This design comes from an exercise in tuning for small area and a short achievable clock period on the open sky130 flow, not from production work.
Function was checked by simulation only, so behaviour that the tests miss may differ from the original.
The series may have gaps, and a smaller design here may also do less where the tests do not look.

Fig. 1: run 1, track usage over the die
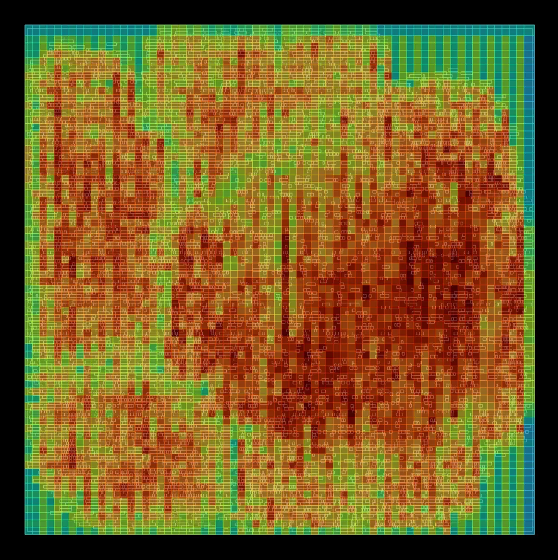
Fig. 2: run 1, M1 wires
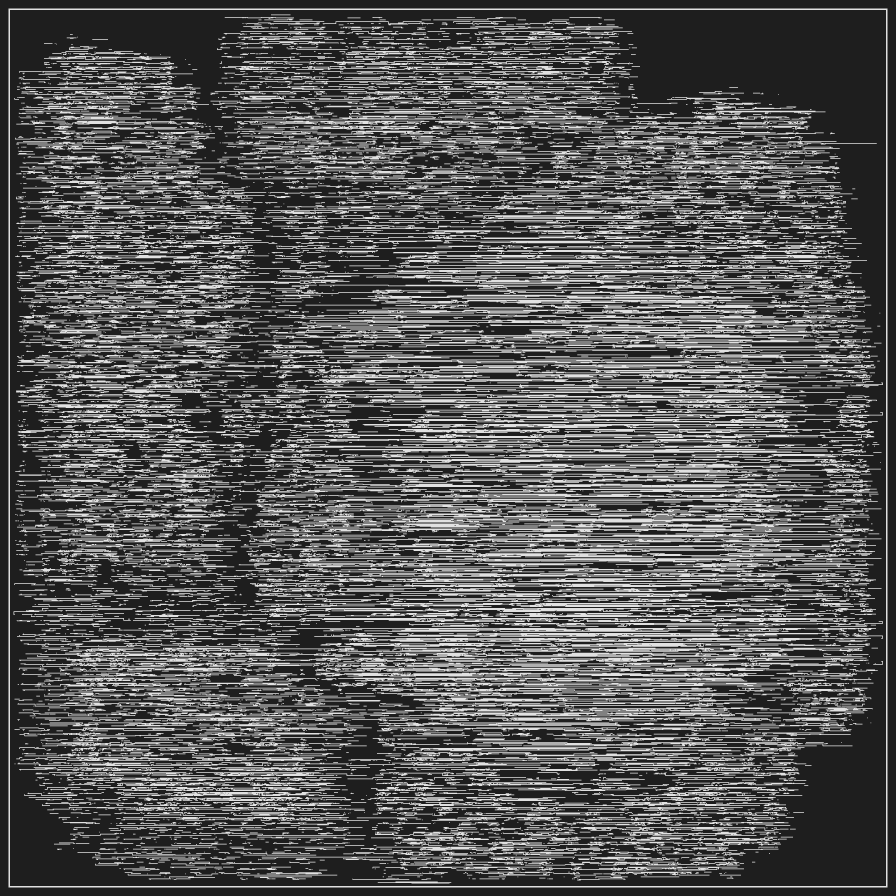
Fig. 3: run 1, logic cells by family
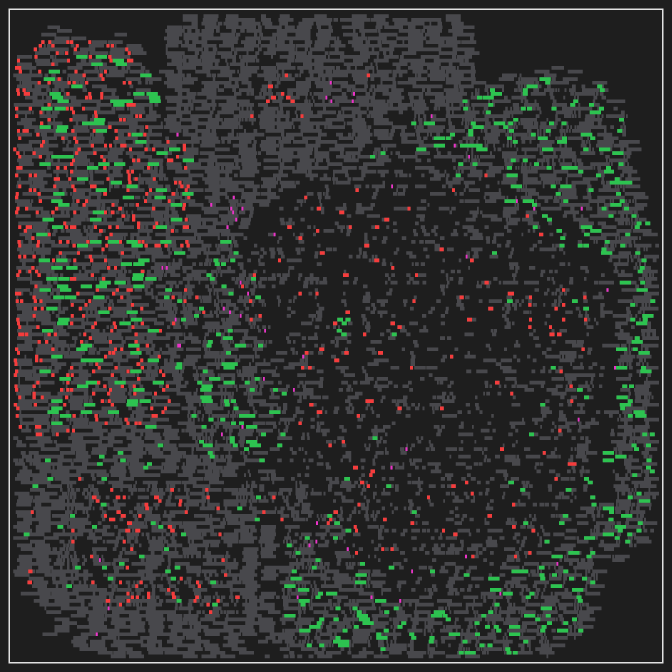
==> design.v <==
module enigma(clk, srst_n, load, encrypt, crypt_mode, table_idx, code_in, code_out, code_valid);
input clk;          
input srst_n;       
input load;         
input encrypt;      
input crypt_mode;   
input [2-1:0] table_idx;  
input [6-1:0] code_in;	 
output reg [6-1:0] code_out;    
output reg code_valid;          
wire XOR_whitening_en;
wire [5:0] XOR_whitening_in;
wire [5:0] XOR_whitening_out;
wire XOR_whitening_out_valid;
wire [5:0] rotorA_ls_count, rotorA_for_dout;
wire rotorA_for_out_valid;
wire rotorA_we;
wire [5:0] for_bit_sw_out, inv_bit_sw_out;
wire [5:0] rotorA_inv_dout;
wire rotorA_inv_out_valid;
reg load_ff, encrypt_ff, crypt_mode_ff;
reg [1:0] table_idx_ff;
reg [5:0] code_in_ff;
wire [5:0] rotorB_for_din, rotorB_for_dout;
wire [5:0] rotorB_inv_din, rotorB_inv_dout;
wire rotorB_for_in_valid, rotorB_inv_in_valid;
wire rotorB_for_out_valid, rotorB_inv_out_valid;
wire bit_sw_inv_out_valid, bit_sw_inv_in_valid;
always @ (posedge clk) begin
  {load_ff, encrypt_ff, crypt_mode_ff, table_idx_ff, code_in_ff} <= {load, encrypt, crypt_mode, table_idx, code_in};
end
wire [5:0] plugboard_for_din, plugboard_inv_din; 
wire [5:0] plugboard_for_dout, plugboard_inv_dout;
wire plugboard_for_out_valid, plugboard_inv_out_valid;
assign plugboard_for_din = code_in_ff;
assign plugboard_inv_din = rotorA_inv_dout;
plugboard U_plugboard(
	.clk(clk),
	.srst_n(srst_n),
	.plugboard_for_din(plugboard_for_din),  
	.plugboard_inv_din(plugboard_inv_din),  
	.plugboard_for_dout(plugboard_for_dout),
	.plugboard_inv_dout(plugboard_inv_dout),
	.table_idx_ff(table_idx_ff),
	.load_ff(load_ff),
	.encrypt_ff(encrypt_ff),
	.plugboard_inv_in_valid(rotorA_inv_out_valid),
	.plugboard_for_out_valid(plugboard_for_out_valid),
	.plugboard_inv_out_valid(plugboard_inv_out_valid)
);
rotorA_forward U_rotorA_forward(
  .clk(clk),
  .srst_n(srst_n),
  .rotorA_for_din(plugboard_for_dout),  
  .code_in_ff(code_in_ff),
  .table_idx_ff(table_idx_ff),
  .crypt_mode_ff(crypt_mode_ff),
  .encrypt_ff(plugboard_for_out_valid),
  .load_ff(load_ff),
  .inverse_path_LSB(inv_bit_sw_out[1:0]),  
  .rotorA_for_dout(rotorA_for_dout),  
  .rotorA_ls_count(rotorA_ls_count),  
  .rotorA_for_out_valid(rotorA_for_out_valid),
  .rotorA_we(rotorA_we)
);
wire [5:0] inv_text_in;
assign inv_text_in = rotorB_inv_dout;
assign bit_sw_inv_in_valid = rotorB_inv_out_valid;
bit_sw U_bit_sw(
	.clk(clk),
  .srst_n(srst_n),
	.for_text_in(rotorA_for_dout),
	.inv_text_in(inv_text_in),
	.crypt_mode_ff(crypt_mode_ff),
	.sw_enable(rotorA_for_out_valid),
	.for_text_out(for_bit_sw_out),
	.inv_text_out(inv_bit_sw_out),
  .bit_sw_inv_in_valid(bit_sw_inv_in_valid),
  .bit_sw_inv_out_valid(bit_sw_inv_out_valid)
);
assign rotorB_for_din = for_bit_sw_out;
assign rotorB_inv_din = XOR_whitening_out;
assign rotorB_for_in_valid = rotorA_for_out_valid;  
assign rotorB_inv_in_valid = XOR_whitening_out_valid;
rotorB U_rotorB(
	.clk(clk),
	.rotorB_for_din(rotorB_for_din), 
	.rotorB_inv_din(rotorB_inv_din),
	.rotorB_for_dout(rotorB_for_dout),
	.rotorB_inv_dout(rotorB_inv_dout),
	.rotorB_for_in_valid(rotorB_for_in_valid),
	.rotorB_inv_in_valid(rotorB_inv_in_valid),
	.code_in_ff(code_in_ff),
	.table_idx_ff(table_idx_ff),
	.crypt_mode_ff(crypt_mode_ff),
	.load_ff(load_ff),
	.rotorB_for_out_valid(rotorB_for_out_valid),
	.rotorB_inv_out_valid(rotorB_inv_out_valid)
);
assign XOR_whitening_en = rotorB_for_out_valid;
assign XOR_whitening_in = rotorB_for_dout;
XOR_whitening U_XOR_whitening(
	.clk(clk),
	.srst_n(srst_n),
	.XOR_whitening_en(XOR_whitening_en),
	.XOR_whitening_in(XOR_whitening_in),
	.XOR_whitening_out(XOR_whitening_out),
	.XOR_whitening_out_valid(XOR_whitening_out_valid)
);
rotorA_inverse U_rotorA_inverse(
	.clk(clk),
	.srst_n(srst_n),
	.rotorA_inv_din(inv_bit_sw_out),  
	.rotorA_ls_count(rotorA_ls_count),  
	.code_in_ff(code_in_ff),
	.rotorA_we(rotorA_we),  
	.rotorA_inv_dout(rotorA_inv_dout),  
	.rotorA_inv_in_valid(bit_sw_inv_out_valid),
	.rotorA_inv_out_valid(rotorA_inv_out_valid)
);
always @ (posedge clk) begin
  code_out    <= plugboard_inv_dout;
  code_valid  <= plugboard_inv_out_valid;
end
endmodule
module sram64x6 (
  input        clk,
  input        we,     
  input  [5:0] addr, 
  input  [5:0] din,
  output [5:0] dout
);
  reg [5:0] mem [0:63];
  always @(posedge clk) begin
    if (we) mem[addr] <= din;
  end
  assign dout = mem[addr];
endmodule
module sram64x6_rotorA_for (
  input        clk,
  input        load,     
  input  [5:0] addr, 
  input  [5:0] din,
  output [5:0] dout
);
  reg [5:0] mem [0:63];
  integer i;
  always @(posedge clk) begin
    if (load) begin
		mem[63] <= din;
		for (i=0; i<63; i=i+1)
			mem[i] <= mem[i+1];
	end
  end
  assign dout = mem[addr];
endmodule
module XOR_whitening(
	input clk,
	input srst_n,
  input XOR_whitening_en,
  input [5:0] XOR_whitening_in,
	output [5:0] XOR_whitening_out,
  output XOR_whitening_out_valid
);
reg [5:0] state, state_next;
always @* begin
  if (XOR_whitening_en) state_next = {state[4:0], state[4]^state[5]};
  else state_next = state;
end
always @ (posedge clk) begin
  if (~srst_n) state <= 6'b000001;
  else state <= state_next;
end
assign  XOR_whitening_out = XOR_whitening_in ^ state;
assign  XOR_whitening_out_valid = XOR_whitening_en;
endmodule
module rotorA_forward (
  input clk,
  input srst_n,
  input [5:0] rotorA_for_din,  
  input [5:0] code_in_ff,
  input [1:0] table_idx_ff,
  input crypt_mode_ff,
  input encrypt_ff,
  input load_ff,
  input [1:0] inverse_path_LSB,  
  output [5:0] rotorA_for_dout,  
  output reg [5:0] rotorA_ls_count,  
  output reg rotorA_for_out_valid,
  output reg rotorA_we  
);
reg [5:0] rotorA_ls_count_next;  
reg [5:0] rotorA_addr_for;
reg [5:0] rotorA_addr_for_next;
reg  rotorA_we_next;
sram64x6_rotorA_for U_rotorA_forward_buffer(
  .clk(clk),
  .load(rotorA_we_next),
  .addr(rotorA_addr_for), 
  .din(code_in_ff),
  .dout(rotorA_for_dout)
);
always @*
 rotorA_we_next = (table_idx_ff == 2'b00 && load_ff == 1'b1);
always @ (posedge clk) begin
  rotorA_for_out_valid <= encrypt_ff;
end
always @ * begin
	if (rotorA_we_next) rotorA_ls_count_next = rotorA_ls_count + 1;
	else if (rotorA_for_out_valid) rotorA_ls_count_next = (crypt_mode_ff) ? rotorA_ls_count + inverse_path_LSB : rotorA_ls_count + rotorA_for_dout[1:0];  
  else rotorA_ls_count_next = rotorA_ls_count;
end
always @ * begin
  if (encrypt_ff) begin  
    rotorA_addr_for_next = rotorA_for_din + rotorA_ls_count_next;
  end
  else begin    
    rotorA_addr_for_next = rotorA_ls_count;
  end
end
always @ (posedge clk) begin
  rotorA_we <= rotorA_we_next;
end
always @ (posedge clk) begin
	if (~srst_n) begin
		rotorA_ls_count <= 6'd0;
		rotorA_addr_for	<= 6'd0;
	end
	else begin
		rotorA_ls_count <= rotorA_ls_count_next;
		rotorA_addr_for	<= rotorA_addr_for_next;
	end
end
endmodule
module rotorA_inverse (
  input clk,
  input srst_n,
  input [5:0] rotorA_inv_din, 
  input  [5:0] rotorA_ls_count,  
  input rotorA_we,  
  input [5:0] code_in_ff,
  output [5:0] rotorA_inv_dout,  
  input rotorA_inv_in_valid,
  output reg rotorA_inv_out_valid
);
reg [5:0]  rotorA_addr_inv, rotorA_din_inv;
reg [5:0] rotorA_addr_inv_next, rotorA_din_inv_next;
wire [5:0] rotorA_inv_sram_dout;
sram64x6 U_rotorA_inverse_buffer(
  .clk(clk),
  .we(rotorA_we),
  .addr(rotorA_addr_inv), 
  .din(rotorA_din_inv),
  .dout(rotorA_inv_sram_dout)
);
always @ * begin
    rotorA_din_inv_next = rotorA_ls_count;
end
always @ * begin
  if (rotorA_inv_in_valid) rotorA_addr_inv_next = rotorA_inv_din;
  else rotorA_addr_inv_next = code_in_ff;
end
reg [5:0] ls_count_buffer, ls_count_buffer_next;
wire [5:0] rotorA_inv_sram_dout_fixed;
always @ (posedge clk) begin
  ls_count_buffer <= rotorA_ls_count;
  rotorA_inv_out_valid <= rotorA_inv_in_valid;
end
assign rotorA_inv_dout = rotorA_inv_sram_dout - ls_count_buffer;
always @ (posedge clk) begin
	rotorA_din_inv 	<= rotorA_din_inv_next;
end
always @ (posedge clk) begin
	if (~srst_n) begin
		rotorA_addr_inv	<= 6'd0;
	end
	else begin
		rotorA_addr_inv	<= rotorA_addr_inv_next;
	end
end
endmodule
module bit_sw(
	input clk,
	input srst_n,
	input [5:0] for_text_in,
	input [5:0] inv_text_in,
	input crypt_mode_ff,
	input sw_enable,
	output reg [5:0] for_text_out,
	output reg [5:0] inv_text_out,
  input bit_sw_inv_in_valid, 
  output bit_sw_inv_out_valid
);
reg [1:0] mode, mode_next;
assign bit_sw_inv_out_valid = bit_sw_inv_in_valid;
always @ * begin
	if (sw_enable) mode_next = (crypt_mode_ff) ? inv_text_in[1:0] : for_text_out[1:0]; 
	else mode_next = mode;
end
always @* begin
	case(mode)
		2'b00: for_text_out = ~for_text_in;
		2'b01: for_text_out = {for_text_in[0], for_text_in[1], for_text_in[2], for_text_in[3], for_text_in[4], for_text_in[5]};
		2'b10: for_text_out = {for_text_in[4], for_text_in[5], for_text_in[2], for_text_in[3], for_text_in[0], for_text_in[1]};
		2'b11: for_text_out = {for_text_in[2], for_text_in[1], for_text_in[0], for_text_in[5], for_text_in[4], for_text_in[3]};
	endcase
end
always @* begin
	case(mode)
		2'b00: inv_text_out = ~inv_text_in;
		2'b01: inv_text_out = {inv_text_in[0], inv_text_in[1], inv_text_in[2], inv_text_in[3], inv_text_in[4], inv_text_in[5]};
		2'b10: inv_text_out = {inv_text_in[4], inv_text_in[5], inv_text_in[2], inv_text_in[3], inv_text_in[0], inv_text_in[1]};
		2'b11: inv_text_out = {inv_text_in[2], inv_text_in[1], inv_text_in[0], inv_text_in[5], inv_text_in[4], inv_text_in[3]};
	endcase
end
always @ (posedge clk) begin
	if (~srst_n) mode <= 0;
	else mode <= mode_next;
end
endmodule
module plugboard (
	input clk,
	input srst_n,
	input [5:0] plugboard_for_din,  
	input [5:0] plugboard_inv_din,  
	output [5:0] plugboard_for_dout,
	output [5:0] plugboard_inv_dout,
	input [1:0] table_idx_ff,
	input load_ff,
	input encrypt_ff,
	input plugboard_inv_in_valid,
	output reg plugboard_for_out_valid,
	output reg plugboard_inv_out_valid
);
reg state, state_next;
reg plugboard_we_next, plugboard_we, plugboard_we_ff;
wire [5:0] plugboard_for_addr;
reg [5:0]  plugboard_inv_addr, plugboard_inv_addr_next;
wire [5:0] plugboard_sram_din;
reg [17:0] temp;
reg plugboard_for_out_valid_beforeff;
reg plugboard_inv_out_valid_beforeff;
sram2r1w_64x6 U_plugboard(
  .clk(clk),
  .srst_n(srst_n),
  .we(plugboard_we_ff),
  .addr_for(plugboard_for_addr), 
  .addr_inv(plugboard_inv_addr),
  .din(plugboard_sram_din),
  .dout_for(plugboard_for_dout),
  .dout_inv(plugboard_inv_dout)
);
localparam CYCLE1 = 1'b0;
localparam CYCLE2 = 1'b1;
always @*
	plugboard_we_next = (table_idx_ff == 2'b01 && load_ff == 1'b1);
always @* begin
	if (plugboard_we_ff) state_next = ~state;
	else state_next = CYCLE2;  
end
always @ (posedge clk) begin
	temp <= {temp[11:0], plugboard_for_din};
end
assign plugboard_sram_din = temp[11:6];
assign plugboard_for_addr = state == CYCLE1 ? temp[17:12] : temp[5:0];
always @ * begin
	plugboard_inv_addr_next = plugboard_inv_din;
end
always @ (posedge clk) begin
	plugboard_we		<= plugboard_we_next;
	plugboard_we_ff		<= plugboard_we;
	state				<= state_next;
	plugboard_inv_addr					<= plugboard_inv_addr_next;
	plugboard_inv_out_valid 			<= plugboard_inv_in_valid;
	plugboard_for_out_valid_beforeff 	<= encrypt_ff;
	plugboard_for_out_valid 			<= plugboard_for_out_valid_beforeff;
end
endmodule
module sram2r1w_64x6 (
  input        clk,
  input 	   srst_n,
  input        we,    			 
  input  [5:0] addr_for, 		 
  input  [5:0] addr_inv, 		 
  input  [5:0] din,				 
  output reg [5:0] dout_for, 	 
  output [5:0] dout_inv 	 
);
  reg [5:0] mem [0:63];
  integer i;
  always @(posedge clk) begin
	dout_for	<= mem[addr_for];
  end
  always @ (posedge clk) begin
	if (~srst_n) begin
		for(i=0; i<64; i=i+1) mem[i] <= i;
	end
	else if (we) mem[addr_for] <= din;
  end
  assign dout_inv = mem[addr_inv];
endmodule
module rotorB (
	input clk,
	input [5:0] rotorB_for_din,  
	input [5:0] rotorB_inv_din,
	output [5:0] rotorB_for_dout,
	output [5:0] rotorB_inv_dout,
	input rotorB_for_in_valid,
	input rotorB_inv_in_valid,
	input [5:0] code_in_ff,
	input [1:0] table_idx_ff,
	input crypt_mode_ff,
	input load_ff,
	output rotorB_for_out_valid,
	output rotorB_inv_out_valid
);
wire load_sram;  
wire [1:0] rot_mode;  
assign load_sram = (table_idx_ff == 2'b10) && load_ff;
assign rot_mode = (crypt_mode_ff) ? rotorB_inv_din[1:0] : rotorB_for_dout[1:0] ;
sram64x6_rotorB U_sram64x6_rotorB(
  .clk(clk),
  .load(load_sram),     
  .rotorB_sram_din(code_in_ff),
  .rotorB_for_addr(rotorB_for_din),  
  .rotorB_inv_din(rotorB_inv_din),  
  .rotorB_for_dout(rotorB_for_dout),	 
  .rotorB_inv_dout(rotorB_inv_dout),  
  .rot_mode(rot_mode),
  .rotorB_in_valid(rotorB_for_in_valid)
);
assign rotorB_for_out_valid = rotorB_for_in_valid;
assign rotorB_inv_out_valid = rotorB_inv_in_valid;
endmodule
module sram64x6_rotorB (
  input        clk,
  input        load,     
  input  [5:0] rotorB_sram_din,
  input  [5:0] rotorB_for_addr,  
  input  [5:0] rotorB_inv_din,  
  output [5:0] rotorB_for_dout,	 
  output reg [5:0] rotorB_inv_dout,  
  input [1:0] rot_mode,
  input rotorB_in_valid
);
reg [5:0] mem [0:63];
integer i;
reg [5:0] mem_MUX [0:63];
always @* begin
  case (rot_mode)
    2'b00: begin
      for (i = 0; i < 64; i = i + 1)
        mem_MUX[i] = mem[i ^ 6'd0]; 
    end
    2'b01: begin
      for (i = 0; i < 64; i = i + 1)
        mem_MUX[i] = mem[i ^ 6'd1]; 
    end
    2'b10: begin
      for (i = 0; i < 64; i = i + 1)
        mem_MUX[i] = mem[i ^ 6'd2];
    end
    2'b11: begin
      for (i = 0; i < 64; i = i + 1)
        mem_MUX[i] = mem[i ^ 6'd3]; 
    end
    default: begin
      for (i = 0; i < 64; i = i + 1)
        mem_MUX[i] = mem[i];
    end
  endcase
end
always @(posedge clk) begin
	if (load) begin
		mem[63] <= rotorB_sram_din;
		for (i = 0; i < 63; i = i + 1)
			mem[i] <= mem[i+1];
	end
	else if (rotorB_in_valid) begin
		mem[0]  <= mem_MUX[56];
		mem[1]  <= mem_MUX[61];
		mem[2]  <= mem_MUX[25];
		mem[3]  <= mem_MUX[17];
		mem[4]  <= mem_MUX[42];
		mem[5]  <= mem_MUX[48];
		mem[6]  <= mem_MUX[23];
		mem[7]  <= mem_MUX[43];
		mem[8]  <= mem_MUX[10];
		mem[9]  <= mem_MUX[28];
		mem[10] <= mem_MUX[58];
		mem[11] <= mem_MUX[24];
		mem[12] <= mem_MUX[21];
		mem[13] <= mem_MUX[29];
		mem[14] <= mem_MUX[18];
		mem[15] <= mem_MUX[38];
		mem[16] <= mem_MUX[26];
		mem[17] <= mem_MUX[13];
		mem[18] <= mem_MUX[57];
		mem[19] <= mem_MUX[6];
		mem[20] <= mem_MUX[22];
		mem[21] <= mem_MUX[47];
		mem[22] <= mem_MUX[8];
		mem[23] <= mem_MUX[40];
		mem[24] <= mem_MUX[54];
		mem[25] <= mem_MUX[2];
		mem[26] <= mem_MUX[32];
		mem[27] <= mem_MUX[63];
		mem[28] <= mem_MUX[14];
		mem[29] <= mem_MUX[34];
		mem[30] <= mem_MUX[60];
		mem[31] <= mem_MUX[55];
		mem[32] <= mem_MUX[49];
		mem[33] <= mem_MUX[16];
		mem[34] <= mem_MUX[9];
		mem[35] <= mem_MUX[44];
		mem[36] <= mem_MUX[5];
		mem[37] <= mem_MUX[3];
		mem[38] <= mem_MUX[53];
		mem[39] <= mem_MUX[46];
		mem[40] <= mem_MUX[51];
		mem[41] <= mem_MUX[39];
		mem[42] <= mem_MUX[30];
		mem[43] <= mem_MUX[11];
		mem[44] <= mem_MUX[15];
		mem[45] <= mem_MUX[4];
		mem[46] <= mem_MUX[36];
		mem[47] <= mem_MUX[59];
		mem[48] <= mem_MUX[50];
		mem[49] <= mem_MUX[19];
		mem[50] <= mem_MUX[35];
		mem[51] <= mem_MUX[52];
		mem[52] <= mem_MUX[62];
		mem[53] <= mem_MUX[1];
		mem[54] <= mem_MUX[37];
		mem[55] <= mem_MUX[7];
		mem[56] <= mem_MUX[12];
		mem[57] <= mem_MUX[45];
		mem[58] <= mem_MUX[31];
		mem[59] <= mem_MUX[27];
		mem[60] <= mem_MUX[41];
		mem[61] <= mem_MUX[20];
		mem[62] <= mem_MUX[0];
		mem[63] <= mem_MUX[33];
	end
end
assign rotorB_for_dout = mem[rotorB_for_addr];
reg [63:0] hit;
integer k;
always @* begin
  for (k = 0; k < 64; k = k + 1) hit[k] = (rotorB_inv_din == mem[k]);
end
always @* begin
  rotorB_inv_dout = 6'd0;
  casez (hit)
    64'b???????????????????????????????????????????????????????????????1: rotorB_inv_dout = 6'd0;
    64'b??????????????????????????????????????????????????????????????1?: rotorB_inv_dout = 6'd1;
    64'b?????????????????????????????????????????????????????????????1??: rotorB_inv_dout = 6'd2;
    64'b????????????????????????????????????????????????????????????1???: rotorB_inv_dout = 6'd3;
    64'b???????????????????????????????????????????????????????????1????: rotorB_inv_dout = 6'd4;
    64'b??????????????????????????????????????????????????????????1?????: rotorB_inv_dout = 6'd5;
    64'b?????????????????????????????????????????????????????????1??????: rotorB_inv_dout = 6'd6;
    64'b????????????????????????????????????????????????????????1???????: rotorB_inv_dout = 6'd7;
    64'b???????????????????????????????????????????????????????1????????: rotorB_inv_dout = 6'd8;
    64'b??????????????????????????????????????????????????????1?????????: rotorB_inv_dout = 6'd9;
    64'b?????????????????????????????????????????????????????1??????????: rotorB_inv_dout = 6'd10;
    64'b????????????????????????????????????????????????????1???????????: rotorB_inv_dout = 6'd11;
    64'b???????????????????????????????????????????????????1????????????: rotorB_inv_dout = 6'd12;
    64'b??????????????????????????????????????????????????1?????????????: rotorB_inv_dout = 6'd13;
    64'b?????????????????????????????????????????????????1??????????????: rotorB_inv_dout = 6'd14;
    64'b????????????????????????????????????????????????1???????????????: rotorB_inv_dout = 6'd15;
    64'b???????????????????????????????????????????????1????????????????: rotorB_inv_dout = 6'd16;
    64'b??????????????????????????????????????????????1?????????????????: rotorB_inv_dout = 6'd17;
    64'b?????????????????????????????????????????????1??????????????????: rotorB_inv_dout = 6'd18;
    64'b????????????????????????????????????????????1???????????????????: rotorB_inv_dout = 6'd19;
    64'b???????????????????????????????????????????1????????????????????: rotorB_inv_dout = 6'd20;
    64'b??????????????????????????????????????????1?????????????????????: rotorB_inv_dout = 6'd21;
    64'b?????????????????????????????????????????1??????????????????????: rotorB_inv_dout = 6'd22;
    64'b????????????????????????????????????????1???????????????????????: rotorB_inv_dout = 6'd23;
    64'b???????????????????????????????????????1????????????????????????: rotorB_inv_dout = 6'd24;
    64'b??????????????????????????????????????1?????????????????????????: rotorB_inv_dout = 6'd25;
    64'b?????????????????????????????????????1??????????????????????????: rotorB_inv_dout = 6'd26;
    64'b????????????????????????????????????1???????????????????????????: rotorB_inv_dout = 6'd27;
    64'b???????????????????????????????????1????????????????????????????: rotorB_inv_dout = 6'd28;
    64'b??????????????????????????????????1?????????????????????????????: rotorB_inv_dout = 6'd29;
    64'b?????????????????????????????????1??????????????????????????????: rotorB_inv_dout = 6'd30;
    64'b????????????????????????????????1???????????????????????????????: rotorB_inv_dout = 6'd31;
    64'b???????????????????????????????1????????????????????????????????: rotorB_inv_dout = 6'd32;
    64'b??????????????????????????????1?????????????????????????????????: rotorB_inv_dout = 6'd33;
    64'b?????????????????????????????1??????????????????????????????????: rotorB_inv_dout = 6'd34;
    64'b????????????????????????????1???????????????????????????????????: rotorB_inv_dout = 6'd35;
    64'b???????????????????????????1????????????????????????????????????: rotorB_inv_dout = 6'd36;
    64'b??????????????????????????1?????????????????????????????????????: rotorB_inv_dout = 6'd37;
    64'b?????????????????????????1??????????????????????????????????????: rotorB_inv_dout = 6'd38;
    64'b????????????????????????1???????????????????????????????????????: rotorB_inv_dout = 6'd39;
    64'b???????????????????????1????????????????????????????????????????: rotorB_inv_dout = 6'd40;
    64'b??????????????????????1?????????????????????????????????????????: rotorB_inv_dout = 6'd41;
    64'b?????????????????????1??????????????????????????????????????????: rotorB_inv_dout = 6'd42;
    64'b????????????????????1???????????????????????????????????????????: rotorB_inv_dout = 6'd43;
    64'b???????????????????1????????????????????????????????????????????: rotorB_inv_dout = 6'd44;
    64'b??????????????????1?????????????????????????????????????????????: rotorB_inv_dout = 6'd45;
    64'b?????????????????1??????????????????????????????????????????????: rotorB_inv_dout = 6'd46;
    64'b????????????????1???????????????????????????????????????????????: rotorB_inv_dout = 6'd47;
    64'b???????????????1????????????????????????????????????????????????: rotorB_inv_dout = 6'd48;
    64'b??????????????1?????????????????????????????????????????????????: rotorB_inv_dout = 6'd49;
    64'b?????????????1??????????????????????????????????????????????????: rotorB_inv_dout = 6'd50;
    64'b????????????1???????????????????????????????????????????????????: rotorB_inv_dout = 6'd51;
    64'b???????????1????????????????????????????????????????????????????: rotorB_inv_dout = 6'd52;
    64'b??????????1?????????????????????????????????????????????????????: rotorB_inv_dout = 6'd53;
    64'b?????????1??????????????????????????????????????????????????????: rotorB_inv_dout = 6'd54;
    64'b????????1???????????????????????????????????????????????????????: rotorB_inv_dout = 6'd55;
    64'b???????1????????????????????????????????????????????????????????: rotorB_inv_dout = 6'd56;
    64'b??????1?????????????????????????????????????????????????????????: rotorB_inv_dout = 6'd57;
    64'b?????1??????????????????????????????????????????????????????????: rotorB_inv_dout = 6'd58;
    64'b????1???????????????????????????????????????????????????????????: rotorB_inv_dout = 6'd59;
    64'b???1????????????????????????????????????????????????????????????: rotorB_inv_dout = 6'd60;
    64'b??1?????????????????????????????????????????????????????????????: rotorB_inv_dout = 6'd61;
    64'b?1??????????????????????????????????????????????????????????????: rotorB_inv_dout = 6'd62;
    64'b1???????????????????????????????????????????????????????????????: rotorB_inv_dout = 6'd63;
    default: ; 
  endcase
end
endmodule
module inverse_mapping (
  input [1:0] mode,
  input [5:0] din,
  output reg [5:0] dout
);
wire [5:0] xor_din;
assign xor_din = din ^ {4'd0, mode};
always @* begin
  case (xor_din)
    6'h00: dout = 6'h38;  
    6'h01: dout = 6'h3D;  
    6'h02: dout = 6'h19;  
    6'h03: dout = 6'h11;  
    6'h04: dout = 6'h2A;  
    6'h05: dout = 6'h30;  
    6'h06: dout = 6'h17;  
    6'h07: dout = 6'h2B;  
    6'h08: dout = 6'h0A;  
    6'h09: dout = 6'h1C;  
    6'h0A: dout = 6'h3A;  
    6'h0B: dout = 6'h18;  
    6'h0C: dout = 6'h15;  
    6'h0D: dout = 6'h1D;  
    6'h0E: dout = 6'h12;  
    6'h0F: dout = 6'h26;  
    6'h10: dout = 6'h1A;  
    6'h11: dout = 6'h0D;  
    6'h12: dout = 6'h39;  
    6'h13: dout = 6'h06;  
    6'h14: dout = 6'h16;  
    6'h15: dout = 6'h2F;  
    6'h16: dout = 6'h08;  
    6'h17: dout = 6'h28;  
    6'h18: dout = 6'h36;  
    6'h19: dout = 6'h02;  
    6'h1A: dout = 6'h20;  
    6'h1B: dout = 6'h3F;  
    6'h1C: dout = 6'h0E;  
    6'h1D: dout = 6'h22;  
    6'h1E: dout = 6'h3C;  
    6'h1F: dout = 6'h37;  
    6'h20: dout = 6'h31;  
    6'h21: dout = 6'h10;  
    6'h22: dout = 6'h09;  
    6'h23: dout = 6'h2C;  
    6'h24: dout = 6'h05;  
    6'h25: dout = 6'h03;  
    6'h26: dout = 6'h35;  
    6'h27: dout = 6'h2E;  
    6'h28: dout = 6'h33;  
    6'h29: dout = 6'h27;  
    6'h2A: dout = 6'h1E;  
    6'h2B: dout = 6'h0B;  
    6'h2C: dout = 6'h0F;  
    6'h2D: dout = 6'h04;  
    6'h2E: dout = 6'h24;  
    6'h2F: dout = 6'h3B;  
    6'h30: dout = 6'h32;  
    6'h31: dout = 6'h13;  
    6'h32: dout = 6'h23;  
    6'h33: dout = 6'h34;  
    6'h34: dout = 6'h3E;  
    6'h35: dout = 6'h01;  
    6'h36: dout = 6'h25;  
    6'h37: dout = 6'h07;  
    6'h38: dout = 6'h0C;  
    6'h39: dout = 6'h2D;  
    6'h3A: dout = 6'h1F;  
    6'h3B: dout = 6'h1B;  
    6'h3C: dout = 6'h29;  
    6'h3D: dout = 6'h14;  
    6'h3E: dout = 6'h00;  
    6'h3F: dout = 6'h21;  
    default: dout = 6'h00;
  endcase
end
endmodule
==> run.sh <==
#!/bin/bash
# synth_recipe.tcl (not shown) runs the flow's synth.tcl, then flattens the netlist and writes it again
# the make line also repeats each setting of config.mk as NAME=value (left out here)
make -C /OpenROAD-flow-scripts/flow DESIGN_CONFIG=/design/flow/config.mk WORK_HOME=/design/flow/orfs CLKGATE_MAP_FILE= SYNTH_SCRIPT=/design/flow/synth_recipe.tcl finish
==> config.mk <==
export PLATFORM = sky130hd
export DESIGN_NAME = enigma
export DESIGN_NICKNAME = enigma
export VERILOG_FILES = /design/flow/design.v
export SDC_FILE = /design/flow/constraint.sdc
export NUM_CORES = 4
export LEC_CHECK = 0
export CAP_MARGIN = 20
export CORE_MARGIN = 2
export CORE_UTILIZATION = 40
export SLEW_MARGIN = 20
==> constraint.sdc <==
create_clock -name core_clock -period 14.0 [get_ports {clk}]
set_input_delay 2.8000 -clock core_clock [delete_from_list [all_inputs] [get_ports {clk}]]
set_output_delay 2.8000 -clock core_clock [all_outputs]
set_load 0.01 [all_outputs]
==> reports/results.txt, run 1 <==
Asr flop ratio synth - 0%
Initial core utilization - 40.19%
Vias/cell - 6.689
Fill cells - 20510
CTS resizes - 0
Crit path capture - U_rotorA_forward.rotorA_addr_for[5]$_SDFF_PN0_
Area-dominant class - sequential cells
CP max FO - 32
Simple-Gate Fraction of Synth Area - 16.44%
Skew final - 0.05269 ns
CP top delay family - simple AND/OR/NAND/NOR gates
CTS tree - yes
Post-synthesis adder-cell area fraction - 0.2605%
Slowest CP cell - nor4bb_1
Synth unique cells - 118
Largest family of logic cells by synthesized area - simple AND/OR/NAND/NOR gates
Hold Path Depth - 0
Yosys top cell area share - 51.08%
Reg2Reg Setup Slack - 0.60 ns
Root buf cell - clkbuf_16
Inserted Clock Buffers - 175
Die extent in x - 479.1 um
Maxcap violations - 0
Critical Path Start - U_rotorA_forward.rotorA_addr_for[4]$_SDFF_PN0_
Antenna diodes - 8
Seq cells - 1625
Routability cong. - 1.099
Port Buffers - 19
Dpl hpwl - 315.3 mm
Routed WL - 440.6 mm
CP Class - reg2reg
Clock buf/inv share - 5.835%
Status - finished clean
Synthesized area - 90300 um^2
Tap cell count - 2992
Final min period - 13.40 ns
Min-Delay Endpoint - U_plugboard.plugboard_inv_out_valid$_DFF_P_
Signal buf overhead - 3.579%
Nets@finish - 7901
Final Max Tran Viols - 0
Fin crit share - 95.68%
Xor/xnor share of the synthesized area - 5.956%
Post-route ant nets - 0
Hold_buf cts - 0
Clk latency of the worst-skew pair - 0.87 ns
Synth area leaders - edfxtp_1, mux4_2, nand2_1, mux2i_1, xnor3_1
CP Depth - 40
CP Capture Type - register
Notes on Fig. 1 above:
met1 Use GR: 50.46%
met2 usage: 57.39%
WL/cell: 40.00 um
Total GRT Usage: 37.49%
met3 Use GR: 6.252%

Notes on Fig. 2 above:
The layer holds 40% of the routed length. The longest straight run is 145 um. 7587 nets have wire on it.

Notes on Fig. 3 above:
AND and OR gates: drawn in red, cells 595. multiplexers: drawn in green, cells 558, where all over the die. inverters: drawn in magenta, cells 57.

==> run 1: through the flow <==
| stage | std cells | area [um^2] | hold slack (ns) | utilization [%] |
|---|---|---|---|---|
| after CTS | 11006 | 101100 | 0.3294 | 45.02 |
| after detailed placement | 10685 | 95240 | 0.3135 | 42.39 |
| after global placement | 10684 | 95210 | 0.3145 | 42.37 |
| after global routing | 11009 | 101200 | 0.3369 | 45.04 |
| after floorplan | 7948 | 90320 | 0.3096 | - |
| final | 11015 | 101200 | 0.3274 | 45.05 |
==> run 1: sequential cells by signal, summed over array words and instances (netlist names), 18 cells and up <==
register and count:
U_rotorA_inverse.U_rotorA_inverse_buffer.mem 384, U_plugboard.temp 18, U_rotorB.U_sram64x6_rotorB.mem 384, U_plugboard.U_plugboard.mem 384, U_rotorA_forward.U_rotorA_forward_buffer.mem 384
==> run 1: metal layers <==
layer / part of all wire, % / global-route usage (%) / routed length (um)
met1: 40 / 50.46 / 174700
met2: 45 / 57.39 / 196400
met3: 8.9 / 6.252 / 39020
met4: 6.9 / 21.51 / 30240
met5: 0.042 / 0 / 186
## Run 2: files that changed since run 1, shown whole
removed: run.sh
==> design.v <==
module enigma(clk, srst_n, load, encrypt, crypt_mode, table_idx, code_in, code_out, code_valid);
input clk;
input srst_n;
input load;
input encrypt;
input crypt_mode;
input [1:0] table_idx;
input [5:0] code_in;
output reg [5:0] code_out;
output reg code_valid;
integer i;
function [5:0] sw;
  input [1:0] md;
  input [5:0] d;
  case (md)
    2'b00: sw = ~d;
    2'b01: sw = {d[0], d[1], d[2], d[3], d[4], d[5]};
    2'b10: sw = {d[4], d[5], d[2], d[3], d[0], d[1]};
    default: sw = {d[2], d[1], d[0], d[5], d[4], d[3]};
  endcase
endfunction
reg rst_r, ldA_r, ldP_r, ldB_r, enc_r, cm_r;
reg [5:0] din_r;
always @(posedge clk) begin
  rst_r <= ~srst_n;
  ldA_r <= load & (table_idx == 2'd0);
  ldP_r <= load & (table_idx == 2'd1);
  ldB_r <= load & (table_idx == 2'd2);
  enc_r <= encrypt & ~load;
  cm_r  <= crypt_mode;
  din_r <= code_in;
end
reg [5:0] R [0:63];
reg [5:0] off;
always @(posedge clk) begin
  R[63] <= ldA_r ? din_r : R[0];
  for (i = 0; i < 63; i = i + 1) R[i] <= R[i+1];
  off <= ldA_r ? 6'd0 : off + 6'd1;
end
reg [5:0] P [0:63];
reg [5:0] pd1, pd2;
reg pl1, ppar;
always @(posedge clk) begin
  pd1 <= din_r;
  pd2 <= pd1;
  pl1 <= ldP_r;
  if (rst_r) ppar <= 1'b0;
  else if (ldP_r) ppar <= ~ppar;
end
wire [5:0] pwdata = ppar ? din_r : pd2;
always @(posedge clk) begin
  if (pl1) P[pd1] <= pwdata;
end
reg [5:0] s, q;
reg [1:0] m, sel;
reg vP1, vP2;
reg [5:0] p1, pa;
always @(posedge clk) begin
  p1 <= P[din_r];
  vP1 <= rst_r ? 1'b0 : enc_r;
  pa <= p1 + s + {4'd0, sel} - off - 6'd1;
  vP2 <= rst_r ? 1'b0 : vP1;
end
wire [5:0] pb = pa + {4'd0, sel};
wire [2:0] oi = pb[5:3];
wire [2:0] ei = pb[5:3] + {2'b00, pb[2]};
reg [5:0] ev [0:3];
reg [5:0] od [0:3];
always @* begin
  for (i = 0; i < 4; i = i + 1) begin
    ev[i] = R[{ei, 1'b0, i[1:0]}];
    od[i] = R[{oi, 1'b1, i[1:0]}];
  end
end
reg [5:0] cand [0:3];
reg [2:0] e;
always @* begin
  for (i = 0; i < 4; i = i + 1) begin
    e = pb[2:0] + i[2:0];
    cand[i] = e[2] ? od[e[1:0]] : ev[e[1:0]];
  end
end
reg [5:0] cr [0:3];
reg vK;
always @(posedge clk) begin
  for (i = 0; i < 4; i = i + 1) cr[i] <= cand[i];
  vK <= rst_r ? 1'b0 : vP2;
end
localparam [383:0] TT = {
  6'd33, 6'd0, 6'd20, 6'd41, 6'd27, 6'd31, 6'd45, 6'd12,
  6'd7, 6'd37, 6'd1, 6'd62, 6'd52, 6'd35, 6'd19, 6'd50,
  6'd59, 6'd36, 6'd4, 6'd15, 6'd11, 6'd30, 6'd39, 6'd51,
  6'd46, 6'd53, 6'd3, 6'd5, 6'd44, 6'd9, 6'd16, 6'd49,
  6'd55, 6'd60, 6'd34, 6'd14, 6'd63, 6'd32, 6'd2, 6'd54,
  6'd40, 6'd8, 6'd47, 6'd22, 6'd6, 6'd57, 6'd13, 6'd26,
  6'd38, 6'd18, 6'd29, 6'd21, 6'd24, 6'd58, 6'd28, 6'd10,
  6'd43, 6'd23, 6'd48, 6'd42, 6'd17, 6'd25, 6'd61, 6'd56};
reg [5:0] Bq [0:63];
reg [5:0] Bn [0:63];
reg [3:0] bh;
reg bhold;
always @* begin
  for (i = 0; i < 64; i = i + 1)
    Bn[i] = ({6{bh[0]}} & Bq[TT[i*6 +: 6] ^ 6'd0]) | ({6{bh[1]}} & Bq[TT[i*6 +: 6] ^ 6'd1])
          | ({6{bh[2]}} & Bq[TT[i*6 +: 6] ^ 6'd2]) | ({6{bh[3]}} & Bq[TT[i*6 +: 6] ^ 6'd3])
          | ({6{bhold}} & Bq[i]);
end
always @(posedge clk) begin
  Bq[63] <= Bn[63] | ({6{ldB_r}} & din_r);
  for (i = 0; i < 63; i = i + 1) Bq[i] <= Bn[i] | ({6{ldB_r}} & Bq[i+1]);
end
wire [5:0] a = cr[sel];
wire [5:0] b = sw(m, a);
wire [5:0] r = Bn[b];
wire [5:0] x = r ^ q;
reg [5:0] y;
always @* begin
  y = 6'd0;
  for (i = 0; i < 64; i = i + 1)
    if (Bn[i] == x) y = y | i[5:0];
end
wire [5:0] z = sw(m, y);
wire [1:0] inc = cm_r ? z[1:0] : a[1:0];
wire [1:0] k = cm_r ? x[1:0] : r[1:0];
always @(posedge clk) begin
  if (rst_r) begin
    s <= 6'd0; q <= 6'd1; m <= 2'd0; sel <= 2'd0;
  end else begin
    s <= s + {4'd0, sel};
    if (vK) begin
      q <= {q[4:0], q[4] ^ q[5]};
      m <= cm_r ? y[1:0] : b[1:0];
      sel <= inc;
    end else begin
      sel <= 2'd0;
    end
  end
  bh <= {4{vK & ~rst_r}} & (4'd1 << k);
  bhold <= ~(vK & ~rst_r) & ~(load & (table_idx == 2'd2));
end
reg [5:0] yr, ds1;
reg [1:0] mr;
reg vF1;
always @(posedge clk) begin
  yr <= y;
  mr <= m;
  ds1 <= off + 6'd1 - s - {4'd0, sel};    
  vF1 <= rst_r ? 1'b0 : vK;
end
wire [5:0] zf = sw(mr, yr);
reg [5:0] hi;
always @* begin
  hi = 6'd0;
  for (i = 0; i < 64; i = i + 1)
    if (R[i] == zf) hi = hi | i[5:0];
end
reg [5:0] hr, ds2;
reg vF2;
always @(posedge clk) begin
  hr <= hi;
  ds2 <= ds1;
  vF2 <= rst_r ? 1'b0 : vF1;
end
reg [5:0] wr;
reg vF3;
always @(posedge clk) begin
  wr <= hr + ds2;
  vF3 <= rst_r ? 1'b0 : vF2;
end
always @(posedge clk) begin
  code_out <= P[wr];
  code_valid <= rst_r ? 1'b0 : vF3;
end
endmodule
==> flow/run.sh <==
#!/bin/bash
set -euo pipefail
bash standard.sh SETUP_SLACK_MARGIN=9 finish > standard.log 2>&1
==> standard.sh <==
#!/bin/bash
# synth_recipe.tcl (not shown) runs the flow's synth.tcl, then flattens the netlist and writes it again
# the make line also repeats each setting of config.mk as NAME=value (left out here)
make -C /OpenROAD-flow-scripts/flow DESIGN_CONFIG=/design/flow/config.mk WORK_HOME=/design/flow/orfs CLKGATE_MAP_FILE= SYNTH_SCRIPT=/design/flow/synth_recipe.tcl "${@:-finish}"
==> config.mk <==
export PLATFORM = sky130hd
export DESIGN_NAME = enigma
export DESIGN_NICKNAME = enigma
export VERILOG_FILES = /design/flow/design.v
export SDC_FILE = /design/flow/constraint.sdc
export NUM_CORES = 4
export LEC_CHECK = 0
export CAP_MARGIN = 20
export CORE_MARGIN = 2
export CORE_UTILIZATION = 60
export SLEW_MARGIN = 20
==> reports/results.txt, run 2 <==
Status - stopped before the end
Last stage - global routing
Err - [ERROR GRT-0116] Global routing finished with congestion. Check the congestion regions in the DRC Viewer.
Root buf cell - clkbuf_16
Asr flop ratio synth - 0% (unchanged)
Yosys top cell area share - 24.05% (-27 points)
First-pass GRT wire length - 703.3 mm
Htree depth - 4
Total GRT Usage - 78.85%
Avg Cell Area, Syn - 9.971 um^2
Mux share of post-synthesis cell area - 10.60%
Vias in the first global route - 85508
Pre-CTS setup slack - 5.009 ns
Placed cell areas - 76860 um^2 (-19%)
Synthesized area - 75090 um^2 (-17%)
Simple-Gate Fraction of Synth Area - 12.24% (-4.2 points)
Post-synthesis adder-cell area fraction - 0.8031% (+0.54 points)
Synth warnings - 8
Inserted Clock Buffers - 132 (-25%)
Synth Flop Type - dfxtp_1
Synth unique cells - 105 (-11%)
Clock Path Buffers - 3
Rows - 129
Initial core utilization - 60.58% (+20 points)
Xor/xnor share of the synthesized area - 11.39% (+5.4 points)
Synth area leaders - dfxtp_1, edfxtp_1, mux4_2, xnor2_1, a222oi_1
Most numerous cell in the Yosys netlist - dfxtp_1
Post-synthesis instance total - 7531
Dpl hpwl - 308.6 mm (-2.1%)
Number of synthesized flops with an enable pin - 384
Largest family of logic cells by synthesized area - compound AO/OA/AOI/OAI gates
Compound-Gate Fraction of Synth Area - 21.39%
Top post-synthesis cells by count - dfxtp_1, nand2_1, xnor2_1, a222oi_1, a22oi_1
Synth area leader - dfxtp_1
# Post-CTS Setup Buffers - 216
I/O pins - 20
Die Y - 357.8 um
Largest net degree at the start of global routing - 201
Seq/Total Area, Yosys - 39.40%
Port Buffers - 19 (unchanged)
Mapped Nets - 7585
CTS resizes - 501 (+501)
Routability cong. - 1.273 (+16%)
Clock sink count - 1286
Hold_buf cts - 0 (unchanged)
Die extent in x - 357.8 um (-25%)
FF+latch count, synth - 1286
Grt total ovfl - 27
-- run 2: routing by layer --
| layer | overflow | GRT usage, % |
|---|---|---|
| met3 | 2 | 71.25 |
| met1 | 0 | 81.92 |
| met5 | 0 | 47.59 |
| met2 | 10 | 88.99 |
| met4 | 15 | 68.73 |
-- run 2: per-stage QoR --
step | std cells
after floorplan | 7531
after CTS | 9235
after global placement | 8749
after detailed placement | 8749
-- run 2: kinds of logic after synthesis --
kind of cell | after synthesis
AO/OA/AOI/OAI | 2114
AND/OR/NAND/NOR | 1950
flip-flops | 1286
XOR/XNOR | 966
buffers and inverters | 747
multiplexers | 427
adder cells (fa/ha/maj) | 41
-- run 2: worst max path at each step --
stage	endpoint	slack, ns
detailed placement	sel[1]$_SDFF_PN0_	5.01
CTS	sel[1]$_SDFF_PN0_	7.97
global placement	sel[1]$_SDFF_PN0_	4.56
floorplan	sel[1]$_SDFF_PN0_	8.83
==> run 3: changes to the inputs <==
--- a/design.v
+++ b/design.v
@@ -53,13 +53,11 @@
 end
 reg [5:0] s, q;
 reg [1:0] m, sel;
-reg vP1, vP2;
-reg [5:0] p1, pa;
+reg vP;
+reg [5:0] pa;
 always @(posedge clk) begin
-  p1 <= P[din_r];
-  vP1 <= rst_r ? 1'b0 : enc_r;
-  pa <= p1 + s + {4'd0, sel} - off - 6'd1;
-  vP2 <= rst_r ? 1'b0 : vP1;
+  pa <= P[din_r] + s + {4'd0, sel} - off - 6'd1;
+  vP <= rst_r ? 1'b0 : enc_r;
 end
 wire [5:0] pb = pa + {4'd0, sel};
 wire [2:0] oi = pb[5:3];
@@ -84,7 +82,7 @@
 reg vK;
 always @(posedge clk) begin
   for (i = 0; i < 4; i = i + 1) cr[i] <= cand[i];
-  vK <= rst_r ? 1'b0 : vP2;
+  vK <= rst_r ? 1'b0 : vP;
 end
 localparam [383:0] TT = {
   6'd33, 6'd0, 6'd20, 6'd41, 6'd27, 6'd31, 6'd45, 6'd12,
@@ -161,14 +159,9 @@
   ds2 <= ds1;
   vF2 <= rst_r ? 1'b0 : vF1;
 end
-reg [5:0] wr;
-reg vF3;
+wire [5:0] w = hr + ds2;
 always @(posedge clk) begin
-  wr <= hr + ds2;
-  vF3 <= rst_r ? 1'b0 : vF2;
-end
-always @(posedge clk) begin
-  code_out <= P[wr];
-  code_valid <= rst_r ? 1'b0 : vF3;
+  code_out <= P[w];
+  code_valid <= rst_r ? 1'b0 : vF2;
 end
 endmodule
--- a/config.mk
+++ b/config.mk
@@ -7,5 +7,5 @@
 export LEC_CHECK = 0
 export CAP_MARGIN = 20
 export CORE_MARGIN = 2
-export CORE_UTILIZATION = 60
+export CORE_UTILIZATION = 40
 export SLEW_MARGIN = 20
Fig. 4: run 3, signal wires on met2
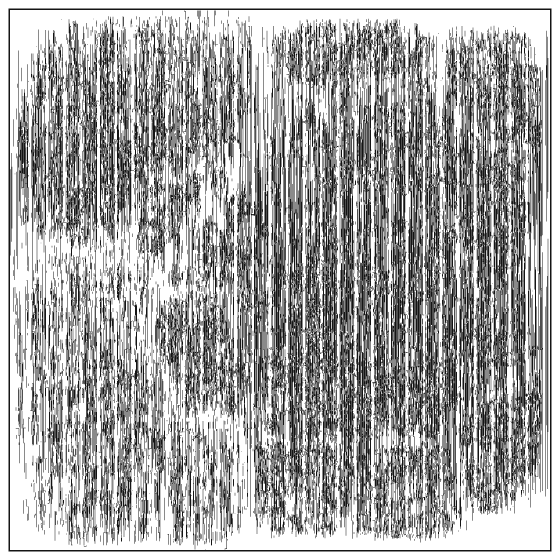
The longest straight run is 169 um. 6323 nets have wire on it. The layer carries 178 mm of wire. The layer holds 42% of the routed length.
via count: 70099
Routed WL: 425.8 mm
met2 usage: 64.99%

==> reports/results.txt, run 3 <==
Status - finished clean
Tap cell count - 2355
Dpl hpwl - 296.5 mm (-3.9%)
Most frequent CP cell - buf_4
Simple-Gate Fraction of Synth Area - 12.09% (-0.15 points)
Initial antenna violation count - 59
Die extent in x - 427.8 um (+20%)
Synthesized area - 71850 um^2 (-4.3%)
Hold_buf cts - 0 (unchanged)
Hold Path Depth - 0
First-pass GRT wire length - 566.8 mm
CTS resizes - 697 (+39%)
Routability cong. - 1.172 (-7.9%)
Post-synthesis adder-cell area fraction - 0.8394% (+0.036 points)
I/O pins - 20 (unchanged)
Inserted Clock Buffers - 144 (+9.1%)
Port Buffers - 19 (unchanged)
Rows - 155 (+20%)
Total GRT Usage - 44.73%
Clock sink count - 1272 (-1.1%)
Htree depth - 4 (unchanged)
Crit path buf inv count - 9
Worst Max-Slew Pin Slew - 1.178 ns
Largest family of logic cells by synthesized area - compound AO/OA/AOI/OAI gates
Synth warnings - 8 (unchanged)
Synth unique cells - 105 (unchanged)
Most numerous cell in the Yosys netlist - dfxtp_1
Synth Flop Type - dfxtp_1
Yosys top cell area share - 24.74% (+0.70 points)
CP Class - reg2reg
Post-synthesis instance total - 7085 (-5.9%)
Largest net degree at the start of global routing - 192
CP max FO - 10
# Post-CTS Setup Buffers - 260 (+20%)
Compound-Gate Fraction of Synth Area - 20.97% (-0.43 points)
Xor/xnor share of the synthesized area - 9.867% (-1.5 points)
Nets@finish - 7318
Number of synthesized flops with an enable pin - 384 (unchanged)
Asr flop ratio synth - 0% (unchanged)
Synth area leaders - dfxtp_1, edfxtp_1, mux4_2, xnor2_1, a222oi_1
Synth area leader - dfxtp_1
Grt total ovfl - 0
FF+latch count, synth - 1272 (-1.1%)
Clock buf/inv share - 5.488%
Mapped Nets - 7139 (-5.9%)
Seq/Total Area, Yosys - 40.79% (+1.4 points)
Initial core utilization - 40.27% (-20 points)
Die Y - 427.8 um (+20%)
Avg Cell Area, Syn - 10.14 um^2 (+1.7%)
Mux share of post-synthesis cell area - 11.10% (+0.49 points)
Skew final - 0.05899 ns
Top post-synthesis cells by count - dfxtp_1, nand2_1, xnor2_1, a222oi_1, edfxtp_1
Root buf cell - clkbuf_16
Vias in the first global route - 64385
Clock Path Buffers - 3 (unchanged)
Fig. 5: run 3, M1 wires
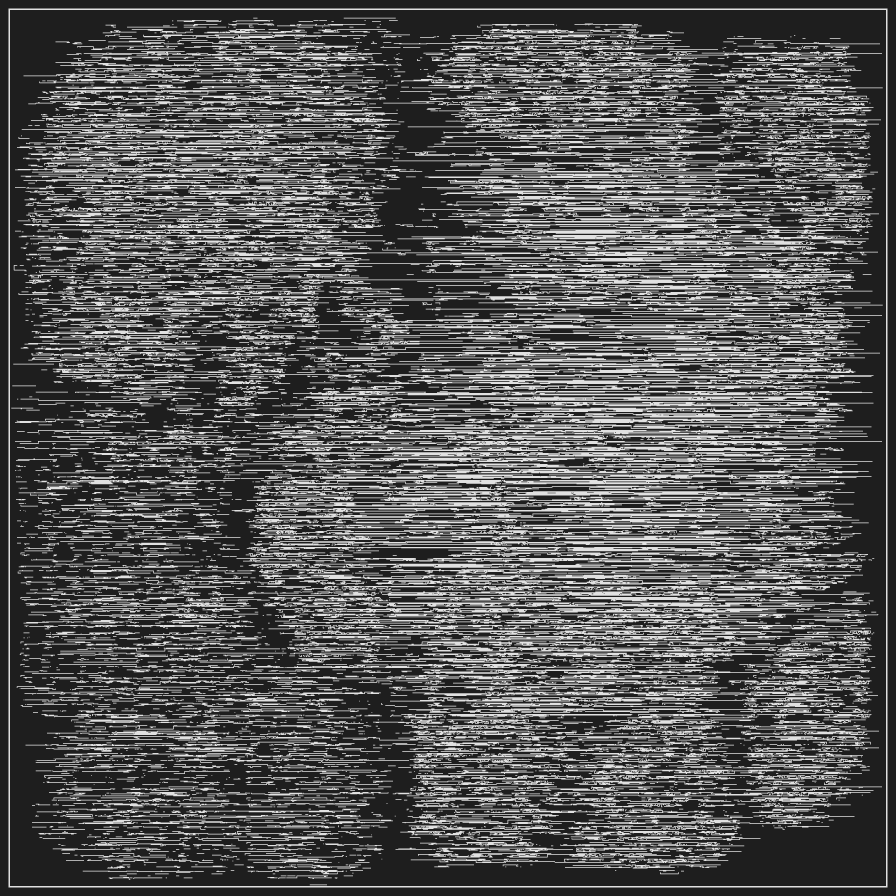
7060 nets have wire on it. The wires run mostly horizontal. The layer carries 150 mm of wire.

-- run 3: cell types whose count changed after synthesis, sizes merged, moves of 48 or more --
| cell | delta |
|---|---|
| inv | +48 |
| a21o | -57 |
| xnor2 | -59 |
| buf | -74 |
| xor2 | -128 |
| a21oi | -86 |
| nand3 | +50 |
-- run 3: stage by stage --
| stage | setup WS (ns) | util (%) | hold WS [ns] | instance area, um^2 | std cells |
|---|---|---|---|---|---|
| 3_5_place_dp | 5.633 | 41.89 | 0.3143 | 74740 | 9079 |
| 3_3_place_gp | 5.371 | 41.87 | 0.3125 | 74710 | 9078 |
| 6_report | 7.747 | 49.23 | 0.3268 | 87840 | 9768 |
| 4_1_cts | 8.019 | 48.07 | 0.3283 | 85770 | 9621 |
| 5_1_grt | 7.741 | 49.20 | 0.3392 | 87780 | 9745 |
| 2_1_floorplan | 8.500 | - | 0.3096 | 71930 | 7085 |
-- run 3: metal layers --
metal  vias up  track usage, %  wire, um
li1      27853               -         -
met1     34635           53.51    150300
met2      5833           64.99    178100
met3      1740           15.01     51320
met4        38           37.03     45590
met5         -          0.7806       460
==> run 4: changes to the inputs <==
--- a/config.mk
+++ b/config.mk
@@ -7,5 +7,5 @@
 export LEC_CHECK = 0
 export CAP_MARGIN = 20
 export CORE_MARGIN = 2
-export CORE_UTILIZATION = 40
+export CORE_UTILIZATION = 45
 export SLEW_MARGIN = 20
Fig. 6: run 4, sequential cells grouped by signal name
The bar under the picture is 100 um long.
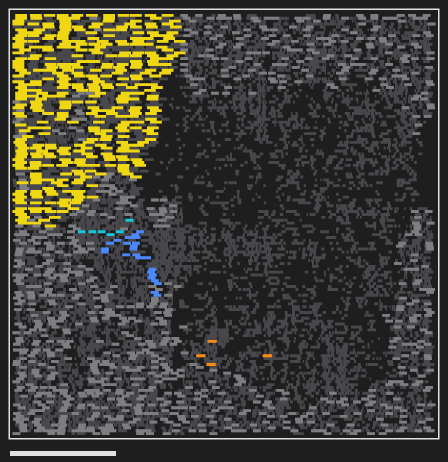
bh: drawn in orange, sequential cells 4, where south. cr: drawn in blue, sequential cells 24. pa: drawn in cyan, sequential cells 6, where west. P: drawn in yellow, sequential cells 384, where north-west.
Another 854 sequential cells are not coloured.
Finished Core Util: 54.79%
register area: 29360 um^2
Seq/total area: 33.83%

==> reports/results.txt, run 4 <==
Synth area leader - dfxtp_1
Vias in the first global route - 65153 (+1.2%)
CP Class - reg2reg
Number of synthesized flops with an enable pin - 384 (unchanged)
Clock Path Buffers - 3 (unchanged)
Compound-Gate Fraction of Synth Area - 20.97% (unchanged)
Die Y - 403.6 um (-5.7%)
First-pass GRT wire length - 567.8 mm (+0.18%)
Asr flop ratio synth - 0% (unchanged)
Yosys top cell area share - 24.74% (unchanged)
Post-synthesis instance total - 7085 (unchanged)
Final worst slack - 7.614 ns (-0.1323 ns)
Total GRT Usage - 50.67% (+5.9 points)
Top post-synthesis cells by count - dfxtp_1, nand2_1, xnor2_1, a222oi_1, edfxtp_1
Grt total ovfl - 0 (unchanged)
Initial antenna violation count - 52 (-12%)
Clock buf/inv share - 5.403% (-0.085 points)
Hold_buf cts - 0 (unchanged)
Pre-CTS setup slack - 4.813 ns (-0.8197 ns)
I/O pins - 20 (unchanged)
Avg Cell Area, Syn - 10.14 um^2 (unchanged)
Clock sink count - 1272 (unchanged)
Hold Slack - 0.3260 ns (-0.0007890 ns)
Nets@finish - 7303 (-0.20%)
Die extent in x - 403.6 um (-5.7%)
Tap cell count - 2072 (-12%)
Simple-Gate Fraction of Synth Area - 12.09% (unchanged)
Skew final - 0.06995 ns (+0.01096 ns)
Rows - 146 (-5.8%)
Synth Flop Type - dfxtp_1
Largest net degree at the start of global routing - 105 (-45%)
Htree depth - 4 (unchanged)
Port Buffers - 19 (unchanged)
Synthesized area - 71850 um^2 (unchanged)
Dpl hpwl - 293.2 mm (-1.1%)
Inserted Clock Buffers - 138 (-4.2%)
Post-synthesis adder-cell area fraction - 0.8394% (unchanged)
Worst Max-Slew Pin Slew - 1.237 ns (+0.05960 ns)
Most numerous cell in the Yosys netlist - dfxtp_1
Synth unique cells - 105 (unchanged)
Hold Path Depth - 0 (unchanged)
Crit path buf inv count - 2 (-7)
Largest family of logic cells by synthesized area - compound AO/OA/AOI/OAI gates
Root buf cell - clkbuf_16
Status - finished clean
Seq/Total Area, Yosys - 40.79% (unchanged)
Die area - 162900 um^2
Routability cong. - 1.170 (-0.18%)
Non-filler cells, final - 9462 (-3.1%)
Mapped Nets - 7139 (unchanged)
Initial core utilization - 45.36% (+5.1 points)
Met3 Use GR - 20.01% (+5.0 points)
Fig. 7: run 4, signal wires on met2
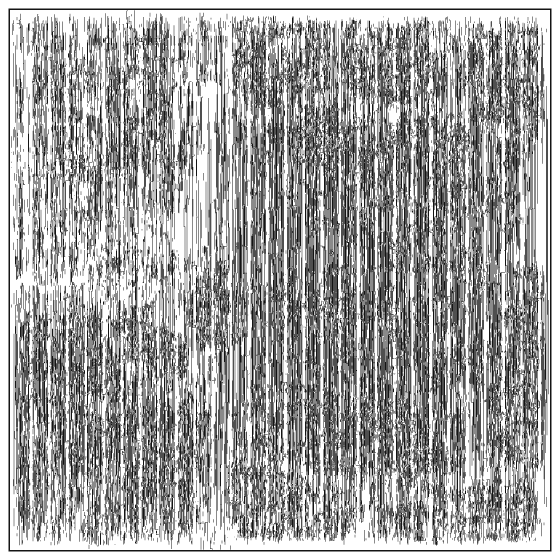
The wires run mostly vertical. The longest straight run is 236 um. 6317 nets have wire on it. The layer carries 175 mm of wire. The layer holds 41% of the routed length.
Routed WL: 425.6 mm
via count: 71429
met2 usage: 72.27%

## run 4: cell count changes in the layout (fill, tap and decap cells not counted), moves of 8 or more
cell and change:
nand3_2 -8, a21oi_2 -8, nand3_1 +14, buf_4 -15, buf_12 +8, o21ai_1 -8
a21oi_1 +8
## run 4: logic make-up after synthesis
logic type / Yosys count
and+or+nand+nor: 1864
buffers and inverters: 756
xor gates and xnor gates: 789
muxes: 409
DFF: 1272
adders and majority gates: 41
AOI/OAI and AO/OA: 1954
## run 4: layer usage
metal,share of wire [%],vias to the layer above
li1,-,27811
met1,34,34888
met2,41,6728
met3,14,1978
met4,12,24
met5,0.065,-
## run 4: worst reg2reg max path, delay by kind of cell, from the launching register on
kind / cells / cell delay (ns)
flops: 1 / 0.49
simple gates: 8 / 2.40
compound gates: 7 / 2.73
buf+inv: 2 / 0.66
## run 4: timing repair
action | CTS | global route
cloned | 27 | 8
resized for setup | 558 | 182
pin swaps | 104 | 71
endpoints found under the setup margin | 39 | 37
buffers inserted | 264 | 89
==> run 5: changes to the inputs <==
==> flow/run.sh (replaced) <==
#!/bin/bash
set -euo pipefail
bash standard.sh SETUP_SLACK_MARGIN=8.5 finish > standard.log 2>&1
--- a/config.mk
+++ b/config.mk
@@ -7,5 +7,5 @@
 export LEC_CHECK = 0
 export CAP_MARGIN = 20
 export CORE_MARGIN = 2
-export CORE_UTILIZATION = 45
+export CORE_UTILIZATION = 40
 export SLEW_MARGIN = 20
Fig. 8: run 5, track usage over the die
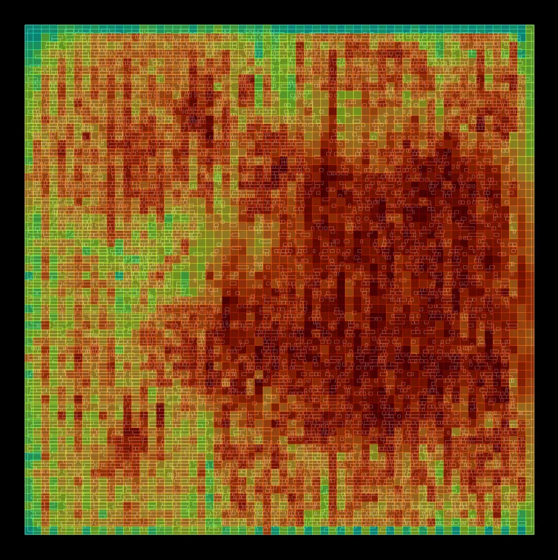
Finished Core Util: 48.79%
WL/cell: 45.22 um
met3 Use GR: 15.78%
Total GRT Usage: 45.98%

==> reports/results.txt, run 5 <==
Final Max Tran Viols - 0
Initial core utilization - 40.27% (-5.1 points)
Status - finished clean
I/O pins - 20 (unchanged)
Critical Path RT - 14.70 ns
CP Class - reg2reg
Clock sink count - 1272 (unchanged)
Root buf cell - clkbuf_16
Fin crit share - 45.73%
Number of synthesized flops with an enable pin - 384 (unchanged)
R2r worst-path depth - 22
Die Y - 427.8 um (+6.0%)
Skew final - 0.06834 ns (-0.001609 ns)
Routed WL - 439.0 mm (+3.2%)
Synth unique cells - 105 (unchanged)
Die area - 183000 um^2 (+12%)
Synth area leader - dfxtp_1
Placed Cells - 9083
Post-synthesis instance total - 7085 (unchanged)
Hold_buf cts - 0 (unchanged)
Non-filler cells, final - 9707 (+2.6%)
Vias in the first global route - 63576 (-2.4%)
Mapped Nets - 7139 (unchanged)
Clock Path Buffers - 3 (unchanged)
# Post-CTS Setup Buffers - 205 (-22%)
Largest net degree at the start of global routing - 192 (+83%)
First-pass GRT wire length - 578.9 mm (+1.9%)
Top flop regs - Bq: 384 flops, P: 384 flops, R: 384 flops
Grt total ovfl - 0 (unchanged)
Inserted Clock Buffers - 141 (+2.2%)
Htree depth - 4 (unchanged)
Nets@finish - 7263 (-0.55%)
Synth warnings - 8
Asr flop ratio synth - 0% (unchanged)
Port Buffers - 19 (unchanged)
CP Depth - 22
Synth Flop Type - dfxtp_1
Via count - 70004 (-2.0%)
Hold path start - ds1[5]$_DFF_P_
Worst Max-Slew Pin Slew - 1.241 ns (+0.003047 ns)
Die extent in x - 427.8 um (+6.0%)
Most numerous cell in the Yosys netlist - dfxtp_1
Starting DRC count in detailed routing - 13357
Dpl hpwl - 312.0 mm (+6.4%)
CTS resizes - 549 (-1.6%)
Crit path buf inv count - 6 (+4)
Routability cong. - 1.145 (-2.1%)
Crit path cell chain - buf_8, or2_2, buf_6, nand2_1, nand2_2, nand3_1, a2111oi_1, nand4b_1, nor4_4, buf_6, a21oi_1, buf_6, clkbuf_4, o21ai_0, a211oi_2, nand4_1, nand4_1, nor4_4, buf_4, a31oi_2, a211oi_2, o211a_1
Hold Path Depth - 0 (unchanged)
Avg Cell Area, Syn - 10.14 um^2 (unchanged)
Initial antenna violation count - 49 (-5.8%)
Seq/Total Area, Yosys - 40.79% (unchanged)
Synthesized area - 71850 um^2 (unchanged)
Rows - 155 (+6.2%)
Relative slew margins - 16.70%
Final worst slack - 7.597 ns (-0.01721 ns)
Yosys top cell area share - 24.74% (unchanged)
Hold Slack - 0.3245 ns (-0.001423 ns)
Pre-CTS setup slack - 5.328 ns (+0.5146 ns)
Fig. 9: run 5, sequential cells grouped by signal name
The bar under the picture is 100 um long.
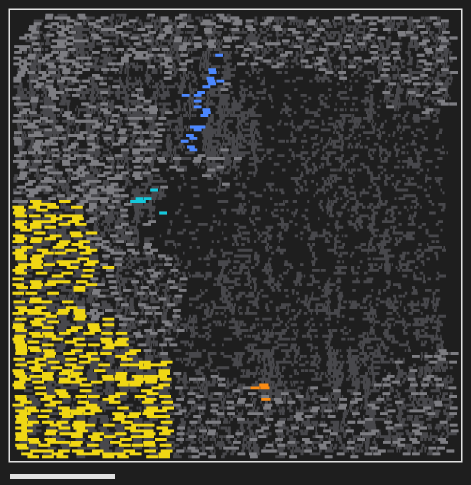
pa: drawn in cyan, sequential cells 6. cr: drawn in blue, sequential cells 24, where north. P: drawn in yellow, sequential cells 384. bh: drawn in orange, sequential cells 4, where south.

[run 5: cell counts after synthesis]
No cell type changed its count.
[run 5: cell type report]
| cell class | instances | area [um^2] | share of cell area [%] |
|---|---|---|---|
| multi-input cells | 5058 | 42800 | 49.16 |
| clock inverters | 55 | 779.5 | 0.8954 |
| flip-flops and latches | 1272 | 29360 | 33.72 |
| repair buffers | 591 | 6507 | 7.475 |
| clock buffers | 199 | 4030 | 4.629 |
| inverters | 145 | 555.5 | 0.6381 |
| diodes | 32 | 80.08 | 0.09198 |
| well taps | 2355 | 2947 | 3.385 |
[run 5: cell families (layout without fill, tap and decap cells)]
logic type | Yosys count | count (layout) | share of synthesized area (%)
AO/OA/AOI/OAI | 1954 | 1954 | 20.97
multiplexers | 409 | 409 | 11.10
AND/OR/NAND/NOR | 1864 | 1865 | 12.09
adder cells (fa/ha/maj) | 41 | 41 | 0.8394
XOR/XNOR | 789 | 789 | 9.867
flip-flops | 1272 | 1272 | 40.79
other | 0 | 32 | 0
buffers and inverters | 756 | 990 | 4.345
[run 5: per-layer routing]
metal / global-route usage [%] / part of all wire, %
met1: 54.52 / 35
met2: 67.30 / 42
met3: 15.78 / 12
met4: 37.74 / 11
met5: 0.4684 / 0.059

==> gallery <==
Logic cells by family.
picture 1
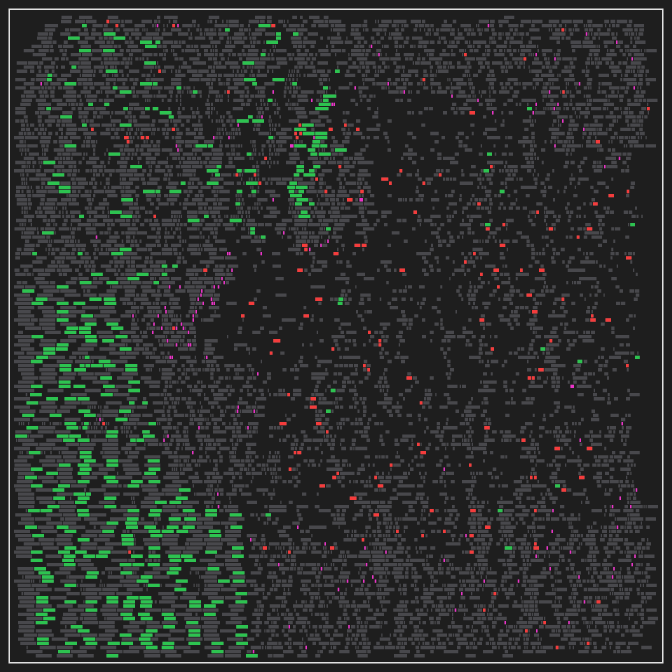
picture 2
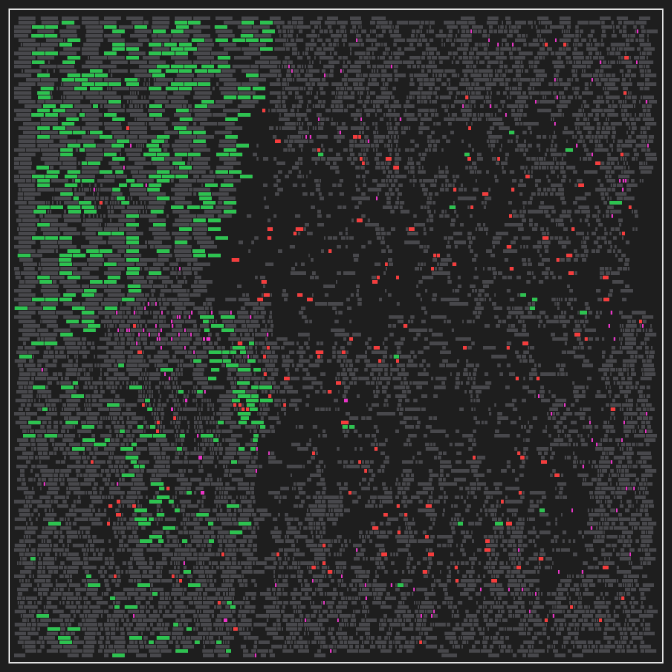
picture 3
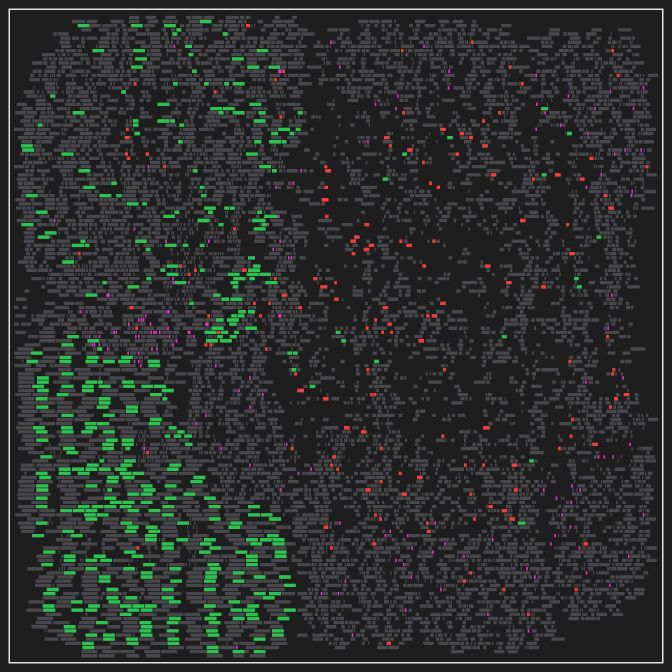
run 4: picture 2
run 5: picture 1
run 3: picture 3

Key to picture 1:
multiplexers: drawn in green, cells 409. inverters: drawn in magenta, cells 145, where all over the die. AND and OR gates: drawn in red, cells 151.

[what the ideal ports hide]
How much do the figures lean on ideal ports? The routed layouts below were timed once more, with nothing changed but the port constraints. Step 1: set_driving_cell puts a clkbuf_16 on clk and a buf_2 on each other input, an assumption about the parent block. Step 2, shift: input delay + t, output delay - t, t = (earliest + latest rising clock arrival at the registers) / 2. This alone moves slack from input paths to output paths. a / b / c = no drivers / after step 1 / after step 2; a / b = the first two.
run	shift t [ns]	slack for setup (ns)	worst slew at a driven data input, ns
run 1	0.943	0.605 / 0.605 / 0.605	0.06
run 3	0.905	7.747 / 7.747 / 7.747	0.08
run 4	0.909	7.614 / 7.614 / 7.614	0.03
run 5	0.895	7.597 / 7.597 / 7.597	0.06
After both steps every run listed still meets setup and hold.
